This is an optimization exercise on Yosys and OpenROAD, whose aim is small area and a short achievable clock period, not a production implementation. RTL that was checked went through simulation tests only; none was proved equivalent to the original. Not every run is shown, and edits may drop behaviour that the tests do not exercise. The RTL of runs 3 to 7 was laid out without a check of its function. Power and IR drop assume default switching activity.

**Run 1: metal layers overlaid**

(3 px per µm) Two of the layers only.
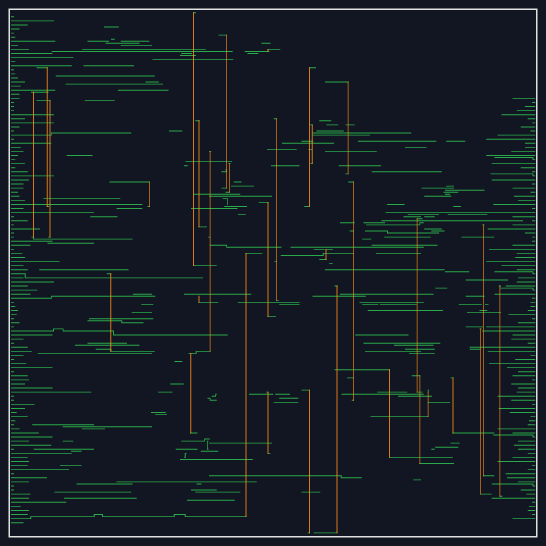
**Run 1: routing congestion map**

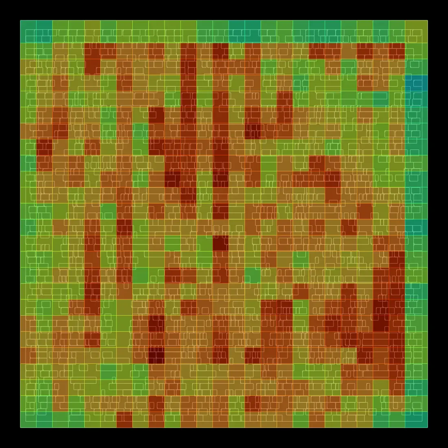
**Run 1: sizing map**

(2 px per µm)
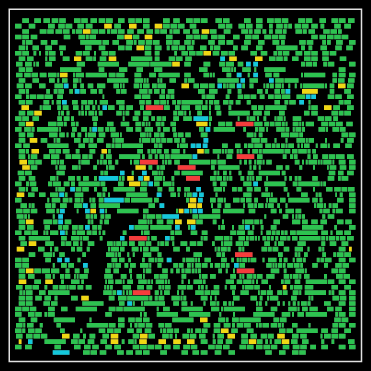
**design.v**
```verilog
module dff (din, clk, q, se, si, so);
parameter SIZE = 1;
input	[SIZE-1:0]	din ;	 
input			clk ;	 
output	[SIZE-1:0]	q ;	 
input			se ;	 
input	[SIZE-1:0]	si ;	 
output	[SIZE-1:0]	so ;	 
reg 	[SIZE-1:0]	q ;
always @ (posedge clk)
	q[SIZE-1:0]  <= (se) ? si[SIZE-1:0]  : din[SIZE-1:0] ;
assign so[SIZE-1:0] = q[SIZE-1:0] ;
endmodule  
module mux4ds (dout, in0, in1, in2, in3, sel0, sel1, sel2, sel3) ;
parameter SIZE = 1;
output 	[SIZE-1:0] 	dout;
input	[SIZE-1:0]	in0;
input	[SIZE-1:0]	in1;
input	[SIZE-1:0]	in2;
input	[SIZE-1:0]	in3;
input			sel0;
input			sel1;
input			sel2;
input			sel3;
reg	[SIZE-1:0]	dout ;
wire [3:0] sel = {sel3,sel2,sel1,sel0};  
always @ (sel0 or sel1 or sel2 or sel3 or in0 or in1 or in2 or in3)
	case ({sel3,sel2,sel1,sel0}) 
		4'b0001 : dout = in0 ;
		4'b0010 : dout = in1 ;
		4'b0100 : dout = in2 ;
		4'b1000 : dout = in3 ;
		4'b0000 : dout = {SIZE{1'bx}} ;
		4'b0011 : dout = {SIZE{1'bx}} ;
		4'b0101 : dout = {SIZE{1'bx}} ;
		4'b0110 : dout = {SIZE{1'bx}} ;
		4'b0111 : dout = {SIZE{1'bx}} ;
		4'b1001 : dout = {SIZE{1'bx}} ;
		4'b1010 : dout = {SIZE{1'bx}} ;
		4'b1011 : dout = {SIZE{1'bx}} ;
		4'b1100 : dout = {SIZE{1'bx}} ;
		4'b1101 : dout = {SIZE{1'bx}} ;
		4'b1110 : dout = {SIZE{1'bx}} ;
		4'b1111 : dout = {SIZE{1'bx}} ;
		default : dout = {SIZE{1'bx}};
	endcase
endmodule  
module dp_mux2es (dout, in0, in1, sel) ;
parameter SIZE = 1;
output 	[SIZE-1:0] 	dout;
input	[SIZE-1:0]	in0;
input	[SIZE-1:0]	in1;
input			sel;
reg	[SIZE-1:0]	dout ;
always @ (sel or in0 or in1)
 begin
	   case (sel)
	     1'b1: dout = in1 ; 
	     1'b0: dout = in0;
	     default: 
         begin
            if (in0 == in1) begin
               dout = in0;
            end
            else
              dout = {SIZE{1'bx}};
         end
	   endcase  
 end
endmodule  
module dp_buffer(dout, in);
parameter SIZE = 1;
output 	[SIZE-1:0] 	dout;
input	[SIZE-1:0]	in;
assign dout = in;
endmodule  
module sparc_exu_aluor32
  ( 
   out, 
   in
   );
   input [31:0] in;          
   output       out;        
   wire         nor1_1;
   wire         nor1_2;
   wire         nor1_3;
   wire         nor1_4;
   wire         nor1_5;
   wire         nor1_6;
   wire         nor1_7;
   wire         nor1_8;
   wire         nor1_9;
   wire         nor1_10;
   wire         nor1_11;
   wire         nor1_12;
   wire         nor1_13;
   wire         nor1_14;
   wire         nor1_15;
   wire         nor1_16;
   wire         nand2_1;
   wire         nand2_2;
   wire         nand2_3;
   wire         nand2_4;
   wire         inv3_1;
   wire         inv3_2;
   wire         inv3_3;
   wire         inv3_4;
   assign       nor1_1 = ~(in[1] | in[0]);
   assign       nor1_2 = ~(in[3] | in[2]);
   assign       nor1_3 = ~(in[5] | in[4]);
   assign       nor1_4 = ~(in[7] | in[6]);
   assign       nor1_5 = ~(in[9] | in[8]);
   assign       nor1_6 = ~(in[11] | in[10]);
   assign       nor1_7 = ~(in[13] | in[12]);
   assign       nor1_8 = ~(in[15] | in[14]);
   assign       nor1_9 = ~(in[17] | in[16]);
   assign       nor1_10 = ~(in[19] | in[18]);
   assign       nor1_11 = ~(in[21] | in[20]);
   assign       nor1_12 = ~(in[23] | in[22]);
   assign       nor1_13 = ~(in[25] | in[24]);
   assign       nor1_14 = ~(in[27] | in[26]);
   assign       nor1_15 = ~(in[29] | in[28]);
   assign       nor1_16 = ~(in[31] | in[30]);
   assign       nand2_1 = ~(nor1_1 & nor1_2 & nor1_3 & nor1_4);
   assign       nand2_2 = ~(nor1_5 & nor1_6 & nor1_7 & nor1_8);
   assign       nand2_3 = ~(nor1_9 & nor1_10 & nor1_11 & nor1_12);
   assign       nand2_4 = ~(nor1_13 & nor1_14 & nor1_15 & nor1_16);
   assign       inv3_1 = ~nand2_1;
   assign       inv3_2 = ~nand2_2;
   assign       inv3_3 = ~nand2_3;
   assign       inv3_4 = ~nand2_4;
   assign       out = ~(inv3_1 & inv3_2 & inv3_3 & inv3_4);
endmodule  
module sparc_exu_aluadder64
  (
   rs1_data,
   rs2_data,
   cin,
   adder_out,
   cout32,
   cout64
   );
   input [63:0]  rs1_data;    
   input [63:0]  rs2_data;    
   input         cin;            
   output [63:0] adder_out;  
   output         cout32;          
   output         cout64;          
   assign      {cout32, adder_out[31:0]} = rs1_data[31:0]+rs2_data[31:0]+
                                           cin;
   assign      {cout64, adder_out[63:32]} = rs1_data[63:32] 
               + rs2_data[63:32] + cout32;
endmodule  
module sparc_exu_aluspr( 
   spr_out, nsleep_out,
   rs1_data, rs2_data, cin
   );
input [63:0] rs1_data;
input [63:0] rs2_data;
   input     cin;
output [63:0] spr_out;
output nsleep_out;  
wire [63:0] rs1_data_xor_rs2_data;
wire [62:0] rs1_data_or_rs2_data;
wire [63:0] shift_or;
assign rs1_data_xor_rs2_data[63:0] = rs1_data[63:0] ^ rs2_data[63:0];
assign rs1_data_or_rs2_data[62:0] = rs1_data[62:0] | rs2_data[62:0];
assign shift_or[63:0] = {rs1_data_or_rs2_data[62:0],cin};
assign spr_out[63:0] = rs1_data_xor_rs2_data[63:0] ^ shift_or[63:0];
endmodule   
module sparc_exu_aluspr_lo( 
   spr_out,
   rs1_data, rs2_data, cin
   );
input [63:0] rs1_data;
input [63:0] rs2_data;
   input     cin;
output [63:0] spr_out;
wire [63:0] rs1_data_xor_rs2_data;
wire [62:0] rs1_data_or_rs2_data;
wire [63:0] shift_or;
assign rs1_data_xor_rs2_data[63:0] = rs1_data[63:0] ^ rs2_data[63:0];
assign rs1_data_or_rs2_data[62:0] = rs1_data[62:0] | rs2_data[62:0];
assign shift_or[63:0] = {rs1_data_or_rs2_data[62:0],cin};
assign spr_out[63:0] = rs1_data_xor_rs2_data[63:0] ^ shift_or[63:0];
endmodule   
module sparc_exu_alu_16eql ( 
   equal, 
   in
   ) ;
   input [16:0] in;
   output       equal;
   wire [15:0]  inxor;
   wire [7:0]   nor1;
   wire [1:0]   nand2;
   assign inxor[0] = in[15] ^ in[14];
   assign inxor[1] = in[14] ^ in[13];
   assign inxor[2] = in[13] ^ in[12];
   assign inxor[3] = in[12] ^ in[11];
   assign inxor[4] = in[11] ^ in[10];
   assign inxor[5] = in[10] ^ in[9];
   assign inxor[6] = in[9] ^ in[8];
   assign inxor[7] = in[8] ^ in[7];
   assign inxor[8] = in[7] ^ in[6];
   assign inxor[9] = in[6] ^ in[5];
   assign inxor[10] = in[5] ^ in[4];
   assign inxor[11] = in[4] ^ in[3];
   assign inxor[12] = in[3] ^ in[2];
   assign inxor[13] = in[2] ^ in[1];
   assign inxor[14] = in[1] ^ in[0];
   assign inxor[15] = in[16] ^ in[15];
   assign nor1[0] = ~(inxor[15] | inxor[14]);
   assign       nor1[1] = ~(inxor[1] | inxor[0]);
   assign       nor1[2] = ~(inxor[3] | inxor[2]);
   assign       nor1[3] = ~(inxor[5] | inxor[4]);
   assign       nor1[4] = ~(inxor[7] | inxor[6]);
   assign       nor1[5] = ~(inxor[9] | inxor[8]);
   assign       nor1[6] = ~(inxor[11] | inxor[10]);
   assign       nor1[7] = ~(inxor[13] | inxor[12]);
   assign       nand2[0] = ~(nor1[1] & nor1[2] & nor1[3] & nor1[4]);
   assign       nand2[1] = ~(nor1[5] & nor1[6] & nor1[7] & nor1[0]);
   assign       equal = ~(nand2[1] | nand2[0]);
endmodule  
module sparc_exu_alulogic ( 
   logic_out, 
   rs1_data, rs2_data, isand, isor, isxor, pass_rs2_data, inv_logic, 
   ifu_exu_sethi_inst_e
   );
input [63:0] rs1_data;              
input [63:0] rs2_data;              
input isand;
input isor;
input isxor;
input pass_rs2_data;
input inv_logic;
   input ifu_exu_sethi_inst_e;        
output [63:0] logic_out;       
wire [63:0] rs1_data_bf1;                  
wire [63:0] rs2_data_bf1;                  
   wire [63:0] mov_data;
wire [63:0] result_and;               
wire [63:0] result_or;                
wire [63:0] result_xor;               
wire [63:0] rs2_xor_invert;            
   mux4ds #(64) logic_mux(.dout(logic_out[63:0]),
                        .in0(result_and[63:0]), 
                        .in1(result_or[63:0]),
                        .in2(result_xor[63:0]), 
                        .in3(mov_data[63:0]), 
                        .sel0(isand),
                        .sel1(isor), 
                        .sel2(isxor),
                        .sel3(pass_rs2_data));
dp_buffer #(64) rs1_data_buf(.dout(rs1_data_bf1[63:0]), .in(rs1_data[63:0]));
dp_buffer #(64) rs2_data_buf(.dout(rs2_data_bf1[63:0]), .in(rs2_data[63:0]));
  assign   mov_data[63:32] = rs2_data_bf1[63:32] & {32{~ifu_exu_sethi_inst_e}};
   dp_buffer #(32) rs2_data_buf2(.dout(mov_data[31:0]), .in(rs2_data_bf1[31:0]));
assign rs2_xor_invert[63:0] = rs2_data_bf1[63:0] ^ {64{inv_logic}};
assign result_and = rs1_data_bf1 & rs2_xor_invert;
assign result_or = rs1_data_bf1 | rs2_xor_invert;
assign result_xor = rs1_data_bf1 ^ rs2_xor_invert;
endmodule
module sparc_exu_aluzcmp64
  (
   in,
   zero64,
   zero32
   );
   input [63:0] in;          
   output zero64;                
   output zero32;                
   wire   low_nonzero;					 
   wire   high_nonzero;          
   sparc_exu_aluor32 lowcmp(.in(in[31:0]), .out(low_nonzero));
   sparc_exu_aluor32 highcmp(.in(in[63:32]), .out(high_nonzero));
   assign zero32 = ~low_nonzero;
   assign zero64 = ~(low_nonzero | high_nonzero);
endmodule  
module sparc_exu_aluaddsub
  ( 
   adder_out, spr_out, alu_ecl_cout64_e_l, alu_ecl_cout32_e, 
   alu_ecl_adderin2_63_e, alu_ecl_adderin2_31_e, 
   clk, byp_alu_rs1_data_e, byp_alu_rs2_data_e, ecl_alu_cin_e, 
   ifu_exu_invert_d, cen
   );
   input clk;
   input cen;
   input [63:0] byp_alu_rs1_data_e;    
   input [63:0]  byp_alu_rs2_data_e;    
   input         ecl_alu_cin_e;            
   input         ifu_exu_invert_d;      
   output [63:0] adder_out;  
   output [63:0] spr_out;    
   output         alu_ecl_cout64_e_l;
   output         alu_ecl_cout32_e;
   output       alu_ecl_adderin2_63_e;
   output       alu_ecl_adderin2_31_e;
   wire [63:0] spr_out_sw;    
   wire [63:0] spr_out_lo;    
   wire [63:0]  rs2_data;        
   wire [63:0]  rs1_data;        
   wire [63:0]  subtract_d;
   wire [63:0]  subtract_sw_e;
   wire [63:0]  subtract_lo_e;
   wire [63:0]  subtract_e;
   wire         cout64_e;
   wire [63:0]  data_out;
   reg  [63:0]  adder_pipe;
   assign       subtract_d[63:0] = {64{ifu_exu_invert_d}};
   dff #(64) sub_dff_sw(.din(subtract_d[63:0]), .clk(clk), .q(subtract_sw_e[63:0]), .se(1'b0),
                     .si(), .so());
   dff #(64) sub_dff_lo(.din(subtract_d[63:0]), .clk(clk), .q(subtract_lo_e[63:0]), .se(1'b0),
                     .si(), .so());
   assign       subtract_e[63:0] = subtract_sw_e[63:0] & subtract_lo_e[63:0];
   assign       rs1_data[63:0] = byp_alu_rs1_data_e[63:0];
   assign       rs2_data[63:0] = byp_alu_rs2_data_e[63:0] ^ subtract_e[63:0];
   assign      alu_ecl_adderin2_63_e = rs2_data[63];
   assign      alu_ecl_adderin2_31_e = rs2_data[31];
   sparc_exu_aluadder64 adder(.rs1_data(rs1_data[63:0]), .rs2_data(rs2_data[63:0]),
                              .cin(ecl_alu_cin_e), .adder_out(data_out[63:0]),
                              .cout32(alu_ecl_cout32_e), .cout64(cout64_e));
   assign      alu_ecl_cout64_e_l = ~cout64_e;
   sparc_exu_aluspr spr_sw(.rs1_data(rs1_data[63:0]), .rs2_data(rs2_data[63:0]), .cin(ecl_alu_cin_e),
                        .spr_out(spr_out_sw[63:0]), .nsleep_out());
   sparc_exu_aluspr_lo spr_lo(.rs1_data(rs1_data[63:0]), .rs2_data(rs2_data[63:0]), .cin(ecl_alu_cin_e),
                        .spr_out(spr_out_lo[63:0]));
   assign       spr_out[63:0] = spr_out_sw[63:0] & spr_out_lo[63:0];
   assign adder_out = adder_pipe;
   always @(posedge clk) begin
      if (cen == 1)
         adder_pipe <= data_out;
      else
         adder_pipe <= adder_pipe;
   end
endmodule  
module sparc_exu_alu
(
   alu_byp_rd_data_e, exu_ifu_brpc_e, exu_lsu_ldst_va_e, 
   exu_lsu_early_va_e, exu_mmu_early_va_e, alu_ecl_add_n64_e, 
   alu_ecl_add_n32_e, alu_ecl_log_n64_e, alu_ecl_log_n32_e, 
   alu_ecl_zhigh_e, alu_ecl_zlow_e, exu_ifu_regz_e,
   alu_ecl_adderin2_63_e, alu_ecl_adderin2_31_e, 
   alu_ecl_adder_out_63_e, alu_ecl_cout32_e, alu_ecl_cout64_e_l, 
   alu_ecl_mem_addr_invalid_e_l,
   cen, rclk, byp_alu_rs1_data_e, byp_alu_rs2_data_e_l, 
   byp_alu_rs3_data_e, byp_alu_rcc_data_e, ecl_alu_cin_e, 
   ifu_exu_invert_d, ecl_alu_log_sel_and_e, ecl_alu_log_sel_or_e, 
   ecl_alu_log_sel_xor_e, ecl_alu_log_sel_move_e, 
   ecl_alu_out_sel_sum_e_l, ecl_alu_out_sel_rs3_e_l, 
   ecl_alu_out_sel_shift_e_l, ecl_alu_out_sel_logic_e_l, 
   shft_alu_shift_out_e, ecl_alu_sethi_inst_e, ifu_lsu_casa_e
   );
   input cen;
   input rclk;
   input [63:0] byp_alu_rs1_data_e;    
   input [63:0] byp_alu_rs2_data_e_l;   
   input [63:0] byp_alu_rs3_data_e;   
   input [63:0] byp_alu_rcc_data_e;   
   input        ecl_alu_cin_e;             
   input        ifu_exu_invert_d;
   input  ecl_alu_log_sel_and_e; 
   input  ecl_alu_log_sel_or_e; 
   input  ecl_alu_log_sel_xor_e; 
   input  ecl_alu_log_sel_move_e;
   input  ecl_alu_out_sel_sum_e_l; 
   input  ecl_alu_out_sel_rs3_e_l; 
   input  ecl_alu_out_sel_shift_e_l; 
   input  ecl_alu_out_sel_logic_e_l;
   input [63:0] shft_alu_shift_out_e; 
   input        ecl_alu_sethi_inst_e;
   input        ifu_lsu_casa_e;
   output [63:0] alu_byp_rd_data_e;           
   output [47:0] exu_ifu_brpc_e; 
   output [47:0] exu_lsu_ldst_va_e;  
   output [10:3] exu_lsu_early_va_e;  
   output [7:0]  exu_mmu_early_va_e;
   output        alu_ecl_add_n64_e;
   output        alu_ecl_add_n32_e;
   output        alu_ecl_log_n64_e;
   output        alu_ecl_log_n32_e;
   output        alu_ecl_zhigh_e;
   output        alu_ecl_zlow_e;
   output    exu_ifu_regz_e;               
   output    alu_ecl_adderin2_63_e;
   output    alu_ecl_adderin2_31_e;
   output    alu_ecl_adder_out_63_e;
   output    alu_ecl_cout32_e;        
   output    alu_ecl_cout64_e_l;        
   output    alu_ecl_mem_addr_invalid_e_l; 
   wire         clk;
   wire [63:0] logic_out;        
   wire [63:0] adder_out;        
   wire [63:0] spr_out;          
   wire [63:0] zcomp_in;         
   wire [63:0] va_e;             
   wire [63:0] byp_alu_rs2_data_e;
   wire        invert_e;
   wire        ecl_alu_out_sel_sum_e;
   wire        ecl_alu_out_sel_rs3_e;
   wire        ecl_alu_out_sel_shift_e;
   wire        ecl_alu_out_sel_logic_e;
   assign      clk = rclk;
   assign      byp_alu_rs2_data_e[63:0] = ~byp_alu_rs2_data_e_l[63:0];
   assign      ecl_alu_out_sel_sum_e = ~ecl_alu_out_sel_sum_e_l;
   assign      ecl_alu_out_sel_rs3_e = ~ecl_alu_out_sel_rs3_e_l;
   assign      ecl_alu_out_sel_shift_e = ~ecl_alu_out_sel_shift_e_l;
   assign      ecl_alu_out_sel_logic_e = ~ecl_alu_out_sel_logic_e_l;
   sparc_exu_aluzcmp64 regzcmp(.in(byp_alu_rcc_data_e[63:0]), .zero64(exu_ifu_regz_e));
   dp_mux2es #(64)  lsu_va_mux(.dout(va_e[63:0]),
                               .in0(adder_out[63:0]),
                               .in1(byp_alu_rs1_data_e[63:0]),
                               .sel(ifu_lsu_casa_e));
   assign     exu_lsu_ldst_va_e[47:0] = va_e[47:0];
   assign     exu_lsu_early_va_e[10:3] = adder_out[10:3];
   assign     exu_mmu_early_va_e[7:0] = adder_out[7:0];
   assign     exu_ifu_brpc_e[47:0] = adder_out[47:0];
   assign     alu_ecl_adder_out_63_e = adder_out[63];
   sparc_exu_aluaddsub addsub(.adder_out(adder_out[63:0]),
                              .spr_out  (spr_out[63:0]),
                              .alu_ecl_cout64_e_l(alu_ecl_cout64_e_l),
                              .alu_ecl_cout32_e(alu_ecl_cout32_e),
                              .alu_ecl_adderin2_63_e(alu_ecl_adderin2_63_e),
                              .alu_ecl_adderin2_31_e(alu_ecl_adderin2_31_e),
                              .clk      (rclk),
                              .cen      (cen),
                              .byp_alu_rs1_data_e(byp_alu_rs1_data_e[63:0]),
                              .byp_alu_rs2_data_e(byp_alu_rs2_data_e[63:0]),
                              .ecl_alu_cin_e(ecl_alu_cin_e),
                              .ifu_exu_invert_d(ifu_exu_invert_d));
   dff invert_d2e(.din(ifu_exu_invert_d), .clk(clk), .q(invert_e), .se(1'b0), .si(), .so());
   sparc_exu_alulogic logic_blk(.rs1_data(byp_alu_rs1_data_e[63:0]),
                            .rs2_data(byp_alu_rs2_data_e[63:0]),
                            .isand(ecl_alu_log_sel_and_e),
                            .isor(ecl_alu_log_sel_or_e),
                            .isxor(ecl_alu_log_sel_xor_e),
                            .pass_rs2_data(ecl_alu_log_sel_move_e),
                            .inv_logic(invert_e), .logic_out(logic_out[63:0]),
                            .ifu_exu_sethi_inst_e(ecl_alu_sethi_inst_e));
   dp_mux2es #(64)  zcompmux(.dout(zcomp_in[63:0]),
                           .in0(logic_out[63:0]),
                           .in1(spr_out[63:0]),
                           .sel(ecl_alu_out_sel_sum_e));
   assign        alu_ecl_zlow_e = ~(|zcomp_in[31:0]);
   assign        alu_ecl_zhigh_e = ~(|zcomp_in[63:32]);
   assign   alu_ecl_add_n64_e = adder_out[63];
   assign   alu_ecl_add_n32_e = adder_out[31];
   assign   alu_ecl_log_n64_e = logic_out[63];
   assign   alu_ecl_log_n32_e = logic_out[31];
   mux4ds #(64) output_mux(.dout(alu_byp_rd_data_e[63:0]), 
                         .in0(adder_out[63:0]),
                         .in1(byp_alu_rs3_data_e[63:0]),
                         .in2(shft_alu_shift_out_e[63:0]),
                         .in3(logic_out[63:0]), 
                         .sel0(ecl_alu_out_sel_sum_e),
                         .sel1(ecl_alu_out_sel_rs3_e),
                         .sel2(ecl_alu_out_sel_shift_e),
                         .sel3(ecl_alu_out_sel_logic_e));
   sparc_exu_alu_16eql chk_mem_addr(.equal(alu_ecl_mem_addr_invalid_e_l),
                                    .in(va_e[63:47]));
endmodule   
```
**run.sh**
```bash
#!/bin/bash
# synth_recipe.tcl (not shown) runs the flow's synth.tcl, then flattens the netlist and writes it again
# the make line also repeats each setting of config.mk as NAME=value (left out here)
make -C /OpenROAD-flow-scripts/flow DESIGN_CONFIG=/design/flow/config.mk WORK_HOME=/design/flow/orfs CLKGATE_MAP_FILE= SYNTH_SCRIPT=/design/flow/synth_recipe.tcl finish
```
**config.mk**
```make
export PLATFORM = sky130hd
export DESIGN_NAME = sparc_exu_alu
export DESIGN_NICKNAME = sparc_exu_alu
export VERILOG_FILES = /design/flow/design.v
export SDC_FILE = /design/flow/constraint.sdc
export NUM_CORES = 4
export LEC_CHECK = 0
export CAP_MARGIN = 20
export CORE_MARGIN = 2
export CORE_UTILIZATION = 40
export SLEW_MARGIN = 20
```
**constraint.sdc**
```tcl
create_clock -name core_clock -period 9.0 [get_ports {rclk}]
set_input_delay 1.8000 -clock core_clock [delete_from_list [all_inputs] [get_ports {rclk}]]
set_output_delay 1.8000 -clock core_clock [all_outputs]
set_load 0.01 [all_outputs]
```
==> flow_metrics.tcl, run 1 <==
set metrics [dict create \
    ys_warn_count 5 \
    clk_pin_slew_worst_paths_ns 0.06 \
    area_growth_pct 47.53 \
    multi_input_area_share_pct 48.51 \
    ir_drop_uv 92.99 \
    worstReg2RegStart "invert_d2e.q" \
    first_pass_iters 7 \
    dp_hpwl_mm 42.47 \
    critPathRequiredTime_ns 7.20 \
    crit_path_end_kind "primary output" \
    met2_length_mm 26.53 \
    place_area_um2 17010 \
    hold_depth 4 \
    power_clock_uw 337 \
    synth_top_area_share_pct 16.37 \
    run_status "finished clean" \
    portBuffers 522 \
    gr-total-overflow 0 \
    ys_seq_area_share_pct 16.54 \
    routed-via-count 13334 \
    num-clock-buffers 11 \
    inverters_excl_clock 141 \
    tap_cells 384 \
    grt_util_all_layers_pct 33.68 \
    fp.dieW_um 175.3 \
    rsz0062_at_grt "no" \
    top_layer_used "met5" \
    antenna_found_initial 5 \
    final.setup_skew_ns 0.006498 \
    diodes 5 \
    synth_flop_cell "edfxtp_1" \
    final_area_um2 17320 \
    crit_path_start "byp_alu_rs2_data_e_l[0]" \
    multi_input_gates 1084 \
    comb_cell_power_mw 1.38 \
    seq_share_pct 11.23 \
    p_per_area_nw_per_um2 127.7 \
    synth.avg_cell_area_um2 8.025 \
    fin_tns_setup_ns 0 \
    ant_nets 0 \
    buf_share_pct 32.88 \
    drc_errors 0 \
    dr_wl_met3_mm 4.111 \
    gp_congestion 0.9241 \
    hold_viol_final 0 \
    power_frac_seq_pct 22.2 \
    yosys-top-cells-count "inv_1 (141), ha_1 (128), xnor2_1 (103), a21oi_1 (96), nor2_1 (96)" \
    worstSkewPairLatency_ns 0.35 \
    wirelength_mm 53.97 \
    switching_share_pct 40.39 \
    worst_slack_ns 0.3556 \
    yosysTopAreaCell "edfxtp_1" \
    drive_above_1_share_pct 7.513 \
    synth_most_common_cell "inv_1" \
    start_util_pct 40.79 \
    clock_path_buffers 2 \
    fmax_mhz 115.7 \
    clkCellAreaFrac_pct 1.474 \
    nFillCells 2664 \
    cp_max_fo 3 \
    path_class "input pin to primary output" \
    critPathCapture "alu_ecl_cout64_e_l" \
    reg2reg_depth 22 \
    cts_buffers 9 \
    finalNetCount 2350 \
    synth_xor_area_share_pct 13.06 \
    final_cell_mix "clkdlybuf4s50_1 (519), inv_1 (141), ha_1 (128)" \
    postCtsHoldBufs 0 \
]
Notes on 'metal layers overlaid' above:
Key: orange = metal 4 [wire length 1300 µm]; green = metal 3 [wire length 4110 µm]

Notes on 'routing congestion map' above:
drt wl/cell: 23.68 µm
gr busiest metal: met2
fin util: 60.18%
GR Util met3: 5.476%
GR met1 Demand/Resource: 42.50%

Notes on 'sizing map' above:
Key: green = _0 and _1 cells [cells 1748, share 92%]; red = _6 and larger [cells 10, share 0.53%]; cyan = _3 and _4 cells [cells 67, share 3.5%]; yellow = _2 cells [cells 65, share 3.4%]

==> run 1: critical path, stage by stage <==
cell	delay, ns
clkdlybuf4s50_1	0.45
xnor2_1	0.16
inv_1	0.11
fa_2	0.22
fa_1	0.21
nor2b_1	0.07
o31a_1	0.30
o31ai_4	0.35
o41ai_4	0.13
o41ai_4	0.28
nor3_2	0.10
o32ai_2	0.33
o21ai_2	0.13
fa_1	0.43
a211o_1	0.32
a211o_1	0.32
nand3_2	0.12
a21oi_1	0.09
a21o_1	0.20
a41o_1	0.28
o21a_1	0.21
nor2_1	0.08
dlymetal6s2s_1	0.17
==> run 1: flip-flops by register name, indices dropped and copies added (netlist names) <==
| signal | count |
|---|---|
| addsub.adder_pipe | 64 |
| invert_d2e.q | 1 |
==> run 1: stage by stage <==
stage	power, mW	utilization [%]	cells
6_report	2.211	60.18	2279
5_1_grt	2.327	60.16	2276
4_1_cts	2.206	60.10	2273
3_3_place_gp	1.851	59.09	2255
3_5_place_dp	1.854	59.09	2255
2_1_floorplan	1.219	-	1463
==> run 1: timing repair <==
action	CTS	global route
setup endpoints to repair	1	1
gates cloned	0	0
gates resized for setup	4	1
pin swaps	3	2
setup buffers	2	1
==> run 2, diff against run 1 <==
==> flow/run.sh (new file) <==
#!/bin/bash
set -euo pipefail
export BUFFER_PORTS_ARGS="-buffer_cell sky130_fd_sc_hd__buf_1"
bash standard.sh finish > standard_flow.log 2>&1
==> standard.sh (new file) <==
#!/bin/bash
# synth_recipe.tcl (not shown) runs the flow's synth.tcl, then flattens the netlist and writes it again
# the make line also repeats each setting of config.mk as NAME=value (left out here)
make -C /OpenROAD-flow-scripts/flow DESIGN_CONFIG=/design/flow/config.mk WORK_HOME=/design/flow/orfs CLKGATE_MAP_FILE= SYNTH_SCRIPT=/design/flow/synth_recipe.tcl "${@:-finish}"
removed: run.sh
**Run 2: the metal 3 layer**

(2 px per µm)
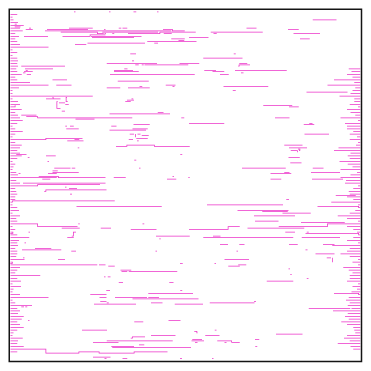
378 nets have wire on it. The longest straight run is 62.8 µm. The layer carries 3650 µm of wire. The layer holds 7.3% of the routed length. The wires run mostly horizontal.

**Run 2: sizing map**

(2 px per µm)
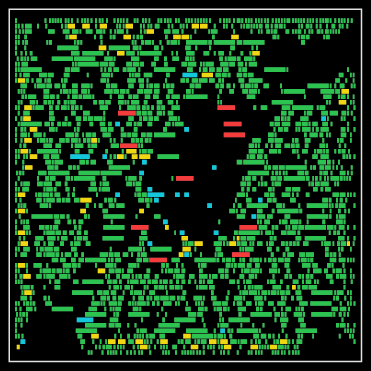
Key: cyan = _3 and _4 cells [cells 26, share 1.4%]; green = _0 and _1 cells [cells 1748, share 94%]; yellow = _2 cells [cells 66, share 3.6%]; red = _6 and larger [cells 10, share 0.54%]

==> run 2 against run 1 <==
Against the previous run:
- still clean on timing, DRC and antenna
- cell count decreased by 1.9%
- clock power up 8.3%
- clock-buffer cell count unchanged
- largest cell class unchanged
==> flow_metrics.tcl, run 2 <==
set metrics [dict create \
    dp_hpwl_mm 38.89 \
    final.setup_skew_ns 0.009951 \
    largest_register "addsub.adder_pipe" \
    run_status "finished clean" \
    utilization_pct 47.77 \
    power_frac_seq_pct 25.5 \
    synth_edf_count 64 \
    layout.cells.non_filler 2236 \
    timing.slew.headroom_pct 28.18 \
    critPathTopFamily "compound AO/OA/AOI/OAI gates" \
    reg_top3 "addsub.adder_pipe: 64 flops, invert_d2e.q: 1 flops" \
    postCtsHoldBufs 0 \
    crit_path_end_kind "primary output" \
    hold_viol_final 0 \
    switching_share_pct 45.21 \
    yosys-top-cells-count "inv_1 (141), ha_1 (128), xnor2_1 (103), a21oi_1 (96), nor2_1 (96)" \
    path_cells "buf_1 > xnor2_1 > inv_1 > fa_1 > fa_1 > nor2b_1 > o31a_1 > o31ai_4 > o41ai_2 > o41ai_4 > nor3_2 > o32ai_2 > o21ai_2 > fa_1 > a211o_1 > a211o_1 > nand3_1 > a21oi_1 > a21o_1 > a41o_1 > o21a_1 > nor2_1 > buf_1" \
    start_util_pct 40.79 \
    cap_violations 0 \
    synth_most_common_cell "inv_1" \
    total_power_mw 1.916 \
    fin_tns_setup_ns 0 \
    fmax_mhz 116.0 \
    worstSkewPairLatency_ns 0.35 \
    routed-via-count 13237 \
    gp_congestion 0.9035 \
    clk_pin_slew_worst_paths_ns 0.06 \
    drive_above_1_share_pct 5.514 \
    fp.dieW_um 175.3 \
    slowest_stage "fa_1" \
    powerSeq_uw 488 \
    placed_cells 2217 \
    final_area_um2 13750 \
    wire_per_inst_um 22.37 \
    hold_path_startpoint "invert_d2e.q" \
    grt_util_all_layers_pct 31.24 \
    slowest_delay_ns 0.46 \
    worstReg2RegStart "invert_d2e.q" \
    yosysTopAreaCell "edfxtp_1" \
    pre_cts_ws_ns 0.2235 \
    p_leak_nw 5.439 \
    hold_slack_ns 1.150 \
    finalNetCount 2310 \
    power_clock_uw 365 \
    gr-total-overflow 0 \
    cp_max_fo 4 \
    p_per_area_nw_per_um2 139.4 \
    cts-resized-gates 0 \
    ant_nets 0 \
    crit_path_start "byp_alu_rs2_data_e_l[0]" \
    syn_nets 1928 \
    antenna_found_initial 4 \
    portBuffers 522 \
    path_buf_inv 3 \
    drc_errors 0 \
    ys_warn_count 5 \
    clock_path_buffers 2 \
    wirelength_mm 50.01 \
    core_area_um2 28780 \
    comb_cell_power_mw 1.06 \
    cts_buffers 9 \
    pwr-share-comb_pct 55.5 \
    largest_register_ffs 64 \
    final_cell_mix "buf_1 (520), inv_1 (141), ha_1 (128)" \
    synth.avg_cell_area_um2 8.025 \
    area_growth_pct 17.12 \
    netlist_instances 1463 \
    critPathRequiredTime_ns 7.20 \
    post_cts_buffers 0 \
    setup_viol 0 \
    ir_drop_uv 73.25 \
    path_class "input pin to primary output" \
    report.final.slew_viol_count 0 \
    cpMostUsedCell "fa_1" \
    first_pass_iters 9 \
    worst_slack_ns 0.3769 \
    rsz0062_at_grt "no" \
    synth_top_area_share_pct 16.37 \
    p_int_mw 1.050 \
    period_share_pct 95.81 \
    syn_area_um2 11740 \
    ys_seq_area_share_pct 16.54 \
    synth_flop_cell "edfxtp_1" \
    place_area_um2 13450 \
    dieHeight_um 175.3 \
]
==> run 2: final timing paths <==
path / endpoint / slack [ns] / cells past startpoint
max: alu_ecl_cout64_e_l / 0.38 / 23
min: addsub.adder_pipe[32] / 1.15 / 2
max reg2reg: addsub.adder_pipe[61] / 3.07 / 21
min reg2reg: addsub.adder_pipe[32] / 1.15 / 2
==> run 2: routing by layer <==
metal  share of wire [%]  up-vias  GRT usage, %  routed length [µm]
li1                    -     6112             -                   -
met1                  42     6325         41.01               21110
met2                  46      683         51.12               23140
met3                 7.3      113         4.502                3654
met4                 4.2        4         13.51                2091
met5               0.042        -             0                  21
==> run 2: cell type report <==
class / instances / area (µm²)
Tap cell: 384 / 480.5
Antenna cell: 2 / 5.005
Clock inverter: 5 / 46.29
Inverter: 141 / 529.3
Clock buffer: 11 / 232.7
Timing Repair Buffer: 544 / 2127
Sequential cell: 65 / 1946
Fill cell: 2952 / 15030
Multi-Input combinational cell: 1084 / 8383
==> run 2: kinds of logic after synthesis <==
kind of cell	share of synthesized area (%)
compound gates	25.99
xor+xnor	13.06
fa+ha+maj	14.15
buf+inv	12.35
flops	16.54
mux	4.934
simple gates	12.97
## Run 3: files that changed since run 2, shown whole
==> design.v <==
module sparc_exu_alu
(
   alu_byp_rd_data_e, exu_ifu_brpc_e, exu_lsu_ldst_va_e,
   exu_lsu_early_va_e, exu_mmu_early_va_e, alu_ecl_add_n64_e,
   alu_ecl_add_n32_e, alu_ecl_log_n64_e, alu_ecl_log_n32_e,
   alu_ecl_zhigh_e, alu_ecl_zlow_e, exu_ifu_regz_e,
   alu_ecl_adderin2_63_e, alu_ecl_adderin2_31_e,
   alu_ecl_adder_out_63_e, alu_ecl_cout32_e, alu_ecl_cout64_e_l,
   alu_ecl_mem_addr_invalid_e_l,
   cen, rclk, byp_alu_rs1_data_e, byp_alu_rs2_data_e_l,
   byp_alu_rs3_data_e, byp_alu_rcc_data_e, ecl_alu_cin_e,
   ifu_exu_invert_d, ecl_alu_log_sel_and_e, ecl_alu_log_sel_or_e,
   ecl_alu_log_sel_xor_e, ecl_alu_log_sel_move_e,
   ecl_alu_out_sel_sum_e_l, ecl_alu_out_sel_rs3_e_l,
   ecl_alu_out_sel_shift_e_l, ecl_alu_out_sel_logic_e_l,
   shft_alu_shift_out_e, ecl_alu_sethi_inst_e, ifu_lsu_casa_e
   );
   input cen;
   input rclk;
   input [63:0] byp_alu_rs1_data_e;
   input [63:0] byp_alu_rs2_data_e_l;
   input [63:0] byp_alu_rs3_data_e;
   input [63:0] byp_alu_rcc_data_e;
   input        ecl_alu_cin_e;
   input        ifu_exu_invert_d;
   input        ecl_alu_log_sel_and_e;
   input        ecl_alu_log_sel_or_e;
   input        ecl_alu_log_sel_xor_e;
   input        ecl_alu_log_sel_move_e;
   input        ecl_alu_out_sel_sum_e_l;
   input        ecl_alu_out_sel_rs3_e_l;
   input        ecl_alu_out_sel_shift_e_l;
   input        ecl_alu_out_sel_logic_e_l;
   input [63:0] shft_alu_shift_out_e;
   input        ecl_alu_sethi_inst_e;
   input        ifu_lsu_casa_e;
   output [63:0] alu_byp_rd_data_e;
   output [47:0] exu_ifu_brpc_e;
   output [47:0] exu_lsu_ldst_va_e;
   output [10:3] exu_lsu_early_va_e;
   output [7:0]  exu_mmu_early_va_e;
   output        alu_ecl_add_n64_e;
   output        alu_ecl_add_n32_e;
   output        alu_ecl_log_n64_e;
   output        alu_ecl_log_n32_e;
   output        alu_ecl_zhigh_e;
   output        alu_ecl_zlow_e;
   output        exu_ifu_regz_e;
   output        alu_ecl_adderin2_63_e;
   output        alu_ecl_adderin2_31_e;
   output        alu_ecl_adder_out_63_e;
   output        alu_ecl_cout32_e;
   output        alu_ecl_cout64_e_l;
   output        alu_ecl_mem_addr_invalid_e_l;
   wire [63:0] a = byp_alu_rs1_data_e;
   wire [63:0] rs2 = ~byp_alu_rs2_data_e_l;
   reg invert_e;
   always @(posedge rclk) invert_e <= ifu_exu_invert_d;
   wire [63:0] b = rs2 ^ {64{invert_e}};
   wire [63:0] g = a & b;
   wire [63:0] t = a | b;
   wire [63:0] p;
   alu_xor64 pxor (.a(a), .b(b), .y(p));
   wire bg0_0 = (g[3] | (t[3] & (g[2] | (t[2] & (g[1] | (t[1] & g[0]))))));
   wire bt0_0 = t[0] & t[1] & t[2] & t[3];
   wire bg0_1 = (g[7] | (t[7] & (g[6] | (t[6] & (g[5] | (t[5] & g[4]))))));
   wire bt0_1 = t[4] & t[5] & t[6] & t[7];
   wire bg0_2 = (g[11] | (t[11] & (g[10] | (t[10] & (g[9] | (t[9] & g[8]))))));
   wire bt0_2 = t[8] & t[9] & t[10] & t[11];
   wire bg0_3 = (g[15] | (t[15] & (g[14] | (t[14] & (g[13] | (t[13] & g[12]))))));
   wire bt0_3 = t[12] & t[13] & t[14] & t[15];
   wire bg0_4 = (g[19] | (t[19] & (g[18] | (t[18] & (g[17] | (t[17] & g[16]))))));
   wire bt0_4 = t[16] & t[17] & t[18] & t[19];
   wire bg0_5 = (g[23] | (t[23] & (g[22] | (t[22] & (g[21] | (t[21] & g[20]))))));
   wire bt0_5 = t[20] & t[21] & t[22] & t[23];
   wire bg0_6 = (g[27] | (t[27] & (g[26] | (t[26] & (g[25] | (t[25] & g[24]))))));
   wire bt0_6 = t[24] & t[25] & t[26] & t[27];
   wire bg0_7 = (g[31] | (t[31] & (g[30] | (t[30] & (g[29] | (t[29] & g[28]))))));
   wire bt0_7 = t[28] & t[29] & t[30] & t[31];
   wire bg0_8 = (g[35] | (t[35] & (g[34] | (t[34] & (g[33] | (t[33] & g[32]))))));
   wire bt0_8 = t[32] & t[33] & t[34] & t[35];
   wire bg0_9 = (g[39] | (t[39] & (g[38] | (t[38] & (g[37] | (t[37] & g[36]))))));
   wire bt0_9 = t[36] & t[37] & t[38] & t[39];
   wire bg0_10 = (g[43] | (t[43] & (g[42] | (t[42] & (g[41] | (t[41] & g[40]))))));
   wire bt0_10 = t[40] & t[41] & t[42] & t[43];
   wire bg0_11 = (g[47] | (t[47] & (g[46] | (t[46] & (g[45] | (t[45] & g[44]))))));
   wire bt0_11 = t[44] & t[45] & t[46] & t[47];
   wire bg0_12 = (g[51] | (t[51] & (g[50] | (t[50] & (g[49] | (t[49] & g[48]))))));
   wire bt0_12 = t[48] & t[49] & t[50] & t[51];
   wire bg0_13 = (g[55] | (t[55] & (g[54] | (t[54] & (g[53] | (t[53] & g[52]))))));
   wire bt0_13 = t[52] & t[53] & t[54] & t[55];
   wire bg0_14 = (g[59] | (t[59] & (g[58] | (t[58] & (g[57] | (t[57] & g[56]))))));
   wire bt0_14 = t[56] & t[57] & t[58] & t[59];
   wire bg0_15 = (g[63] | (t[63] & (g[62] | (t[62] & (g[61] | (t[61] & g[60]))))));
   wire bt0_15 = t[60] & t[61] & t[62] & t[63];
   wire bg1_1 = bg0_1 | (bt0_1 & bg0_0);
   wire bt1_1 = bt0_1 & bt0_0;
   wire bg1_3 = bg0_3 | (bt0_3 & bg0_2);
   wire bt1_3 = bt0_3 & bt0_2;
   wire bg1_5 = bg0_5 | (bt0_5 & bg0_4);
   wire bt1_5 = bt0_5 & bt0_4;
   wire bg1_7 = bg0_7 | (bt0_7 & bg0_6);
   wire bt1_7 = bt0_7 & bt0_6;
   wire bg1_9 = bg0_9 | (bt0_9 & bg0_8);
   wire bt1_9 = bt0_9 & bt0_8;
   wire bg1_11 = bg0_11 | (bt0_11 & bg0_10);
   wire bt1_11 = bt0_11 & bt0_10;
   wire bg1_13 = bg0_13 | (bt0_13 & bg0_12);
   wire bt1_13 = bt0_13 & bt0_12;
   wire bg1_15 = bg0_15 | (bt0_15 & bg0_14);
   wire bt1_15 = bt0_15 & bt0_14;
   wire bg2_3 = bg1_3 | (bt1_3 & bg1_1);
   wire bt2_3 = bt1_3 & bt1_1;
   wire bg2_7 = bg1_7 | (bt1_7 & bg1_5);
   wire bt2_7 = bt1_7 & bt1_5;
   wire bg2_11 = bg1_11 | (bt1_11 & bg1_9);
   wire bt2_11 = bt1_11 & bt1_9;
   wire bg2_15 = bg1_15 | (bt1_15 & bg1_13);
   wire bt2_15 = bt1_15 & bt1_13;
   wire bg3_7 = bg2_7 | (bt2_7 & bg2_3);
   wire bt3_7 = bt2_7 & bt2_3;
   wire bg3_15 = bg2_15 | (bt2_15 & bg2_11);
   wire bt3_15 = bt2_15 & bt2_11;
   wire bg4_15 = bg3_15 | (bt3_15 & bg3_7);
   wire bt4_15 = bt3_15 & bt3_7;
   wire bg5_11 = bg2_11 | (bt2_11 & bg3_7);
   wire bt5_11 = bt2_11 & bt3_7;
   wire bg6_5 = bg1_5 | (bt1_5 & bg2_3);
   wire bt6_5 = bt1_5 & bt2_3;
   wire bg6_9 = bg1_9 | (bt1_9 & bg3_7);
   wire bt6_9 = bt1_9 & bt3_7;
   wire bg6_13 = bg1_13 | (bt1_13 & bg5_11);
   wire bt6_13 = bt1_13 & bt5_11;
   wire bg7_2 = bg0_2 | (bt0_2 & bg1_1);
   wire bt7_2 = bt0_2 & bt1_1;
   wire bg7_4 = bg0_4 | (bt0_4 & bg2_3);
   wire bt7_4 = bt0_4 & bt2_3;
   wire bg7_6 = bg0_6 | (bt0_6 & bg6_5);
   wire bt7_6 = bt0_6 & bt6_5;
   wire bg7_8 = bg0_8 | (bt0_8 & bg3_7);
   wire bt7_8 = bt0_8 & bt3_7;
   wire bg7_10 = bg0_10 | (bt0_10 & bg6_9);
   wire bt7_10 = bt0_10 & bt6_9;
   wire bg7_12 = bg0_12 | (bt0_12 & bg5_11);
   wire bt7_12 = bt0_12 & bt5_11;
   wire bg7_14 = bg0_14 | (bt0_14 & bg6_13);
   wire bt7_14 = bt0_14 & bt6_13;
   wire [64:0] c;
   assign c[0] = ecl_alu_cin_e;
   assign c[4] = bg0_0 | (bt0_0 & ecl_alu_cin_e);
   assign c[8] = bg1_1 | (bt1_1 & ecl_alu_cin_e);
   assign c[12] = bg7_2 | (bt7_2 & ecl_alu_cin_e);
   assign c[16] = bg2_3 | (bt2_3 & ecl_alu_cin_e);
   assign c[20] = bg7_4 | (bt7_4 & ecl_alu_cin_e);
   assign c[24] = bg6_5 | (bt6_5 & ecl_alu_cin_e);
   assign c[28] = bg7_6 | (bt7_6 & ecl_alu_cin_e);
   assign c[32] = bg3_7 | (bt3_7 & ecl_alu_cin_e);
   assign c[36] = bg7_8 | (bt7_8 & ecl_alu_cin_e);
   assign c[40] = bg6_9 | (bt6_9 & ecl_alu_cin_e);
   assign c[44] = bg7_10 | (bt7_10 & ecl_alu_cin_e);
   assign c[48] = bg5_11 | (bt5_11 & ecl_alu_cin_e);
   assign c[52] = bg7_12 | (bt7_12 & ecl_alu_cin_e);
   assign c[56] = bg6_13 | (bt6_13 & ecl_alu_cin_e);
   assign c[60] = bg7_14 | (bt7_14 & ecl_alu_cin_e);
   assign c[64] = bg4_15 | (bt4_15 & ecl_alu_cin_e);
   assign c[1] = g[0] | (t[0] & c[0]);
   assign c[2] = g[1] | (t[1] & c[1]);
   assign c[3] = g[2] | (t[2] & c[2]);
   assign c[5] = g[4] | (t[4] & c[4]);
   assign c[6] = g[5] | (t[5] & c[5]);
   assign c[7] = g[6] | (t[6] & c[6]);
   assign c[9] = g[8] | (t[8] & c[8]);
   assign c[10] = g[9] | (t[9] & c[9]);
   assign c[11] = g[10] | (t[10] & c[10]);
   assign c[13] = g[12] | (t[12] & c[12]);
   assign c[14] = g[13] | (t[13] & c[13]);
   assign c[15] = g[14] | (t[14] & c[14]);
   assign c[17] = g[16] | (t[16] & c[16]);
   assign c[18] = g[17] | (t[17] & c[17]);
   assign c[19] = g[18] | (t[18] & c[18]);
   assign c[21] = g[20] | (t[20] & c[20]);
   assign c[22] = g[21] | (t[21] & c[21]);
   assign c[23] = g[22] | (t[22] & c[22]);
   assign c[25] = g[24] | (t[24] & c[24]);
   assign c[26] = g[25] | (t[25] & c[25]);
   assign c[27] = g[26] | (t[26] & c[26]);
   assign c[29] = g[28] | (t[28] & c[28]);
   assign c[30] = g[29] | (t[29] & c[29]);
   assign c[31] = g[30] | (t[30] & c[30]);
   assign c[33] = g[32] | (t[32] & c[32]);
   assign c[34] = g[33] | (t[33] & c[33]);
   assign c[35] = g[34] | (t[34] & c[34]);
   assign c[37] = g[36] | (t[36] & c[36]);
   assign c[38] = g[37] | (t[37] & c[37]);
   assign c[39] = g[38] | (t[38] & c[38]);
   assign c[41] = g[40] | (t[40] & c[40]);
   assign c[42] = g[41] | (t[41] & c[41]);
   assign c[43] = g[42] | (t[42] & c[42]);
   assign c[45] = g[44] | (t[44] & c[44]);
   assign c[46] = g[45] | (t[45] & c[45]);
   assign c[47] = g[46] | (t[46] & c[46]);
   assign c[49] = g[48] | (t[48] & c[48]);
   assign c[50] = g[49] | (t[49] & c[49]);
   assign c[51] = g[50] | (t[50] & c[50]);
   assign c[53] = g[52] | (t[52] & c[52]);
   assign c[54] = g[53] | (t[53] & c[53]);
   assign c[55] = g[54] | (t[54] & c[54]);
   assign c[57] = g[56] | (t[56] & c[56]);
   assign c[58] = g[57] | (t[57] & c[57]);
   assign c[59] = g[58] | (t[58] & c[58]);
   assign c[61] = g[60] | (t[60] & c[60]);
   assign c[62] = g[61] | (t[61] & c[61]);
   assign c[63] = g[62] | (t[62] & c[62]);
   wire [63:0] sum = p ^ c[63:0];
   wire c32 = c[32];
   wire c64 = c[64];
   reg [63:0] sum_q;
   always @(posedge rclk) if (cen) sum_q <= sum;
   wire [63:0] spr = p ^ {t[62:0], ecl_alu_cin_e};
   wire s_and = ecl_alu_log_sel_and_e, s_or = ecl_alu_log_sel_or_e;
   wire s_xor = ecl_alu_log_sel_xor_e, s_mov = ecl_alu_log_sel_move_e;
   wire [63:0] mv = {rs2[63:32] & {32{~ecl_alu_sethi_inst_e}}, rs2[31:0]};
   wire [63:0] lg = (g & {64{s_and | s_or}}) | (p & {64{s_or | s_xor}}) |
                    (mv & {64{s_mov}});
   wire o_sum = ~ecl_alu_out_sel_sum_e_l;
   wire o_rs3 = ~ecl_alu_out_sel_rs3_e_l;
   wire o_sh  = ~ecl_alu_out_sel_shift_e_l;
   wire o_lg  = ~ecl_alu_out_sel_logic_e_l;
   assign alu_byp_rd_data_e = (sum_q & {64{o_sum}}) |
                              (byp_alu_rs3_data_e & {64{o_rs3}}) |
                              (shft_alu_shift_out_e & {64{o_sh}}) |
                              (lg & {64{o_lg}});
   wire spr_zlo = ~(|spr[31:0]);
   wire spr_zhi = ~(|spr[63:32]);
   wire lg_zlo = ~(|lg[31:0]);
   wire lg_zhi = ~(|lg[63:32]);
   assign alu_ecl_zlow_e  = o_sum ? spr_zlo : lg_zlo;
   assign alu_ecl_zhigh_e = o_sum ? spr_zhi : lg_zhi;
   assign exu_lsu_ldst_va_e = ifu_lsu_casa_e ? a[47:0] : sum_q[47:0];
   wire a_hi_ok = (&a[63:47]) | ~(|a[63:47]);
   wire s_hi_ok = (&sum_q[63:47]) | ~(|sum_q[63:47]);
   assign alu_ecl_mem_addr_invalid_e_l = ifu_lsu_casa_e ? a_hi_ok : s_hi_ok;
   assign exu_ifu_brpc_e = sum_q[47:0];
   assign exu_lsu_early_va_e = sum_q[10:3];
   assign exu_mmu_early_va_e = sum_q[7:0];
   assign alu_ecl_add_n64_e = sum_q[63];
   assign alu_ecl_adder_out_63_e = sum_q[63];
   assign alu_ecl_add_n32_e = sum_q[31];
   assign alu_ecl_log_n64_e = lg[63];
   assign alu_ecl_log_n32_e = lg[31];
   assign exu_ifu_regz_e = ~(|byp_alu_rcc_data_e);
   assign alu_ecl_adderin2_63_e = b[63];
   assign alu_ecl_adderin2_31_e = b[31];
   assign alu_ecl_cout32_e = c32;
   assign alu_ecl_cout64_e_l = ~c64;
endmodule
module alu_xor64 (a, b, y);
   input [63:0] a, b;
   output [63:0] y;
   assign y = a ^ b;
endmodule
==> flow/run.sh <==
#!/bin/bash
# The standard layout (standard.sh), with the smallest buffer (buf_1) on
# every port and these extra ORFS settings: 
set -euo pipefail
export BUFFER_PORTS_ARGS="-buffer_cell sky130_fd_sc_hd__buf_1"
bash standard.sh  finish > standard_flow.log 2>&1
==> config.mk <==
export PLATFORM = sky130hd
export DESIGN_NAME = sparc_exu_alu
export DESIGN_NICKNAME = sparc_exu_alu
export VERILOG_FILES = /design/flow/design.v
export SDC_FILE = /design/flow/constraint.sdc
export NUM_CORES = 4
export LEC_CHECK = 0
export CAP_MARGIN = 20
export CORE_MARGIN = 2
export CORE_UTILIZATION = 40
export SETUP_SLACK_MARGIN = 3.0
export SLEW_MARGIN = 20
export SYNTH_HIERARCHICAL = 1
**Run 3: sizing map**

(2 px per µm)
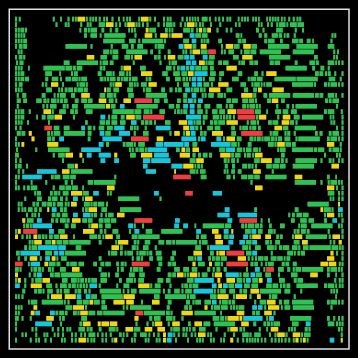
Key: cyan = _3 and _4 cells [cells 125, share 6.8%]; green = _0 and _1 cells [cells 1492, share 82%]; red = _6 and larger [cells 19, share 1.0%]; yellow = _2 cells [cells 191, share 10%]

**Run 3: placement by cell class**

(2 px per µm)
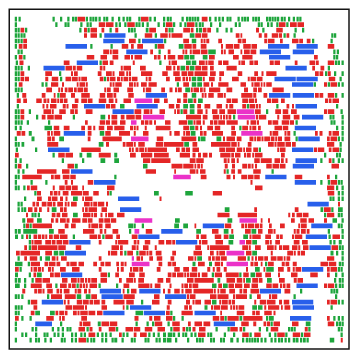
Key: blue = sequential cells [cells 65]; red = combinational and other logic [cells 1143]; magenta = clock drivers and dummy loads [cells 16]; green = remaining buffers and delay cells [cells 603]

==> run 3 against run 2 <==
Against the previous run:
- non-clock buffer count rose by 59
- area after synthesis down 7.1%
- fmax is 36% higher
- clock-buffer cell count shrank 2
- die area decreased by 6.9%
- final area rose by 2.9%
- routed wire length up 3.4%
- clock power increased by 18%
- largest power group unchanged
- still clean
- first-iteration DRC count grew 2.7%
- critical path type unchanged
- combinational power up 11%
==> flow_metrics.tcl, run 3 <==
set metrics [dict create \
    setup_viol 0 \
    start_util_pct 40.60 \
    rsz0062_at_grt "yes" \
    synth_most_common_cell "xor2_1" \
    gr-total-overflow 0 \
    power_frac_seq_pct 23.1 \
    dieHeight_um 169.2 \
    synth-compound-area-share_pct 24.99 \
    grt_util_all_layers_pct 33.63 \
    hold_depth 3 \
    synth_xor_area_share_pct 21.92 \
    hold_viol_final 0 \
    met2_length_mm 23.95 \
    reg2reg_depth 31 \
    syn_area_um2 10910 \
    dp_hpwl_mm 39.17 \
    area_growth_pct 29.69 \
    comb_cell_power_mw 1.18 \
    finalNetCount 2156 \
    report.final.slew_viol_count 0 \
    muxShareOfSynthArea_pct 5.138 \
    synthAdderAreaFrac_pct 4.300 \
    ys_seq_area_share_pct 17.80 \
    switching_share_pct 44.17 \
    synth_top_area_share_pct 17.61 \
    largest_register "sum_q" \
    critPathCapture "alu_ecl_cout64_e_l" \
    post_cts_buffers 50 \
    powerSeq_uw 483 \
    antenna_found_initial 9 \
    hold_end "sum_q[18]" \
    final_cell_mix "buf_1 (486), xor2_1 (128), o21ai_0 (113)" \
    cts-resized-gates 79 \
    path_cells "buf_1 > xnor2_2 > nor2_2 > or3_4 > o2111a_1 > o2111a_2 > or3_4 > o211ai_4 > a31oi_4 > nand2_2 > o21ai_2 > a21oi_2 > o21ai_2 > buf_2" \
    slowest_stage "or3_4" \
    path_class "input pin to primary output" \
    portBuffers 522 \
    first_pass_iters 8 \
    cts_buffers 9 \
    yosys-top-cells-count "xor2_1 (130), o21ai_0 (118), xnor2_1 (104), nand2_1 (100), nor2_1 (91)" \
    run_status "finished clean" \
    critPathRequiredTime_ns 7.20 \
    synth.avg_cell_area_um2 8.082 \
    fp.dieW_um 169.2 \
]
[run 3: changes by cell type in the layout (fill, tap and decap cells not counted), sizes merged, moves of 26 or more]
cell / previous run / this run
inv: 141 / 53
o21ai: 56 / 132
a221oi: 39 / 11
maj3: 0 / 46
buf: 544 / 595
o221ai: 28 / 2
xor2: 72 / 131
ha: 128 / 0
a31oi: 7 / 43
nand2: 53 / 100
a21oi: 96 / 26
[run 3: critical path, delay by kind of cell]
| kind | cells | cell delay [ns] |
|---|---|---|
| buf+inv | 2 | 0.28 |
| xor+xnor | 1 | 0.32 |
| simple gates | 4 | 0.97 |
| compound gates | 7 | 1.14 |
[run 3: layout make-up]
cell class	count	area, µm²
clock inverter	7	118.9
tap	341	426.7
fill	2696	12730
sequential	65	1946
timing repair buffer	603	2668
antenna	7	17.52
clock buffer	9	225.2
inverter	53	201.4
multi-input combinational	1090	8547
[run 3: stage by stage]
step	cells	setup WS, ns	utilization (%)	cell area, µm²
finish	2175	2.679	52.65	14150
detailed placement	2083	2.202	47.18	12680
floorplan	1350	2.978	-	11040
global placement	2083	2.338	47.18	12680
CTS	2149	2.714	50.96	13700
global route	2174	2.557	52.64	14150
==> run 4: a larger rewrite; changed files in full <==
==> design.v <==
module sparc_exu_alu
(
   alu_byp_rd_data_e, exu_ifu_brpc_e, exu_lsu_ldst_va_e,
   exu_lsu_early_va_e, exu_mmu_early_va_e, alu_ecl_add_n64_e,
   alu_ecl_add_n32_e, alu_ecl_log_n64_e, alu_ecl_log_n32_e,
   alu_ecl_zhigh_e, alu_ecl_zlow_e, exu_ifu_regz_e,
   alu_ecl_adderin2_63_e, alu_ecl_adderin2_31_e,
   alu_ecl_adder_out_63_e, alu_ecl_cout32_e, alu_ecl_cout64_e_l,
   alu_ecl_mem_addr_invalid_e_l,
   cen, rclk, byp_alu_rs1_data_e, byp_alu_rs2_data_e_l,
   byp_alu_rs3_data_e, byp_alu_rcc_data_e, ecl_alu_cin_e,
   ifu_exu_invert_d, ecl_alu_log_sel_and_e, ecl_alu_log_sel_or_e,
   ecl_alu_log_sel_xor_e, ecl_alu_log_sel_move_e,
   ecl_alu_out_sel_sum_e_l, ecl_alu_out_sel_rs3_e_l,
   ecl_alu_out_sel_shift_e_l, ecl_alu_out_sel_logic_e_l,
   shft_alu_shift_out_e, ecl_alu_sethi_inst_e, ifu_lsu_casa_e
   );
   input cen;
   input rclk;
   input [63:0] byp_alu_rs1_data_e;
   input [63:0] byp_alu_rs2_data_e_l;
   input [63:0] byp_alu_rs3_data_e;
   input [63:0] byp_alu_rcc_data_e;
   input        ecl_alu_cin_e;
   input        ifu_exu_invert_d;
   input        ecl_alu_log_sel_and_e;
   input        ecl_alu_log_sel_or_e;
   input        ecl_alu_log_sel_xor_e;
   input        ecl_alu_log_sel_move_e;
   input        ecl_alu_out_sel_sum_e_l;
   input        ecl_alu_out_sel_rs3_e_l;
   input        ecl_alu_out_sel_shift_e_l;
   input        ecl_alu_out_sel_logic_e_l;
   input [63:0] shft_alu_shift_out_e;
   input        ecl_alu_sethi_inst_e;
   input        ifu_lsu_casa_e;
   output [63:0] alu_byp_rd_data_e;
   output [47:0] exu_ifu_brpc_e;
   output [47:0] exu_lsu_ldst_va_e;
   output [10:3] exu_lsu_early_va_e;
   output [7:0]  exu_mmu_early_va_e;
   output        alu_ecl_add_n64_e;
   output        alu_ecl_add_n32_e;
   output        alu_ecl_log_n64_e;
   output        alu_ecl_log_n32_e;
   output        alu_ecl_zhigh_e;
   output        alu_ecl_zlow_e;
   output        exu_ifu_regz_e;
   output        alu_ecl_adderin2_63_e;
   output        alu_ecl_adderin2_31_e;
   output        alu_ecl_adder_out_63_e;
   output        alu_ecl_cout32_e;
   output        alu_ecl_cout64_e_l;
   output        alu_ecl_mem_addr_invalid_e_l;
   wire [63:0] a = byp_alu_rs1_data_e;
   wire [63:0] rs2 = ~byp_alu_rs2_data_e_l;
   reg invert_e;
   always @(posedge rclk) invert_e <= ifu_exu_invert_d;
   wire [63:0] b = rs2 ^ {64{invert_e}};
   wire [63:0] g = a & b;
   wire [63:0] t = a | b;
   wire [63:0] p = t & ~g;
   wire bg0_0 = g[0];
   wire bt0_0 = t[0];
   wire bg0_1 = g[1];
   wire bt0_1 = t[1];
   wire bg0_2 = g[2];
   wire bt0_2 = t[2];
   wire bg0_3 = g[3];
   wire bt0_3 = t[3];
   wire bg0_4 = g[4];
   wire bt0_4 = t[4];
   wire bg0_5 = g[5];
   wire bt0_5 = t[5];
   wire bg0_6 = g[6];
   wire bt0_6 = t[6];
   wire bg0_7 = g[7];
   wire bt0_7 = t[7];
   wire bg0_8 = g[8];
   wire bt0_8 = t[8];
   wire bg0_9 = g[9];
   wire bt0_9 = t[9];
   wire bg0_10 = g[10];
   wire bt0_10 = t[10];
   wire bg0_11 = g[11];
   wire bt0_11 = t[11];
   wire bg0_12 = g[12];
   wire bt0_12 = t[12];
   wire bg0_13 = g[13];
   wire bt0_13 = t[13];
   wire bg0_14 = g[14];
   wire bt0_14 = t[14];
   wire bg0_15 = g[15];
   wire bt0_15 = t[15];
   wire bg0_16 = g[16];
   wire bt0_16 = t[16];
   wire bg0_17 = g[17];
   wire bt0_17 = t[17];
   wire bg0_18 = g[18];
   wire bt0_18 = t[18];
   wire bg0_19 = g[19];
   wire bt0_19 = t[19];
   wire bg0_20 = g[20];
   wire bt0_20 = t[20];
   wire bg0_21 = g[21];
   wire bt0_21 = t[21];
   wire bg0_22 = g[22];
   wire bt0_22 = t[22];
   wire bg0_23 = g[23];
   wire bt0_23 = t[23];
   wire bg0_24 = g[24];
   wire bt0_24 = t[24];
   wire bg0_25 = g[25];
   wire bt0_25 = t[25];
   wire bg0_26 = g[26];
   wire bt0_26 = t[26];
   wire bg0_27 = g[27];
   wire bt0_27 = t[27];
   wire bg0_28 = g[28];
   wire bt0_28 = t[28];
   wire bg0_29 = g[29];
   wire bt0_29 = t[29];
   wire bg0_30 = g[30];
   wire bt0_30 = t[30];
   wire bg0_31 = g[31];
   wire bt0_31 = t[31];
   wire bg0_32 = g[32];
   wire bt0_32 = t[32];
   wire bg0_33 = g[33];
   wire bt0_33 = t[33];
   wire bg0_34 = g[34];
   wire bt0_34 = t[34];
   wire bg0_35 = g[35];
   wire bt0_35 = t[35];
   wire bg0_36 = g[36];
   wire bt0_36 = t[36];
   wire bg0_37 = g[37];
   wire bt0_37 = t[37];
   wire bg0_38 = g[38];
   wire bt0_38 = t[38];
   wire bg0_39 = g[39];
   wire bt0_39 = t[39];
   wire bg0_40 = g[40];
   wire bt0_40 = t[40];
   wire bg0_41 = g[41];
   wire bt0_41 = t[41];
   wire bg0_42 = g[42];
   wire bt0_42 = t[42];
   wire bg0_43 = g[43];
   wire bt0_43 = t[43];
   wire bg0_44 = g[44];
   wire bt0_44 = t[44];
   wire bg0_45 = g[45];
   wire bt0_45 = t[45];
   wire bg0_46 = g[46];
   wire bt0_46 = t[46];
   wire bg0_47 = g[47];
   wire bt0_47 = t[47];
   wire bg0_48 = g[48];
   wire bt0_48 = t[48];
   wire bg0_49 = g[49];
   wire bt0_49 = t[49];
   wire bg0_50 = g[50];
   wire bt0_50 = t[50];
   wire bg0_51 = g[51];
   wire bt0_51 = t[51];
   wire bg0_52 = g[52];
   wire bt0_52 = t[52];
   wire bg0_53 = g[53];
   wire bt0_53 = t[53];
   wire bg0_54 = g[54];
   wire bt0_54 = t[54];
   wire bg0_55 = g[55];
   wire bt0_55 = t[55];
   wire bg0_56 = g[56];
   wire bt0_56 = t[56];
   wire bg0_57 = g[57];
   wire bt0_57 = t[57];
   wire bg0_58 = g[58];
   wire bt0_58 = t[58];
   wire bg0_59 = g[59];
   wire bt0_59 = t[59];
   wire bg0_60 = g[60];
   wire bt0_60 = t[60];
   wire bg0_61 = g[61];
   wire bt0_61 = t[61];
   wire bg0_62 = g[62];
   wire bt0_62 = t[62];
   wire bg0_63 = g[63];
   wire bt0_63 = t[63];
   wire bg1_1 = bg0_1 | (bt0_1 & bg0_0);
   wire bt1_1 = bt0_1 & bt0_0;
   wire bg1_3 = bg0_3 | (bt0_3 & bg0_2);
   wire bt1_3 = bt0_3 & bt0_2;
   wire bg1_5 = bg0_5 | (bt0_5 & bg0_4);
   wire bt1_5 = bt0_5 & bt0_4;
   wire bg1_7 = bg0_7 | (bt0_7 & bg0_6);
   wire bt1_7 = bt0_7 & bt0_6;
   wire bg1_9 = bg0_9 | (bt0_9 & bg0_8);
   wire bt1_9 = bt0_9 & bt0_8;
   wire bg1_11 = bg0_11 | (bt0_11 & bg0_10);
   wire bt1_11 = bt0_11 & bt0_10;
   wire bg1_13 = bg0_13 | (bt0_13 & bg0_12);
   wire bt1_13 = bt0_13 & bt0_12;
   wire bg1_15 = bg0_15 | (bt0_15 & bg0_14);
   wire bt1_15 = bt0_15 & bt0_14;
   wire bg1_17 = bg0_17 | (bt0_17 & bg0_16);
   wire bt1_17 = bt0_17 & bt0_16;
   wire bg1_19 = bg0_19 | (bt0_19 & bg0_18);
   wire bt1_19 = bt0_19 & bt0_18;
   wire bg1_21 = bg0_21 | (bt0_21 & bg0_20);
   wire bt1_21 = bt0_21 & bt0_20;
   wire bg1_23 = bg0_23 | (bt0_23 & bg0_22);
   wire bt1_23 = bt0_23 & bt0_22;
   wire bg1_25 = bg0_25 | (bt0_25 & bg0_24);
   wire bt1_25 = bt0_25 & bt0_24;
   wire bg1_27 = bg0_27 | (bt0_27 & bg0_26);
   wire bt1_27 = bt0_27 & bt0_26;
   wire bg1_29 = bg0_29 | (bt0_29 & bg0_28);
   wire bt1_29 = bt0_29 & bt0_28;
   wire bg1_31 = bg0_31 | (bt0_31 & bg0_30);
   wire bt1_31 = bt0_31 & bt0_30;
   wire bg1_33 = bg0_33 | (bt0_33 & bg0_32);
   wire bt1_33 = bt0_33 & bt0_32;
   wire bg1_35 = bg0_35 | (bt0_35 & bg0_34);
   wire bt1_35 = bt0_35 & bt0_34;
   wire bg1_37 = bg0_37 | (bt0_37 & bg0_36);
   wire bt1_37 = bt0_37 & bt0_36;
   wire bg1_39 = bg0_39 | (bt0_39 & bg0_38);
   wire bt1_39 = bt0_39 & bt0_38;
   wire bg1_41 = bg0_41 | (bt0_41 & bg0_40);
   wire bt1_41 = bt0_41 & bt0_40;
   wire bg1_43 = bg0_43 | (bt0_43 & bg0_42);
   wire bt1_43 = bt0_43 & bt0_42;
   wire bg1_45 = bg0_45 | (bt0_45 & bg0_44);
   wire bt1_45 = bt0_45 & bt0_44;
   wire bg1_47 = bg0_47 | (bt0_47 & bg0_46);
   wire bt1_47 = bt0_47 & bt0_46;
   wire bg1_49 = bg0_49 | (bt0_49 & bg0_48);
   wire bt1_49 = bt0_49 & bt0_48;
   wire bg1_51 = bg0_51 | (bt0_51 & bg0_50);
   wire bt1_51 = bt0_51 & bt0_50;
   wire bg1_53 = bg0_53 | (bt0_53 & bg0_52);
   wire bt1_53 = bt0_53 & bt0_52;
   wire bg1_55 = bg0_55 | (bt0_55 & bg0_54);
   wire bt1_55 = bt0_55 & bt0_54;
   wire bg1_57 = bg0_57 | (bt0_57 & bg0_56);
   wire bt1_57 = bt0_57 & bt0_56;
   wire bg1_59 = bg0_59 | (bt0_59 & bg0_58);
   wire bt1_59 = bt0_59 & bt0_58;
   wire bg1_61 = bg0_61 | (bt0_61 & bg0_60);
   wire bt1_61 = bt0_61 & bt0_60;
   wire bg1_63 = bg0_63 | (bt0_63 & bg0_62);
   wire bt1_63 = bt0_63 & bt0_62;
   wire bg2_3 = bg1_3 | (bt1_3 & bg1_1);
   wire bt2_3 = bt1_3 & bt1_1;
   wire bg2_7 = bg1_7 | (bt1_7 & bg1_5);
   wire bt2_7 = bt1_7 & bt1_5;
   wire bg2_11 = bg1_11 | (bt1_11 & bg1_9);
   wire bt2_11 = bt1_11 & bt1_9;
   wire bg2_15 = bg1_15 | (bt1_15 & bg1_13);
   wire bt2_15 = bt1_15 & bt1_13;
   wire bg2_19 = bg1_19 | (bt1_19 & bg1_17);
   wire bt2_19 = bt1_19 & bt1_17;
   wire bg2_23 = bg1_23 | (bt1_23 & bg1_21);
   wire bt2_23 = bt1_23 & bt1_21;
   wire bg2_27 = bg1_27 | (bt1_27 & bg1_25);
   wire bt2_27 = bt1_27 & bt1_25;
   wire bg2_31 = bg1_31 | (bt1_31 & bg1_29);
   wire bt2_31 = bt1_31 & bt1_29;
   wire bg2_35 = bg1_35 | (bt1_35 & bg1_33);
   wire bt2_35 = bt1_35 & bt1_33;
   wire bg2_39 = bg1_39 | (bt1_39 & bg1_37);
   wire bt2_39 = bt1_39 & bt1_37;
   wire bg2_43 = bg1_43 | (bt1_43 & bg1_41);
   wire bt2_43 = bt1_43 & bt1_41;
   wire bg2_47 = bg1_47 | (bt1_47 & bg1_45);
   wire bt2_47 = bt1_47 & bt1_45;
   wire bg2_51 = bg1_51 | (bt1_51 & bg1_49);
   wire bt2_51 = bt1_51 & bt1_49;
   wire bg2_55 = bg1_55 | (bt1_55 & bg1_53);
   wire bt2_55 = bt1_55 & bt1_53;
   wire bg2_59 = bg1_59 | (bt1_59 & bg1_57);
   wire bt2_59 = bt1_59 & bt1_57;
   wire bg2_63 = bg1_63 | (bt1_63 & bg1_61);
   wire bt2_63 = bt1_63 & bt1_61;
   wire bg3_7 = bg2_7 | (bt2_7 & bg2_3);
   wire bt3_7 = bt2_7 & bt2_3;
   wire bg3_15 = bg2_15 | (bt2_15 & bg2_11);
   wire bt3_15 = bt2_15 & bt2_11;
   wire bg3_23 = bg2_23 | (bt2_23 & bg2_19);
   wire bt3_23 = bt2_23 & bt2_19;
   wire bg3_31 = bg2_31 | (bt2_31 & bg2_27);
   wire bt3_31 = bt2_31 & bt2_27;
   wire bg3_39 = bg2_39 | (bt2_39 & bg2_35);
   wire bt3_39 = bt2_39 & bt2_35;
   wire bg3_47 = bg2_47 | (bt2_47 & bg2_43);
   wire bt3_47 = bt2_47 & bt2_43;
   wire bg3_55 = bg2_55 | (bt2_55 & bg2_51);
   wire bt3_55 = bt2_55 & bt2_51;
   wire bg3_63 = bg2_63 | (bt2_63 & bg2_59);
   wire bt3_63 = bt2_63 & bt2_59;
   wire bg4_15 = bg3_15 | (bt3_15 & bg3_7);
   wire bt4_15 = bt3_15 & bt3_7;
   wire bg4_31 = bg3_31 | (bt3_31 & bg3_23);
   wire bt4_31 = bt3_31 & bt3_23;
   wire bg4_47 = bg3_47 | (bt3_47 & bg3_39);
   wire bt4_47 = bt3_47 & bt3_39;
   wire bg4_63 = bg3_63 | (bt3_63 & bg3_55);
   wire bt4_63 = bt3_63 & bt3_55;
   wire bg5_31 = bg4_31 | (bt4_31 & bg4_15);
   wire bt5_31 = bt4_31 & bt4_15;
   wire bg5_63 = bg4_63 | (bt4_63 & bg4_47);
   wire bt5_63 = bt4_63 & bt4_47;
   wire bg6_63 = bg5_63 | (bt5_63 & bg5_31);
   wire bt6_63 = bt5_63 & bt5_31;
   wire bg7_47 = bg4_47 | (bt4_47 & bg5_31);
   wire bt7_47 = bt4_47 & bt5_31;
   wire bg8_23 = bg3_23 | (bt3_23 & bg4_15);
   wire bt8_23 = bt3_23 & bt4_15;
   wire bg8_39 = bg3_39 | (bt3_39 & bg5_31);
   wire bt8_39 = bt3_39 & bt5_31;
   wire bg8_55 = bg3_55 | (bt3_55 & bg7_47);
   wire bt8_55 = bt3_55 & bt7_47;
   wire bg9_11 = bg2_11 | (bt2_11 & bg3_7);
   wire bt9_11 = bt2_11 & bt3_7;
   wire bg9_19 = bg2_19 | (bt2_19 & bg4_15);
   wire bt9_19 = bt2_19 & bt4_15;
   wire bg9_27 = bg2_27 | (bt2_27 & bg8_23);
   wire bt9_27 = bt2_27 & bt8_23;
   wire bg9_35 = bg2_35 | (bt2_35 & bg5_31);
   wire bt9_35 = bt2_35 & bt5_31;
   wire bg9_43 = bg2_43 | (bt2_43 & bg8_39);
   wire bt9_43 = bt2_43 & bt8_39;
   wire bg9_51 = bg2_51 | (bt2_51 & bg7_47);
   wire bt9_51 = bt2_51 & bt7_47;
   wire bg9_59 = bg2_59 | (bt2_59 & bg8_55);
   wire bt9_59 = bt2_59 & bt8_55;
   wire bg10_5 = bg1_5 | (bt1_5 & bg2_3);
   wire bt10_5 = bt1_5 & bt2_3;
   wire bg10_9 = bg1_9 | (bt1_9 & bg3_7);
   wire bt10_9 = bt1_9 & bt3_7;
   wire bg10_13 = bg1_13 | (bt1_13 & bg9_11);
   wire bt10_13 = bt1_13 & bt9_11;
   wire bg10_17 = bg1_17 | (bt1_17 & bg4_15);
   wire bt10_17 = bt1_17 & bt4_15;
   wire bg10_21 = bg1_21 | (bt1_21 & bg9_19);
   wire bt10_21 = bt1_21 & bt9_19;
   wire bg10_25 = bg1_25 | (bt1_25 & bg8_23);
   wire bt10_25 = bt1_25 & bt8_23;
   wire bg10_29 = bg1_29 | (bt1_29 & bg9_27);
   wire bt10_29 = bt1_29 & bt9_27;
   wire bg10_33 = bg1_33 | (bt1_33 & bg5_31);
   wire bt10_33 = bt1_33 & bt5_31;
   wire bg10_37 = bg1_37 | (bt1_37 & bg9_35);
   wire bt10_37 = bt1_37 & bt9_35;
   wire bg10_41 = bg1_41 | (bt1_41 & bg8_39);
   wire bt10_41 = bt1_41 & bt8_39;
   wire bg10_45 = bg1_45 | (bt1_45 & bg9_43);
   wire bt10_45 = bt1_45 & bt9_43;
   wire bg10_49 = bg1_49 | (bt1_49 & bg7_47);
   wire bt10_49 = bt1_49 & bt7_47;
   wire bg10_53 = bg1_53 | (bt1_53 & bg9_51);
   wire bt10_53 = bt1_53 & bt9_51;
   wire bg10_57 = bg1_57 | (bt1_57 & bg8_55);
   wire bt10_57 = bt1_57 & bt8_55;
   wire bg10_61 = bg1_61 | (bt1_61 & bg9_59);
   wire bt10_61 = bt1_61 & bt9_59;
   wire bg11_2 = bg0_2 | (bt0_2 & bg1_1);
   wire bt11_2 = bt0_2 & bt1_1;
   wire bg11_4 = bg0_4 | (bt0_4 & bg2_3);
   wire bt11_4 = bt0_4 & bt2_3;
   wire bg11_6 = bg0_6 | (bt0_6 & bg10_5);
   wire bt11_6 = bt0_6 & bt10_5;
   wire bg11_8 = bg0_8 | (bt0_8 & bg3_7);
   wire bt11_8 = bt0_8 & bt3_7;
   wire bg11_10 = bg0_10 | (bt0_10 & bg10_9);
   wire bt11_10 = bt0_10 & bt10_9;
   wire bg11_12 = bg0_12 | (bt0_12 & bg9_11);
   wire bt11_12 = bt0_12 & bt9_11;
   wire bg11_14 = bg0_14 | (bt0_14 & bg10_13);
   wire bt11_14 = bt0_14 & bt10_13;
   wire bg11_16 = bg0_16 | (bt0_16 & bg4_15);
   wire bt11_16 = bt0_16 & bt4_15;
   wire bg11_18 = bg0_18 | (bt0_18 & bg10_17);
   wire bt11_18 = bt0_18 & bt10_17;
   wire bg11_20 = bg0_20 | (bt0_20 & bg9_19);
   wire bt11_20 = bt0_20 & bt9_19;
   wire bg11_22 = bg0_22 | (bt0_22 & bg10_21);
   wire bt11_22 = bt0_22 & bt10_21;
   wire bg11_24 = bg0_24 | (bt0_24 & bg8_23);
   wire bt11_24 = bt0_24 & bt8_23;
   wire bg11_26 = bg0_26 | (bt0_26 & bg10_25);
   wire bt11_26 = bt0_26 & bt10_25;
   wire bg11_28 = bg0_28 | (bt0_28 & bg9_27);
   wire bt11_28 = bt0_28 & bt9_27;
   wire bg11_30 = bg0_30 | (bt0_30 & bg10_29);
   wire bt11_30 = bt0_30 & bt10_29;
   wire bg11_32 = bg0_32 | (bt0_32 & bg5_31);
   wire bt11_32 = bt0_32 & bt5_31;
   wire bg11_34 = bg0_34 | (bt0_34 & bg10_33);
   wire bt11_34 = bt0_34 & bt10_33;
   wire bg11_36 = bg0_36 | (bt0_36 & bg9_35);
   wire bt11_36 = bt0_36 & bt9_35;
   wire bg11_38 = bg0_38 | (bt0_38 & bg10_37);
   wire bt11_38 = bt0_38 & bt10_37;
   wire bg11_40 = bg0_40 | (bt0_40 & bg8_39);
   wire bt11_40 = bt0_40 & bt8_39;
   wire bg11_42 = bg0_42 | (bt0_42 & bg10_41);
   wire bt11_42 = bt0_42 & bt10_41;
   wire bg11_44 = bg0_44 | (bt0_44 & bg9_43);
   wire bt11_44 = bt0_44 & bt9_43;
   wire bg11_46 = bg0_46 | (bt0_46 & bg10_45);
   wire bt11_46 = bt0_46 & bt10_45;
   wire bg11_48 = bg0_48 | (bt0_48 & bg7_47);
   wire bt11_48 = bt0_48 & bt7_47;
   wire bg11_50 = bg0_50 | (bt0_50 & bg10_49);
   wire bt11_50 = bt0_50 & bt10_49;
   wire bg11_52 = bg0_52 | (bt0_52 & bg9_51);
   wire bt11_52 = bt0_52 & bt9_51;
   wire bg11_54 = bg0_54 | (bt0_54 & bg10_53);
   wire bt11_54 = bt0_54 & bt10_53;
   wire bg11_56 = bg0_56 | (bt0_56 & bg8_55);
   wire bt11_56 = bt0_56 & bt8_55;
   wire bg11_58 = bg0_58 | (bt0_58 & bg10_57);
   wire bt11_58 = bt0_58 & bt10_57;
   wire bg11_60 = bg0_60 | (bt0_60 & bg9_59);
   wire bt11_60 = bt0_60 & bt9_59;
   wire bg11_62 = bg0_62 | (bt0_62 & bg10_61);
   wire bt11_62 = bt0_62 & bt10_61;
   wire [64:0] c;
   assign c[0] = ecl_alu_cin_e;
   assign c[1] = bg0_0 | (bt0_0 & ecl_alu_cin_e);
   assign c[2] = bg1_1 | (bt1_1 & ecl_alu_cin_e);
   assign c[3] = bg11_2 | (bt11_2 & ecl_alu_cin_e);
   assign c[4] = bg2_3 | (bt2_3 & ecl_alu_cin_e);
   assign c[5] = bg11_4 | (bt11_4 & ecl_alu_cin_e);
   assign c[6] = bg10_5 | (bt10_5 & ecl_alu_cin_e);
   assign c[7] = bg11_6 | (bt11_6 & ecl_alu_cin_e);
   assign c[8] = bg3_7 | (bt3_7 & ecl_alu_cin_e);
   assign c[9] = bg11_8 | (bt11_8 & ecl_alu_cin_e);
   assign c[10] = bg10_9 | (bt10_9 & ecl_alu_cin_e);
   assign c[11] = bg11_10 | (bt11_10 & ecl_alu_cin_e);
   assign c[12] = bg9_11 | (bt9_11 & ecl_alu_cin_e);
   assign c[13] = bg11_12 | (bt11_12 & ecl_alu_cin_e);
   assign c[14] = bg10_13 | (bt10_13 & ecl_alu_cin_e);
   assign c[15] = bg11_14 | (bt11_14 & ecl_alu_cin_e);
   assign c[16] = bg4_15 | (bt4_15 & ecl_alu_cin_e);
   assign c[17] = bg11_16 | (bt11_16 & ecl_alu_cin_e);
   assign c[18] = bg10_17 | (bt10_17 & ecl_alu_cin_e);
   assign c[19] = bg11_18 | (bt11_18 & ecl_alu_cin_e);
   assign c[20] = bg9_19 | (bt9_19 & ecl_alu_cin_e);
   assign c[21] = bg11_20 | (bt11_20 & ecl_alu_cin_e);
   assign c[22] = bg10_21 | (bt10_21 & ecl_alu_cin_e);
   assign c[23] = bg11_22 | (bt11_22 & ecl_alu_cin_e);
   assign c[24] = bg8_23 | (bt8_23 & ecl_alu_cin_e);
   assign c[25] = bg11_24 | (bt11_24 & ecl_alu_cin_e);
   assign c[26] = bg10_25 | (bt10_25 & ecl_alu_cin_e);
   assign c[27] = bg11_26 | (bt11_26 & ecl_alu_cin_e);
   assign c[28] = bg9_27 | (bt9_27 & ecl_alu_cin_e);
   assign c[29] = bg11_28 | (bt11_28 & ecl_alu_cin_e);
   assign c[30] = bg10_29 | (bt10_29 & ecl_alu_cin_e);
   assign c[31] = bg11_30 | (bt11_30 & ecl_alu_cin_e);
   assign c[32] = bg5_31 | (bt5_31 & ecl_alu_cin_e);
   assign c[33] = bg11_32 | (bt11_32 & ecl_alu_cin_e);
   assign c[34] = bg10_33 | (bt10_33 & ecl_alu_cin_e);
   assign c[35] = bg11_34 | (bt11_34 & ecl_alu_cin_e);
   assign c[36] = bg9_35 | (bt9_35 & ecl_alu_cin_e);
   assign c[37] = bg11_36 | (bt11_36 & ecl_alu_cin_e);
   assign c[38] = bg10_37 | (bt10_37 & ecl_alu_cin_e);
   assign c[39] = bg11_38 | (bt11_38 & ecl_alu_cin_e);
   assign c[40] = bg8_39 | (bt8_39 & ecl_alu_cin_e);
   assign c[41] = bg11_40 | (bt11_40 & ecl_alu_cin_e);
   assign c[42] = bg10_41 | (bt10_41 & ecl_alu_cin_e);
   assign c[43] = bg11_42 | (bt11_42 & ecl_alu_cin_e);
   assign c[44] = bg9_43 | (bt9_43 & ecl_alu_cin_e);
   assign c[45] = bg11_44 | (bt11_44 & ecl_alu_cin_e);
   assign c[46] = bg10_45 | (bt10_45 & ecl_alu_cin_e);
   assign c[47] = bg11_46 | (bt11_46 & ecl_alu_cin_e);
   assign c[48] = bg7_47 | (bt7_47 & ecl_alu_cin_e);
   assign c[49] = bg11_48 | (bt11_48 & ecl_alu_cin_e);
   assign c[50] = bg10_49 | (bt10_49 & ecl_alu_cin_e);
   assign c[51] = bg11_50 | (bt11_50 & ecl_alu_cin_e);
   assign c[52] = bg9_51 | (bt9_51 & ecl_alu_cin_e);
   assign c[53] = bg11_52 | (bt11_52 & ecl_alu_cin_e);
   assign c[54] = bg10_53 | (bt10_53 & ecl_alu_cin_e);
   assign c[55] = bg11_54 | (bt11_54 & ecl_alu_cin_e);
   assign c[56] = bg8_55 | (bt8_55 & ecl_alu_cin_e);
   assign c[57] = bg11_56 | (bt11_56 & ecl_alu_cin_e);
   assign c[58] = bg10_57 | (bt10_57 & ecl_alu_cin_e);
   assign c[59] = bg11_58 | (bt11_58 & ecl_alu_cin_e);
   assign c[60] = bg9_59 | (bt9_59 & ecl_alu_cin_e);
   assign c[61] = bg11_60 | (bt11_60 & ecl_alu_cin_e);
   assign c[62] = bg10_61 | (bt10_61 & ecl_alu_cin_e);
   assign c[63] = bg11_62 | (bt11_62 & ecl_alu_cin_e);
   assign c[64] = bg6_63 | (bt6_63 & ecl_alu_cin_e);
   wire [63:0] sum = p ^ c[63:0];
   wire c32 = c[32];
   wire c64 = c[64];
   reg [63:0] sum_q;
   always @(posedge rclk) if (cen) sum_q <= sum;
   wire [63:0] spr = p ^ {t[62:0], ecl_alu_cin_e};
   wire s_and = ecl_alu_log_sel_and_e, s_or = ecl_alu_log_sel_or_e;
   wire s_xor = ecl_alu_log_sel_xor_e, s_mov = ecl_alu_log_sel_move_e;
   wire [63:0] mv = {rs2[63:32] & {32{~ecl_alu_sethi_inst_e}}, rs2[31:0]};
   wire [63:0] lg = (g & {64{s_and | s_or}}) | (p & {64{s_or | s_xor}}) |
                    (mv & {64{s_mov}});
   wire o_sum = ~ecl_alu_out_sel_sum_e_l;
   wire o_rs3 = ~ecl_alu_out_sel_rs3_e_l;
   wire o_sh  = ~ecl_alu_out_sel_shift_e_l;
   wire o_lg  = ~ecl_alu_out_sel_logic_e_l;
   assign alu_byp_rd_data_e = (sum_q & {64{o_sum}}) |
                              (byp_alu_rs3_data_e & {64{o_rs3}}) |
                              (shft_alu_shift_out_e & {64{o_sh}}) |
                              (lg & {64{o_lg}});
   wire [63:0] z = o_sum ? spr : lg;
   assign alu_ecl_zlow_e  = ~(|z[31:0]);
   assign alu_ecl_zhigh_e = ~(|z[63:32]);
   wire [63:0] va = ifu_lsu_casa_e ? a : sum_q;
   assign exu_lsu_ldst_va_e = va[47:0];
   assign alu_ecl_mem_addr_invalid_e_l = (&va[63:47]) | ~(|va[63:47]);
   assign exu_ifu_brpc_e = sum_q[47:0];
   assign exu_lsu_early_va_e = sum_q[10:3];
   assign exu_mmu_early_va_e = sum_q[7:0];
   assign alu_ecl_add_n64_e = sum_q[63];
   assign alu_ecl_adder_out_63_e = sum_q[63];
   assign alu_ecl_add_n32_e = sum_q[31];
   assign alu_ecl_log_n64_e = lg[63];
   assign alu_ecl_log_n32_e = lg[31];
   assign exu_ifu_regz_e = ~(|byp_alu_rcc_data_e);
   assign alu_ecl_adderin2_63_e = b[63];
   assign alu_ecl_adderin2_31_e = b[31];
   assign alu_ecl_cout32_e = c32;
   assign alu_ecl_cout64_e_l = ~c64;
endmodule
==> config.mk <==
export PLATFORM = sky130hd
export DESIGN_NAME = sparc_exu_alu
export DESIGN_NICKNAME = sparc_exu_alu
export VERILOG_FILES = /design/flow/design.v
export SDC_FILE = /design/flow/constraint.sdc
export NUM_CORES = 4
export LEC_CHECK = 0
export ABC_AREA = 1
export CAP_MARGIN = 20
export CORE_MARGIN = 2
export CORE_UTILIZATION = 40
export SLEW_MARGIN = 20
**Run 4: the metal 3 layer**

(2 px per µm)
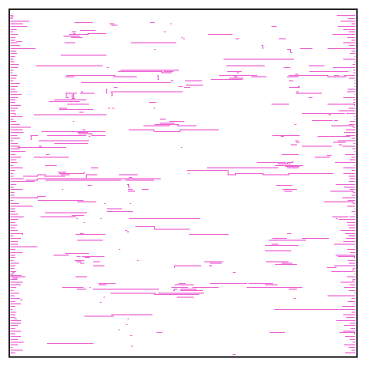
The layer carries 3270 µm of wire. The layer holds 6.6% of the routed length. The wires run mostly horizontal.

**Run 4: metal layers overlaid**

(3 px per µm) Two of the layers only.
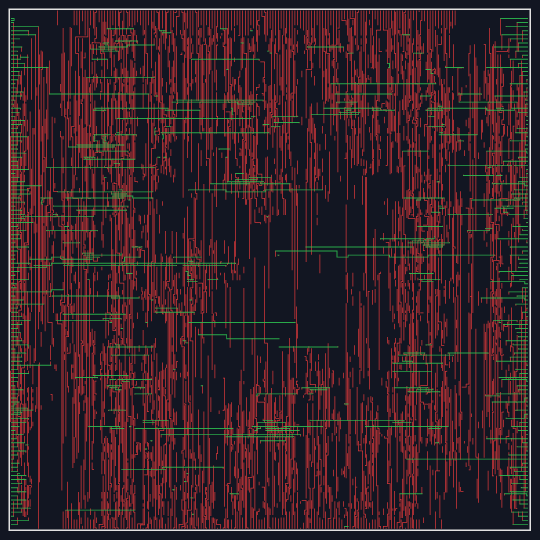
Key: green = metal 3 [wire length 3270 µm]; red = metal 2 [wire length 24.4 mm]

==> run 4 against run 3 <==
Against the previous run:
- clock-buffer cell count up 2
- sequential share of layout area increased by 0.63 points
- final area shrank 4.4%
- die area up 4.8%
- synthesized cell count up 25%
- non-clock buffer count down 70
- global-route usage decreased by 2.1 points
- combinational power fell by 14%
- clock skew is essentially flat
- area after synthesis is 4.9% higher
- clock power is 11% lower
- register-to-register slack improved by 2.1 ns
- largest power group unchanged
==> flow_metrics.tcl, run 4 <==
set metrics [dict create \
    critPathTopFamily "simple AND/OR/NAND/NOR gates" \
    register_area_um2 1946 \
    place_area_um2 13220 \
    powerSeq_uw 476 \
    diodes 3 \
    hold_depth 3 \
    pre_cts_ws_ns 2.544 \
    portBuffers 522 \
    area_growth_pct 18.21 \
    largest_register "sum_q" \
    switching_share_pct 45.36 \
    cts_root_buffer "clkbuf_16" \
    clkCellAreaFrac_pct 2.228 \
    clk_pin_slew_worst_paths_ns 0.06 \
    drive_above_1_share_pct 3.468 \
    report.final.slew_viol_count 0 \
    buf_share_pct 15.15 \
    rsz0062_at_grt "no" \
    run_status "finished clean" \
    slowest_stage "nor2_4" \
    hold_end "sum_q[0]" \
    nFillCells 3004 \
    grt_util_all_layers_pct 31.56 \
    finalNetCount 2564 \
    layout.cells.non_filler 2486 \
    max_slew.worst_pin.slew_ns 1.110 \
    num-clock-buffers 11 \
    path_depth 12 \
    synth_most_common_cell "nand2_1" \
    multi_input_area_um2 7674 \
    utilization_pct 48.31 \
    critPathRequiredTime_ns 7.20 \
    path_cells "buf_1 > nor2_4 > inv_2 > a22oi_1 > o21a_1 > inv_1 > nor4_1 > nand2_1 > o31ai_1 > nand2_1 > nor2_1 > buf_1" \
    busiest_layer "met2" \
    nFlopsAndLatches 65 \
    synth_top_area_share_pct 16.79 \
    post_cts_buffers 0 \
    ir_drop_uv 88.58 \
    worstSkewPairLatency_ns 0.34 \
    first_pass_iters 6 \
    worst_slack_ns 2.405 \
    inverters_excl_clock 288 \
    fp.dieW_um 173.2 \
    placed_cells 2468 \
    path_class "input pin to primary output" \
    gr-total-overflow 0 \
    syn_area_um2 11450 \
    ys_seq_area_share_pct 16.96 \
    cts_buffers 9 \
    met2_length_mm 24.41 \
    wirelength_mm 49.75 \
    path_buf_inv 4 \
    biggestCellCategory "multi-input gates" \
    async_flop_share_pct 0 \
    comb_cell_power_mw 1.01 \
    final_area_um2 13530 \
    muxShareOfSynthArea_pct 0 \
    first_iter_violations 1107 \
    synth.avg_cell_area_um2 6.786 \
    seq_share_pct 14.38 \
    power_frac_seq_pct 25.4 \
    reg2reg_depth 20 \
    final.setup_skew_ns 0.009258 \
    slowest_delay_ns 0.67 \
    synthAdderAreaFrac_pct 14.17 \
    synth-compound-area-share_pct 18.07 \
    antenna_found_initial 3 \
    dieHeight_um 173.2 \
    synth_edf_count 64 \
    multi_input_gates 1204 \
    yosys-top-cells-count "nand2_1 (353), inv_1 (276), ha_1 (128), nor2_1 (116), o21ai_0 (94)" \
    final_cell_mix "buf_1 (518), nand2_1 (353), inv_1 (275)" \
    dp_hpwl_mm 39.85 \
    multi_input_area_share_pct 56.71 \
    nNonClkBuffers 533 \
    start_util_pct 40.87 \
    setup_viol 0 \
    cts-resized-gates 0 \
    routed-via-count 13302 \
    hold_slack_ns 1.285 \
    top_layer_used "met4" \
    worstReg2RegStart "invert_e" \
    hold_viol_final 0 \
    tap_cells 378 \
    viasPerCell 5.351 \
    synth_xor_area_share_pct 11.94 \
    p_per_area_nw_per_um2 138.5 \
    grt_max_degree 75 \
]
-- run 4: changes by cell type in the layout (fill, tap and decap cells not counted), moves of 32 or more --
cell      before  now
nand2_1       99  353
inv_1         45  275
ha_1           0  128
buf_4         80   11
a222oi_1      65    0
mux2_2        48    0
a21oi_1       23   69
xor2_1       128   89
a31oi_1       37    0
maj3_1        33    0
nor2_1        83  116
buf_1        486  518
-- run 4: worst max path at each step --
stage	slack (ns)	startpoint	end
6_report	2.40	ecl_alu_log_sel_or_e	alu_ecl_zlow_e
5_1_grt	2.34	ecl_alu_log_sel_or_e	alu_ecl_zlow_e
3_3_place_gp	2.60	ecl_alu_log_sel_or_e	alu_ecl_zlow_e
3_5_place_dp	2.54	ifu_lsu_casa_e	alu_ecl_mem_addr_invalid_e_l
4_1_cts	2.56	ifu_lsu_casa_e	alu_ecl_mem_addr_invalid_e_l
2_1_floorplan	3.69	byp_alu_rs2_data_e_l[0]	alu_ecl_cout64_e_l
-- run 4: cell families (layout without fill, tap and decap cells) --
family	count (synthesis)	in the layout
xor+xnor	156	156
fa+ha+maj	129	129
simple gates	605	605
other cells	0	3
flops	65	65
compound gates	314	314
buf+inv	418	836
==> run 5, diff against run 4 <==
--- a/config.mk
+++ b/config.mk
@@ -9,4 +9,5 @@
 export CAP_MARGIN = 20
 export CORE_MARGIN = 2
 export CORE_UTILIZATION = 40
+export SETUP_SLACK_MARGIN = 3.0
 export SLEW_MARGIN = 20
**Run 5: sizing map**

(2 px per µm)
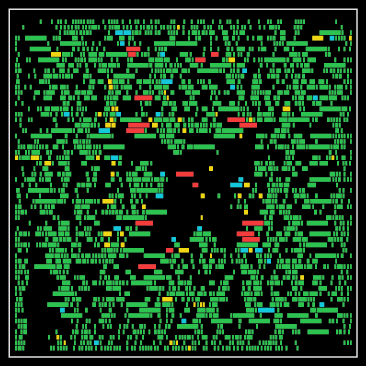
Key: green = _0 and _1 cells [cells 2013, share 95%]; yellow = _2 cells [cells 56, share 2.6%]; red = _6 and larger [cells 17, share 0.80%]; cyan = _3 and _4 cells [cells 29, share 1.4%]

**Run 5: placement by cell class**

(2 px per µm)
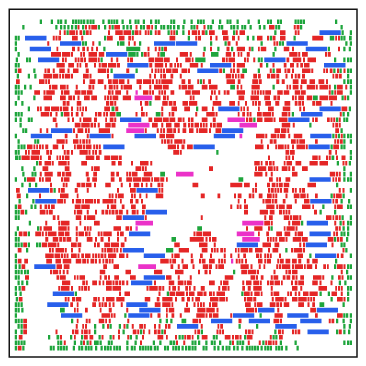
Key: magenta = clock drivers and dummy loads [cells 15]; blue = sequential cells [cells 65]; green = remaining buffers and delay cells [cells 542]; red = combinational and other logic [cells 1493]

==> run 5 against run 4 <==
Against the previous run:
- still clean on timing, DRC and antenna
- fmax is 13% higher
- sequential share of layout area is 0.20 points lower
- utilization is 0.69 points higher
- global-route usage is 0.47 points higher
- cell count is 0.40% higher
- hold slack better by 0.0048 ns
- largest cell class unchanged
- largest power group unchanged
==> flow_metrics.tcl, run 5 <==
set metrics [dict create \
    run_status "finished clean" \
    critPathRequiredTime_ns 7.20 \
    mostFrequentLayoutCell "buf_1" \
    reg_top3 "sum_q: 64 flops, invert_e: 1 flops" \
    first_iter_violations 1127 \
    synth_most_common_cell "nand2_1" \
    drive_above_1_share_pct 4.823 \
    portBuffers 522 \
    clk_pin_slew_worst_paths_ns 0.06 \
    ir_drop_uv 85.97 \
    final_cell_mix "buf_1 (513), nand2_1 (352), inv_1 (275)" \
    gr-total-overflow 0 \
    p_per_area_nw_per_um2 137.7 \
    viasPerCell 5.358 \
    num_io_pins 523 \
    path_class "input pin to primary output" \
    placed_cells 2468 \
    multi_input_area_um2 7752 \
    max_slew.worst_pin.slew_ns 0.9978 \
    muxShareOfSynthArea_pct 0 \
    layout_min_cycle_time_ns 5.849 \
    hold_end "sum_q[0]" \
    rsz0062_at_grt "no" \
    gp_congestion 0.9423 \
    fp.dieW_um 173.2 \
    synth.avg_cell_area_um2 6.786 \
    worst_slack_ns 3.151 \
    clock-sinks 65 \
    worstReg2RegStart "invert_e" \
    place_area_um2 13220 \
    cp-start-kind "input pin" \
    grt_max_degree 75 \
    reg2reg_depth 20 \
    report.final.slew_viol_count 0 \
    routed-via-count 13373 \
    hold_viol_final 0 \
    synth_top_area_share_pct 16.79 \
    worstSkewPairLatency_ns 0.33 \
    setup_viol 0 \
    pre_cts_ws_ns 2.544 \
    ys_seq_elements 65 \
    slowest_stage "ha_1" \
    wirelength_mm 50.42 \
    cts_buffers 9 \
    dp_hpwl_mm 39.85 \
    ys_seq_area_share_pct 16.96 \
    final.setup_skew_ns 0.008894 \
    slowest_delay_ns 0.22 \
    final_area_um2 13720 \
    layout.cells.non_filler 2496 \
    hold_slack_ns 1.290 \
    finalNetCount 2574 \
    synth-compound-area-share_pct 18.07 \
    synthAdderAreaFrac_pct 14.17 \
    grt_util_all_layers_pct 32.03 \
    synth_xor_area_share_pct 11.94 \
    largest_register "sum_q" \
    register_area_um2 1946 \
    dieHeight_um 173.2 \
    cts_root_buffer "clkbuf_16" \
    crit_path_start "byp_alu_rs2_data_e_l[26]" \
    syn_area_um2 11450 \
    yosys-top-cells-count "nand2_1 (353), inv_1 (276), ha_1 (128), nor2_1 (116), o21ai_0 (94)" \
    antenna_found_initial 3 \
    critPathCapture "alu_ecl_cout64_e_l" \
    synth_edf_count 64 \
    area_growth_pct 19.89 \
    utilization_pct 49.00 \
    first_pass_iters 6 \
    async_flop_share_pct 0 \
    hold_depth 3 \
]
-- run 5: critical path: cells and delay by family --
kind,cells,cell delay [ns]
xor+xnor,1,0.16
fa+ha+maj,1,0.22
simple gates,12,1.32
compound gates,1,0.06
buf+inv,4,0.49
-- run 5: area by class of cell --
| type | instances | share of cell area [%] |
|---|---|---|
| multi-input cells | 1205 | 56.49 |
| repair buffers | 542 | 15.70 |
| flip-flops and latches | 65 | 14.18 |
| inverters | 288 | 7.941 |
| well taps | 378 | 3.446 |
| clock buffers | 11 | 1.696 |
| clock inverters | 4 | 0.5014 |
| diodes | 3 | 0.05470 |
-- run 5: power by group --
group	switching, mW	internal [mW]	total [mW]
logic	0.660	0.370	1.03
clock network	0.143	0.240	0.383
registers	0.0533	0.423	0.476
total	0.856	1.03	1.89
-- run 5: what timing repair did --
action                     in CTS  in global routing
pin swaps                       2                  4
buffers inserted                6                  3
gates resized for setup         3                 30
setup endpoints to repair       3                  4
gates cloned                    1                  0
-- run 5: per-layer routing --
layer | GRT usage (%) | vias up | share of wire, %
met5 | 0 | - | 0
met3 | 3.738 | 75 | 6.4
li1 | - | 6400 | -
met1 | 39.20 | 6219 | 41
met4 | 12.08 | 0 | 3.6
met2 | 57.38 | 679 | 49
==> run 6, diff against run 5 <==
--- a/config.mk
+++ b/config.mk
@@ -9,5 +9,5 @@
 export CAP_MARGIN = 20
 export CORE_MARGIN = 2
 export CORE_UTILIZATION = 40
-export SETUP_SLACK_MARGIN = 3.0
+export SETUP_SLACK_MARGIN = 3.7
 export SLEW_MARGIN = 20
**Run 6: sizing map**

(2 px per µm)
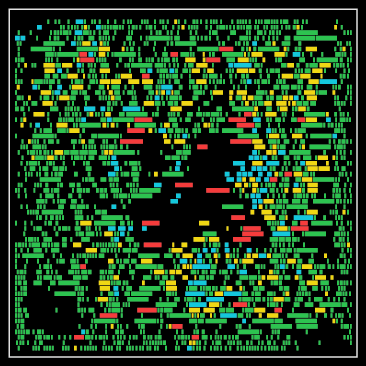
Key: cyan = _3 and _4 cells [cells 113, share 5.2%]; yellow = _2 cells [cells 225, share 10%]; green = _0 and _1 cells [cells 1809, share 83%]; red = _6 and larger [cells 35, share 1.6%]

**Run 6: routing congestion map**

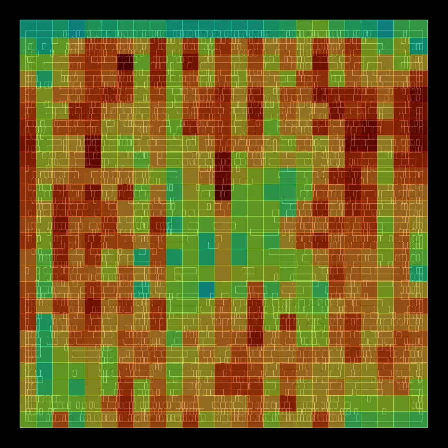
GR Util met3: 4.705%
drt wl/cell: 20.60 µm
Total GRT Usage: 33.01%

==> run 6 against run 5 <==
Against the previous run:
- combinational power increased by 14%
- synthesized cell count unchanged
- highest routed layer is now met5
- largest cell class unchanged
- largest power group unchanged
- sequential power about the same
- register-to-register slack got worse by 0.91 ns
- power increased by 8.1%
==> flow_metrics.tcl, run 6 <==
set metrics [dict create \
    reg_top3 "sum_q: 64 flops, invert_e: 1 flops" \
    worstReg2RegStart "invert_e" \
    ir_drop_uv 80.13 \
    pre_cts_ws_ns 2.164 \
    routed-via-count 14007 \
    cts_root_buffer "clkbuf_16" \
    async_flop_share_pct 0 \
    path_depth 18 \
    synth_edf_count 64 \
    first_iter_violations 1440 \
    placed_cells 2470 \
    rsz0062_at_grt "yes" \
    reg2reg_depth 34 \
    register_area_um2 1946 \
    dieHeight_um 173.2 \
    synth_xor_area_share_pct 11.94 \
    diodes 5 \
    area_growth_pct 33.87 \
    switching_share_pct 44.79 \
    viasPerCell 5.461 \
    switchingPower_uw 914.7 \
    inverters_excl_clock 288 \
    synth.avg_cell_area_um2 6.786 \
    place_area_um2 13260 \
    final_cell_mix "buf_1 (472), nand2_1 (336), inv_1 (261)" \
    crit_path_start "byp_alu_rs2_data_e_l[23]" \
    nNonClkBuffers 608 \
    max_slew.worst_pin.slew_ns 1.092 \
    gr-total-overflow 0 \
    yosys-top-cells-count "nand2_1 (353), inv_1 (276), ha_1 (128), nor2_1 (116), o21ai_0 (94)" \
    report.final.slew_viol_count 0 \
    hold_viol_final 0 \
    power_leader "combinational logic" \
    run_status "finished clean" \
    synth_most_common_cell "nand2_1" \
    post_cts_buffers 49 \
    num-clock-buffers 9 \
    synth-compound-area-share_pct 18.07 \
    p_int_mw 1.128 \
    buf_share_pct 19.07 \
    muxShareOfSynthArea_pct 0 \
    synth_top_area_share_pct 16.79 \
    grt_max_degree 72 \
    path_buf_inv 4 \
    biggestCellCategory "multi-input gates" \
    largest_register "sum_q" \
    gp_congestion 0.9449 \
    ys_seq_area_share_pct 16.96 \
    portBuffers 522 \
    pwr-share-comb_pct 57.5 \
    powerSeq_uw 473 \
    comb_cell_power_mw 1.17 \
    path_class "input pin to primary output" \
]
run 6: cell count changes in the layout (fill, tap and decap cells not counted), moves of 14 or more:
| cell | delta |
|---|---|
| clkbuf_2 | +16 |
| buf_4 | +56 |
| inv_1 | -14 |
| nand2_1 | -16 |
| xnor2_2 | +18 |
| nor2_1 | -15 |
| xor2_2 | +19 |
| xor2_1 | -19 |
| xnor2_1 | -20 |
| buf_2 | +15 |
| ha_2 | +38 |
| ha_1 | -46 |
| buf_1 | -41 |
run 6: routing by layer:
| metal | wire [µm] | part of all wire, % | global-route usage [%] | up-vias |
|---|---|---|---|---|
| li1 | - | - | - | 6523 |
| met1 | 20710 | 39 | 40.11 | 6618 |
| met2 | 25580 | 48 | 58.15 | 748 |
| met3 | 4184 | 7.9 | 4.705 | 116 |
| met4 | 2346 | 4.4 | 13.98 | 2 |
| met5 | 13 | 0.025 | 0 | - |
run 6: kinds of logic after synthesis:
| group | Yosys count |
|---|---|
| xor gates and xnor gates | 156 |
| DFF | 65 |
| and+or+nand+nor | 605 |
| buffers and inverters | 418 |
| adders and majority gates | 129 |
| AOI/OAI and AO/OA | 314 |
==> run 7, diff against run 6 <==
--- a/config.mk
+++ b/config.mk
@@ -8,6 +8,6 @@
 export ABC_AREA = 1
 export CAP_MARGIN = 20
 export CORE_MARGIN = 2
-export CORE_UTILIZATION = 40
-export SETUP_SLACK_MARGIN = 3.7
+export CORE_UTILIZATION = 60
+export SETUP_SLACK_MARGIN = 3.3
 export SLEW_MARGIN = 20
==> run 7 against run 6 <==
Against the previous run:
- the flow now stops in I/O pin placement
- synthesized cell count unchanged
- area after synthesis unchanged
==> flow_metrics.tcl, run 7 <==
set metrics [dict create \
    syn_area_um2 11450 \
    synth.area.top_cells "edfxtp_1 (17%), ha_1 (14%), nand2_1 (12%)" \
    netlist_instances 1687 \
    async_flop_share_pct 0 \
    stop_stage "I/O pin placement" \
    row_count 50 \
    synth_flop_cell "edfxtp_1" \
    synth_edf_count 64 \
    syn_nets 2150 \
    yosys-top-cells-count "nand2_1 (353), inv_1 (276), ha_1 (128), nor2_1 (116), o21ai_0 (94)" \
    yosysTopAreaCell "edfxtp_1" \
    fp.dieW_um 142.1 \
    dieHeight_um 142.1 \
    ys_warn_count 1 \
    synth_top_area_share_pct 16.79 \
    synth.distinct_cells 49 \
    ys_seq_area_share_pct 16.96 \
    synth_most_common_cell "nand2_1" \
    run_status "stopped before the end" \
    ys_seq_elements 65 \
    start_util_pct 61.20 \
    synth.avg_cell_area_um2 6.786 \
    stop_error "[ERROR PPL-0024] Number of IO pins (523) exceeds maximum number of available positions (508). Increase the die perimeter from 568.50um to 711.28um." \
]
-- run 7: cell counts after synthesis --
Identical to the previous run, type by type.
-- run 7: logic make-up after synthesis --
kind of cell / Yosys count / share of synthesized area, %
simple gates: 605 / 22.87
buf+inv: 418 / 16.00
compound gates: 314 / 18.07
xor+xnor: 156 / 11.94
fa+ha+maj: 129 / 14.17
flops: 65 / 16.96
==> run 8, diff against run 7 <==
--- a/design.v
+++ b/design.v
@@ -54,12 +54,131 @@
    output        alu_ecl_mem_addr_invalid_e_l;
    wire [63:0] a = byp_alu_rs1_data_e;
    wire [63:0] rs2 = ~byp_alu_rs2_data_e_l;
+   wire        cin = ecl_alu_cin_e;
    reg invert_e;
    always @(posedge rclk) invert_e <= ifu_exu_invert_d;
-   wire [63:0] b = rs2 ^ {64{invert_e}};
-   wire [63:0] g = a & b;
-   wire [63:0] t = a | b;
-   wire [63:0] p = t & ~g;
+   wire [63:0] b;
+   alu_bx bx (.rs2_l(byp_alu_rs2_data_e_l), .inv(invert_e), .b(b));
+   wire [63:0] p, gn, tn;
+   alu_pgen pgen (.a(a), .b(b), .p(p));
+   alu_gt gtgen (.a(a), .b(b), .gn(gn), .tn(tn));
+   wire [63:0] g = ~gn, t = ~tn;
+   wire [64:0] c;
+   alu_carry carry (.gn(gn), .tn(tn), .cin(cin), .c(c));
+   wire [63:0] sum;
+   alu_sum sumx (.p(p), .c(c[63:0]), .s(sum));
+   reg [63:0] sum_q;
+   always @(posedge rclk) if (cen) sum_q <= sum;
+   wire [63:0] lgn;
+   alu_logic logic_blk (.gn(gn), .p(p), .rs2(rs2), .sel_and(ecl_alu_log_sel_and_e),
+                        .sel_or(ecl_alu_log_sel_or_e), .sel_xor(ecl_alu_log_sel_xor_e),
+                        .sel_mov(ecl_alu_log_sel_move_e), .sethi(ecl_alu_sethi_inst_e),
+                        .lgn(lgn));
+   wire [63:0] lg = ~lgn;
+   alu_outmux outmux (.sum_q(sum_q), .rs3(byp_alu_rs3_data_e), .sh(shft_alu_shift_out_e),
+                      .lgn(lgn), .sel_sum(~ecl_alu_out_sel_sum_e_l),
+                      .sel_rs3(~ecl_alu_out_sel_rs3_e_l),
+                      .sel_sh(~ecl_alu_out_sel_shift_e_l),
+                      .sel_lg_l(ecl_alu_out_sel_logic_e_l), .rd(alu_byp_rd_data_e));
+   wire spr_zlo, spr_zhi, lg_zlo, lg_zhi;
+   alu_sprz sprz (.p(p), .tn(tn), .cin(cin), .zlo(spr_zlo), .zhi(spr_zhi));
+   alu_o64 lgz (.x(lgn), .olo(lg_zlo), .ohi(lg_zhi));
+   assign alu_ecl_zlow_e  = ecl_alu_out_sel_sum_e_l ? lg_zlo : spr_zlo;
+   assign alu_ecl_zhigh_e = ecl_alu_out_sel_sum_e_l ? lg_zhi : spr_zhi;
+   alu_va va (.a(a), .sum_q(sum_q), .casa(ifu_lsu_casa_e), .va(exu_lsu_ldst_va_e),
+              .ok_l(alu_ecl_mem_addr_invalid_e_l));
+   alu_z64 rccz (.x(byp_alu_rcc_data_e), .zlo(), .zhi(), .z(exu_ifu_regz_e));
+   assign exu_ifu_brpc_e = sum_q[47:0];
+   assign exu_lsu_early_va_e = sum_q[10:3];
+   assign exu_mmu_early_va_e = sum_q[7:0];
+   assign alu_ecl_add_n64_e = sum_q[63];
+   assign alu_ecl_adder_out_63_e = sum_q[63];
+   assign alu_ecl_add_n32_e = sum_q[31];
+   assign alu_ecl_log_n64_e = lg[63];
+   assign alu_ecl_log_n32_e = lg[31];
+   assign alu_ecl_adderin2_63_e = b[63];
+   assign alu_ecl_adderin2_31_e = b[31];
+   assign alu_ecl_cout32_e = c[32];
+   assign alu_ecl_cout64_e_l = ~c[64];
+endmodule
+module alu_bx (rs2_l, inv, b);
+   input [63:0] rs2_l;
+   input inv;
+   output [63:0] b;
+   assign b = ~rs2_l ^ {64{inv}};
+endmodule
+module alu_pgen (a, b, p);
+   input [63:0] a, b;
+   output [63:0] p;
+   assign p = a ^ b;
+endmodule
+module alu_gt (a, b, gn, tn);
+   input [63:0] a, b;
+   output [63:0] gn, tn;
+   assign gn = ~(a & b);
+   assign tn = ~(a | b);
+endmodule
+module alu_sum (p, c, s);
+   input [63:0] p, c;
+   output [63:0] s;
+   assign s = p ^ c;
+endmodule
+module alu_logic (gn, p, rs2, sel_and, sel_or, sel_xor, sel_mov, sethi, lgn);
+   input [63:0] gn, p, rs2;
+   wire [63:0] g = ~gn;
+   input sel_and, sel_or, sel_xor, sel_mov, sethi;
+   output [63:0] lgn;
+   wire s_g = sel_and | sel_or;
+   wire s_p = sel_or | sel_xor;
+   wire s_mlo = sel_mov;
+   wire s_mhi = sel_mov & ~sethi;
+   assign lgn = ~((g & {64{s_g}}) | (p & {64{s_p}}) |
+                  (rs2 & {{32{s_mhi}}, {32{s_mlo}}}));
+endmodule
+module alu_outmux (sum_q, rs3, sh, lgn, sel_sum, sel_rs3, sel_sh, sel_lg_l, rd);
+   input [63:0] sum_q, rs3, sh, lgn;
+   input sel_sum, sel_rs3, sel_sh, sel_lg_l;
+   output [63:0] rd;
+   wire [63:0] y0n = ~((sum_q & {64{sel_sum}}) | (rs3 & {64{sel_rs3}}));
+   wire [63:0] y1n = ~((~lgn & ~{64{sel_lg_l}}) | (sh & {64{sel_sh}}));
+   assign rd = ~(y0n & y1n);
+endmodule
+module alu_sprz (p, tn, cin, zlo, zhi);
+   input [63:0] p, tn;
+   input cin;
+   output zlo, zhi;
+   wire [63:0] spr = p ^ {~tn[62:0], cin};
+   assign zlo = ~(|spr[31:0]);
+   assign zhi = ~(|spr[63:32]);
+endmodule
+module alu_z64 (x, zlo, zhi, z);
+   input [63:0] x;
+   output zlo, zhi, z;
+   assign zlo = ~(|x[31:0]);
+   assign zhi = ~(|x[63:32]);
+   assign z = ~(|x);
+endmodule
+module alu_o64 (x, olo, ohi);
+   input [63:0] x;
+   output olo, ohi;
+   assign olo = &x[31:0];
+   assign ohi = &x[63:32];
+endmodule
+module alu_va (a, sum_q, casa, va, ok_l);
+   input [63:0] a, sum_q;
+   input casa;
+   output [47:0] va;
+   output ok_l;
+   assign va = casa ? a[47:0] : sum_q[47:0];
+   wire a_ok = (&a[63:47]) | ~(|a[63:47]);
+   wire s_ok = (&sum_q[63:47]) | ~(|sum_q[63:47]);
+   assign ok_l = casa ? a_ok : s_ok;
+endmodule
+module alu_carry (gn, tn, cin, c);
+   input [63:0] gn, tn;
+   wire [63:0] g = ~gn, t = ~tn;
+   input cin;
+   output [64:0] c;    
    wire bg0_0 = g[0];
    wire bt0_0 = t[0];
    wire bg0_1 = g[1];
@@ -428,108 +547,69 @@
    wire bt11_60 = bt0_60 & bt9_59;
    wire bg11_62 = bg0_62 | (bt0_62 & bg10_61);
    wire bt11_62 = bt0_62 & bt10_61;
-   wire [64:0] c;
-   assign c[0] = ecl_alu_cin_e;
-   assign c[1] = bg0_0 | (bt0_0 & ecl_alu_cin_e);
-   assign c[2] = bg1_1 | (bt1_1 & ecl_alu_cin_e);
-   assign c[3] = bg11_2 | (bt11_2 & ecl_alu_cin_e);
-   assign c[4] = bg2_3 | (bt2_3 & ecl_alu_cin_e);
-   assign c[5] = bg11_4 | (bt11_4 & ecl_alu_cin_e);
-   assign c[6] = bg10_5 | (bt10_5 & ecl_alu_cin_e);
-   assign c[7] = bg11_6 | (bt11_6 & ecl_alu_cin_e);
-   assign c[8] = bg3_7 | (bt3_7 & ecl_alu_cin_e);
-   assign c[9] = bg11_8 | (bt11_8 & ecl_alu_cin_e);
-   assign c[10] = bg10_9 | (bt10_9 & ecl_alu_cin_e);
-   assign c[11] = bg11_10 | (bt11_10 & ecl_alu_cin_e);
-   assign c[12] = bg9_11 | (bt9_11 & ecl_alu_cin_e);
-   assign c[13] = bg11_12 | (bt11_12 & ecl_alu_cin_e);
-   assign c[14] = bg10_13 | (bt10_13 & ecl_alu_cin_e);
-   assign c[15] = bg11_14 | (bt11_14 & ecl_alu_cin_e);
-   assign c[16] = bg4_15 | (bt4_15 & ecl_alu_cin_e);
-   assign c[17] = bg11_16 | (bt11_16 & ecl_alu_cin_e);
-   assign c[18] = bg10_17 | (bt10_17 & ecl_alu_cin_e);
-   assign c[19] = bg11_18 | (bt11_18 & ecl_alu_cin_e);
-   assign c[20] = bg9_19 | (bt9_19 & ecl_alu_cin_e);
-   assign c[21] = bg11_20 | (bt11_20 & ecl_alu_cin_e);
-   assign c[22] = bg10_21 | (bt10_21 & ecl_alu_cin_e);
-   assign c[23] = bg11_22 | (bt11_22 & ecl_alu_cin_e);
-   assign c[24] = bg8_23 | (bt8_23 & ecl_alu_cin_e);
-   assign c[25] = bg11_24 | (bt11_24 & ecl_alu_cin_e);
-   assign c[26] = bg10_25 | (bt10_25 & ecl_alu_cin_e);
-   assign c[27] = bg11_26 | (bt11_26 & ecl_alu_cin_e);
-   assign c[28] = bg9_27 | (bt9_27 & ecl_alu_cin_e);
-   assign c[29] = bg11_28 | (bt11_28 & ecl_alu_cin_e);
-   assign c[30] = bg10_29 | (bt10_29 & ecl_alu_cin_e);
-   assign c[31] = bg11_30 | (bt11_30 & ecl_alu_cin_e);
-   assign c[32] = bg5_31 | (bt5_31 & ecl_alu_cin_e);
-   assign c[33] = bg11_32 | (bt11_32 & ecl_alu_cin_e);
-   assign c[34] = bg10_33 | (bt10_33 & ecl_alu_cin_e);
-   assign c[35] = bg11_34 | (bt11_34 & ecl_alu_cin_e);
-   assign c[36] = bg9_35 | (bt9_35 & ecl_alu_cin_e);
-   assign c[37] = bg11_36 | (bt11_36 & ecl_alu_cin_e);
-   assign c[38] = bg10_37 | (bt10_37 & ecl_alu_cin_e);
-   assign c[39] = bg11_38 | (bt11_38 & ecl_alu_cin_e);
-   assign c[40] = bg8_39 | (bt8_39 & ecl_alu_cin_e);
-   assign c[41] = bg11_40 | (bt11_40 & ecl_alu_cin_e);
-   assign c[42] = bg10_41 | (bt10_41 & ecl_alu_cin_e);
-   assign c[43] = bg11_42 | (bt11_42 & ecl_alu_cin_e);
-   assign c[44] = bg9_43 | (bt9_43 & ecl_alu_cin_e);
-   assign c[45] = bg11_44 | (bt11_44 & ecl_alu_cin_e);
-   assign c[46] = bg10_45 | (bt10_45 & ecl_alu_cin_e);
-   assign c[47] = bg11_46 | (bt11_46 & ecl_alu_cin_e);
-   assign c[48] = bg7_47 | (bt7_47 & ecl_alu_cin_e);
-   assign c[49] = bg11_48 | (bt11_48 & ecl_alu_cin_e);
-   assign c[50] = bg10_49 | (bt10_49 & ecl_alu_cin_e);
-   assign c[51] = bg11_50 | (bt11_50 & ecl_alu_cin_e);
-   assign c[52] = bg9_51 | (bt9_51 & ecl_alu_cin_e);
-   assign c[53] = bg11_52 | (bt11_52 & ecl_alu_cin_e);
-   assign c[54] = bg10_53 | (bt10_53 & ecl_alu_cin_e);
-   assign c[55] = bg11_54 | (bt11_54 & ecl_alu_cin_e);
-   assign c[56] = bg8_55 | (bt8_55 & ecl_alu_cin_e);
-   assign c[57] = bg11_56 | (bt11_56 & ecl_alu_cin_e);
-   assign c[58] = bg10_57 | (bt10_57 & ecl_alu_cin_e);
-   assign c[59] = bg11_58 | (bt11_58 & ecl_alu_cin_e);
-   assign c[60] = bg9_59 | (bt9_59 & ecl_alu_cin_e);
-   assign c[61] = bg11_60 | (bt11_60 & ecl_alu_cin_e);
-   assign c[62] = bg10_61 | (bt10_61 & ecl_alu_cin_e);
-   assign c[63] = bg11_62 | (bt11_62 & ecl_alu_cin_e);
-   assign c[64] = bg6_63 | (bt6_63 & ecl_alu_cin_e);
-   wire [63:0] sum = p ^ c[63:0];
-   wire c32 = c[32];
-   wire c64 = c[64];
-   reg [63:0] sum_q;
-   always @(posedge rclk) if (cen) sum_q <= sum;
-   wire [63:0] spr = p ^ {t[62:0], ecl_alu_cin_e};
-   wire s_and = ecl_alu_log_sel_and_e, s_or = ecl_alu_log_sel_or_e;
-   wire s_xor = ecl_alu_log_sel_xor_e, s_mov = ecl_alu_log_sel_move_e;
-   wire [63:0] mv = {rs2[63:32] & {32{~ecl_alu_sethi_inst_e}}, rs2[31:0]};
-   wire [63:0] lg = (g & {64{s_and | s_or}}) | (p & {64{s_or | s_xor}}) |
-                    (mv & {64{s_mov}});
-   wire o_sum = ~ecl_alu_out_sel_sum_e_l;
-   wire o_rs3 = ~ecl_alu_out_sel_rs3_e_l;
-   wire o_sh  = ~ecl_alu_out_sel_shift_e_l;
-   wire o_lg  = ~ecl_alu_out_sel_logic_e_l;
-   assign alu_byp_rd_data_e = (sum_q & {64{o_sum}}) |
-                              (byp_alu_rs3_data_e & {64{o_rs3}}) |
-                              (shft_alu_shift_out_e & {64{o_sh}}) |
-                              (lg & {64{o_lg}});
-   wire [63:0] z = o_sum ? spr : lg;
-   assign alu_ecl_zlow_e  = ~(|z[31:0]);
-   assign alu_ecl_zhigh_e = ~(|z[63:32]);
-   wire [63:0] va = ifu_lsu_casa_e ? a : sum_q;
-   assign exu_lsu_ldst_va_e = va[47:0];
-   assign alu_ecl_mem_addr_invalid_e_l = (&va[63:47]) | ~(|va[63:47]);
-   assign exu_ifu_brpc_e = sum_q[47:0];
-   assign exu_lsu_early_va_e = sum_q[10:3];
-   assign exu_mmu_early_va_e = sum_q[7:0];
-   assign alu_ecl_add_n64_e = sum_q[63];
-   assign alu_ecl_adder_out_63_e = sum_q[63];
-   assign alu_ecl_add_n32_e = sum_q[31];
-   assign alu_ecl_log_n64_e = lg[63];
-   assign alu_ecl_log_n32_e = lg[31];
-   assign exu_ifu_regz_e = ~(|byp_alu_rcc_data_e);
-   assign alu_ecl_adderin2_63_e = b[63];
-   assign alu_ecl_adderin2_31_e = b[31];
-   assign alu_ecl_cout32_e = c32;
-   assign alu_ecl_cout64_e_l = ~c64;
+   assign c[0] = cin;
+   assign c[1] = bg0_0 | (bt0_0 & cin);
+   assign c[2] = bg1_1 | (bt1_1 & cin);
+   assign c[3] = bg11_2 | (bt11_2 & cin);
+   assign c[4] = bg2_3 | (bt2_3 & cin);
+   assign c[5] = bg11_4 | (bt11_4 & cin);
+   assign c[6] = bg10_5 | (bt10_5 & cin);
+   assign c[7] = bg11_6 | (bt11_6 & cin);
+   assign c[8] = bg3_7 | (bt3_7 & cin);
+   assign c[9] = bg11_8 | (bt11_8 & cin);
+   assign c[10] = bg10_9 | (bt10_9 & cin);
+   assign c[11] = bg11_10 | (bt11_10 & cin);
+   assign c[12] = bg9_11 | (bt9_11 & cin);
+   assign c[13] = bg11_12 | (bt11_12 & cin);
+   assign c[14] = bg10_13 | (bt10_13 & cin);
+   assign c[15] = bg11_14 | (bt11_14 & cin);
+   assign c[16] = bg4_15 | (bt4_15 & cin);
+   assign c[17] = bg11_16 | (bt11_16 & cin);
+   assign c[18] = bg10_17 | (bt10_17 & cin);
+   assign c[19] = bg11_18 | (bt11_18 & cin);
+   assign c[20] = bg9_19 | (bt9_19 & cin);
+   assign c[21] = bg11_20 | (bt11_20 & cin);
+   assign c[22] = bg10_21 | (bt10_21 & cin);
+   assign c[23] = bg11_22 | (bt11_22 & cin);
+   assign c[24] = bg8_23 | (bt8_23 & cin);
+   assign c[25] = bg11_24 | (bt11_24 & cin);
+   assign c[26] = bg10_25 | (bt10_25 & cin);
+   assign c[27] = bg11_26 | (bt11_26 & cin);
+   assign c[28] = bg9_27 | (bt9_27 & cin);
+   assign c[29] = bg11_28 | (bt11_28 & cin);
+   assign c[30] = bg10_29 | (bt10_29 & cin);
+   assign c[31] = bg11_30 | (bt11_30 & cin);
+   assign c[32] = bg5_31 | (bt5_31 & cin);
+   assign c[33] = bg11_32 | (bt11_32 & cin);
+   assign c[34] = bg10_33 | (bt10_33 & cin);
+   assign c[35] = bg11_34 | (bt11_34 & cin);
+   assign c[36] = bg9_35 | (bt9_35 & cin);
+   assign c[37] = bg11_36 | (bt11_36 & cin);
+   assign c[38] = bg10_37 | (bt10_37 & cin);
+   assign c[39] = bg11_38 | (bt11_38 & cin);
+   assign c[40] = bg8_39 | (bt8_39 & cin);
+   assign c[41] = bg11_40 | (bt11_40 & cin);
+   assign c[42] = bg10_41 | (bt10_41 & cin);
+   assign c[43] = bg11_42 | (bt11_42 & cin);
+   assign c[44] = bg9_43 | (bt9_43 & cin);
+   assign c[45] = bg11_44 | (bt11_44 & cin);
+   assign c[46] = bg10_45 | (bt10_45 & cin);
+   assign c[47] = bg11_46 | (bt11_46 & cin);
+   assign c[48] = bg7_47 | (bt7_47 & cin);
+   assign c[49] = bg11_48 | (bt11_48 & cin);
+   assign c[50] = bg10_49 | (bt10_49 & cin);
+   assign c[51] = bg11_50 | (bt11_50 & cin);
+   assign c[52] = bg9_51 | (bt9_51 & cin);
+   assign c[53] = bg11_52 | (bt11_52 & cin);
+   assign c[54] = bg10_53 | (bt10_53 & cin);
+   assign c[55] = bg11_54 | (bt11_54 & cin);
+   assign c[56] = bg8_55 | (bt8_55 & cin);
+   assign c[57] = bg11_56 | (bt11_56 & cin);
+   assign c[58] = bg10_57 | (bt10_57 & cin);
+   assign c[59] = bg11_58 | (bt11_58 & cin);
+   assign c[60] = bg9_59 | (bt9_59 & cin);
+   assign c[61] = bg11_60 | (bt11_60 & cin);
+   assign c[62] = bg10_61 | (bt10_61 & cin);
+   assign c[63] = bg11_62 | (bt11_62 & cin);
+   assign c[64] = bg6_63 | (bt6_63 & cin);
 endmodule
--- a/config.mk
+++ b/config.mk
@@ -5,9 +5,9 @@
 export SDC_FILE = /design/flow/constraint.sdc
 export NUM_CORES = 4
 export LEC_CHECK = 0
-export ABC_AREA = 1
 export CAP_MARGIN = 20
 export CORE_MARGIN = 2
-export CORE_UTILIZATION = 60
-export SETUP_SLACK_MARGIN = 3.3
+export CORE_UTILIZATION = 40
+export SETUP_SLACK_MARGIN = 3.4
 export SLEW_MARGIN = 20
+export SYNTH_HIERARCHICAL = 1
**Run 8: sizing map**

(2 px per µm)
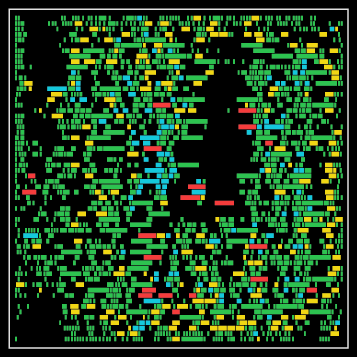
Key: red = _6 and larger [cells 20, share 1.1%]; yellow = _2 cells [cells 195, share 11%]; green = _0 and _1 cells [cells 1518, share 82%]; cyan = _3 and _4 cells [cells 116, share 6.3%]

**Run 8: the metal 3 layer**

(2 px per µm)
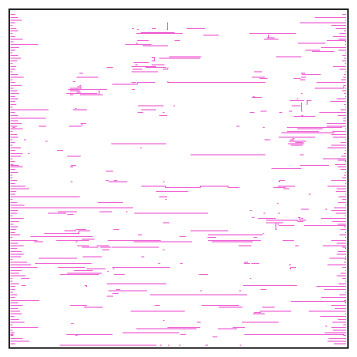
The longest straight run is 60.9 µm. The wires run mostly horizontal. The layer holds 6.5% of the routed length. 392 nets have wire on it. The layer carries 3190 µm of wire.

==> run 8 against run 7 <==
Against the previous run:
- now clean on timing, DRC and antenna
- area after synthesis decreased by 5.3%
- synthesized cell count decreased by 20%
==> flow_metrics.tcl, run 8 <==
set metrics [dict create \
    syn_nets 1679 \
    switchingPower_uw 901.1 \
    netlist_instances 1345 \
    hold_viol_final 0 \
    critPathCapture "alu_ecl_zhigh_e" \
    worstSkewPairLatency_ns 0.34 \
    ir_drop_uv 87.01 \
    crit_path_start "ecl_alu_log_sel_move_e" \
    switching_share_pct 45.55 \
    slowest_stage "or4_4" \
    p_int_mw 1.077 \
    finalNetCount 2178 \
    start_util_pct 40.43 \
    dieHeight_um 168.6 \
    cts_buffers 9 \
    die-area_um2 28420 \
    reg2reg_depth 17 \
    mostFrequentLayoutCell "buf_1" \
    r2r_slack_ns 4.25 \
    synth.avg_cell_area_um2 8.057 \
    viasPerCell 5.727 \
    largest_register "sum_q" \
    cts_tree "yes" \
    placed_cells 2092 \
    hold_path_startpoint "invert_e" \
    slowest_delay_ns 0.59 \
    row_count 60 \
    path_cells "buf_1 > buf_8 > nor2b_2 > buf_6 > a222oi_1 > nand4_1 > or4_4 > nor2_1 > mux2_2 > clkbuf_2" \
    num_io_pins 523 \
    max_slew.worst_pin.slew_ns 1.004 \
    rsz0062_at_grt "yes" \
    grt_util_all_layers_pct 33.29 \
    routed-via-count 12560 \
    power_leader "combinational logic" \
    grt_max_degree 65 \
    final.setup_skew_ns 0.007444 \
    clkPwrFrac_pct 16.9 \
    dp_hpwl_mm 38.07 \
    ant_nets 0 \
    cp-start-kind "input pin" \
    final_cell_mix "buf_1 (505), inv_1 (155), nand2_1 (152)" \
    syn_area_um2 10840 \
    critPathTopFamily "simple AND/OR/NAND/NOR gates" \
    worstReg2RegStart "invert_e" \
    ys_warn_count 7 \
    layout.cells.non_filler 2193 \
    powerSeq_uw 507 \
    largest_register_ffs 64 \
    clk_pin_slew_worst_paths_ns 0.06 \
    period_share_pct 67.47 \
    wirelength_mm 49.50 \
    area_growth_pct 27.78 \
    fp.dieW_um 168.6 \
    gp_congestion 0.9758 \
    clock_path_buffers 2 \
    worstPathArrival_ns 4.27 \
    hold_end "sum_q[47]" \
    power_frac_seq_pct 25.6 \
    setup_viol 0 \
    first_global_vias 12104 \
    report.final.slew_viol_count 0 \
    p_leak_nw 5.384 \
    timing.slew.headroom_pct 33.04 \
    crit_path_end_kind "primary output" \
    power_clock_uw 335 \
    path_buf_inv 4 \
    pwr-share-comb_pct 57.5 \
    core_area_um2 26800 \
    antenna_found_initial 5 \
    run_status "finished clean" \
    critPathRequiredTime_ns 7.20 \
    fmax_mhz 164.7 \
    h-tree-depth 3 \
    grt_pass1_wl_mm 72.02 \
    reg2reg_to "sum_q[31]" \
    path_depth 10 \
]
run 8: cell type report:
type                            instances  area [µm²]
Inverter                              158       599.3
Clock buffer                            9       225.2
Multi-Input combinational cell        994        7796
Timing Repair Buffer                  616        2809
Sequential cell                        65        1946
Clock inverter                          7       37.54
Fill cell                            2721       12950
Tap cell                              341       426.7
Antenna cell                            3       7.507
run 8: layer usage:
layer | GRT usage [%] | part of all wire [%]
met5 | 0 | 0.026
met4 | 14.51 | 4.1
met3 | 3.414 | 6.5
met2 | 62.66 | 52
met1 | 38.05 | 38
run 8: repair_timing:
action | in CTS | in global routing
resized for setup | 81 | 25
pin swaps | 45 | 17
buffers inserted | 68 | 12
gates cloned | 2 | 0
hold buffers | 0 | 0
setup endpoints to repair | 5 | 4
run 8: through the flow:
step                instance area, µm²  power [mW]  utilization [%]  hold WS, ns  worst slack [ns]
finish                           13850       1.978            51.67        1.263             2.927
global route                     13850       2.083            51.67        1.284             2.860
CTS                              13630       1.952            50.85        1.241             2.975
detailed placement               12490       1.521            46.60        1.271             2.606
global placement                 12490       1.516            46.60        1.267             2.588
floorplan                        10970       1.223                -        1.007             3.391
==> run 9, diff against run 8 <==
--- a/config.mk
+++ b/config.mk
@@ -8,6 +8,6 @@
 export CAP_MARGIN = 20
 export CORE_MARGIN = 2
 export CORE_UTILIZATION = 40
-export SETUP_SLACK_MARGIN = 3.4
+export SETUP_SLACK_MARGIN = 3.0
 export SLEW_MARGIN = 20
 export SYNTH_HIERARCHICAL = 1
**Run 9: routing congestion map**

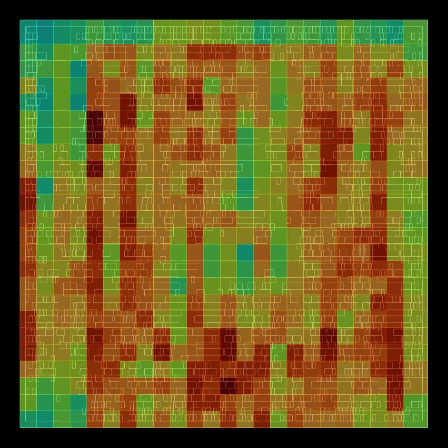
drt wl/cell: 22.76 µm
fin util: 49.68%
Total GRT Usage: 33.13%

**Run 9: sizing map**

(2 px per µm)
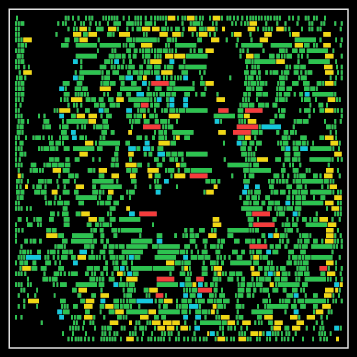
Key: yellow = _2 cells [cells 166, share 9.1%]; red = _6 and larger [cells 17, share 0.94%]; green = _0 and _1 cells [cells 1566, share 86%]; cyan = _3 and _4 cells [cells 68, share 3.7%]

==> run 9 against run 8 <==
Against the previous run:
- still clean on timing, DRC and antenna
- cell count shrank 1.2%
- fmax grew 0.47%
- synthesized cell count is the same
- flip-flop and latch count is the same
- combinational power shrank 5%
- routed wire length shrank 0.40%
- first-iteration DRC count grew 4.2%
- via count shrank 1.7%
- critical path type unchanged
- largest cell class unchanged
- largest power group unchanged
- highest routed layer unchanged
==> flow_metrics.tcl, run 9 <==
set metrics [dict create \
    run_status "finished clean" \
    ys_warn_count 7 \
    mostFrequentLayoutCell "buf_1" \
    setup_viol 0 \
    hold_viol_final 0 \
    row_count 60 \
    pwr-share-comb_pct 54.3 \
    period_share_pct 67.16 \
    area_growth_pct 22.86 \
    dieHeight_um 168.6 \
    place_area_um2 12340 \
    hold_end "sum_q[62]" \
    netlist_instances 1345 \
    clk_pin_slew_worst_paths_ns 0.06 \
    first_global_vias 11785 \
    ir_drop_uv 100.8 \
    busiest_layer "met2" \
    critPathCapture "alu_ecl_cout32_e" \
    path_depth 11 \
    largest_register_ffs 64 \
    final.setup_skew_ns 0.009215 \
    postCtsHoldBufs 0 \
    critPathRequiredTime_ns 7.20 \
    path_cells "buf_1 > xnor2_2 > nor2_1 > a21o_1 > a31o_2 > a31o_2 > a32oi_4 > a211oi_1 > and2_1 > inv_1 > buf_1" \
    rsz0062_at_grt "yes" \
    p_leak_nw 5.073 \
    use_met3_pct 3.858 \
    cts_buffers 9 \
    wirelength_mm 49.30 \
    total_power_mw 1.985 \
    fmax_mhz 165.4 \
    p_int_mw 1.099 \
    largest_register "sum_q" \
    core_area_um2 26800 \
    hold_path_startpoint "invert_e" \
    gp_congestion 0.9360 \
    reg2reg_to "sum_q[27]" \
    switchingPower_uw 886.2 \
    grtUsageMet1_pct 37.65 \
    nFillCells 2792 \
    antenna_found_initial 13 \
    cts_tree "yes" \
    pre_cts_ws_ns 2.388 \
    grt_max_degree 65 \
    crit_path_start "byp_alu_rs2_data_e_l[1]" \
    critPathTopFamily "compound AO/OA/AOI/OAI gates" \
    num_io_pins 523 \
    hold_slack_ns 1.320 \
    timing.slew.headroom_pct 34.59 \
    power_frac_seq_pct 25.6 \
    syn_area_um2 10840 \
    path_buf_inv 3 \
    syn_nets 1679 \
    clkPwrFrac_pct 20.1 \
    worstPathArrival_ns 4.24 \
    layout.cells.non_filler 2166 \
    dp_hpwl_mm 38.30 \
    synth.avg_cell_area_um2 8.057 \
    switching_share_pct 44.65 \
    placed_cells 2090 \
    final_cell_mix "buf_1 (515), inv_1 (155), nand2_1 (154)" \
    cp-start-kind "input pin" \
    report.final.slew_viol_count 0 \
    slowest_delay_ns 0.57 \
    start_util_pct 40.43 \
    clock_path_buffers 2 \
    final_area_um2 13310 \
    die-area_um2 28420 \
    reg2reg_depth 13 \
    fp.dieW_um 168.6 \
    slowest_stage "a211oi_1" \
]
run 9: cell type report:
cell class	count	area (µm²)	share of cell area, %
multi-input combinational	998	7579	56.92
timing repair buffer	580	2439	18.32
sequential	65	1946	14.61
inverter	158	599.3	4.501
tap	341	426.7	3.205
clock buffer	12	236.5	1.776
clock inverter	4	68.82	0.5169
antenna	8	20.02	0.1504
run 9: timing repair:
| action | in CTS | in global routing |
|---|---|---|
| gates cloned | 4 | 0 |
| buffers inserted | 18 | 30 |
| pin swaps | 19 | 29 |
| endpoints found under the setup margin | 19 | 4 |
| gates resized for setup | 29 | 25 |
run 9: power by group through the flow:
stage	Sequential (mW)	Clock (mW)	Combinational, mW
floorplan	0.477	0	0.738
global placement	0.511	0	0.998
detailed placement	0.511	0	1.00
CTS	0.506	0.399	1.04
global route	0.514	0.411	1.16
finish	0.508	0.399	1.08
run 9: layer usage:
layer / vias up / part of all wire (%) / wire [µm]
met3: 119 / 6.3 / 3104
met2: 639 / 51 / 25170
met1: 5843 / 38 / 18530
met4: 6 / 5.0 / 2459
li1: 5737 / - / -
met5: - / 0.075 / 37

## port drivers added, routing unchanged
In the flow no input, the clock included, has a driving cell. The finished layouts below were timed again as built, in two steps.
Step 1 assumes that a clkbuf_16 drives the clock port and a buf_2 every other input.
Step 2 also shifts input and output timing later by t, the mid clock arrival at the registers, as if the neighbouring blocks saw the same clock.
Three values: no drivers, after step 1, after step 2; two values: the first two.
| run | shift t [ns] | setup WS [ns] | clock arrival spread, ns | worst register clock-pin slew, ns | cell pins on the clock port's net |
|---|---|---|---|---|---|
| run 1 | 0.399 | 0.356 / 0.292 / 0.292 | 0.007 / 0.007 | 0.06 / 0.06 | 1 |
| run 2 | 0.392 | 0.377 / 0.269 / 0.269 | 0.018 / 0.019 | 0.07 / 0.07 | 1 |
| run 3 | 0.392 | 2.679 / 2.648 / 2.331 | 0.009 / 0.010 | 0.07 / 0.07 | 1 |
| run 4 | 0.388 | 2.405 / 2.382 / 2.382 | 0.016 / 0.017 | 0.07 / 0.07 | 1 |
| run 5 | 0.384 | 3.151 / 3.120 / 3.120 | 0.014 / 0.015 | 0.07 / 0.07 | 1 |
| run 6 | 0.386 | 3.326 / 3.286 / 3.059 | 0.013 / 0.014 | 0.07 / 0.07 | 1 |
| run 8 | 0.388 | 2.927 / 2.897 / 2.897 | 0.010 / 0.010 | 0.06 / 0.06 | 1 |
| run 9 | 0.397 | 2.956 / 2.885 / 2.885 | 0.013 / 0.013 | 0.07 / 0.07 | 1 |
After both steps setup and hold are still met in every run listed. For run 3, which loses most, drivers alone change the setup slack by -0.031 ns; drivers and shift together by -0.348 ns.
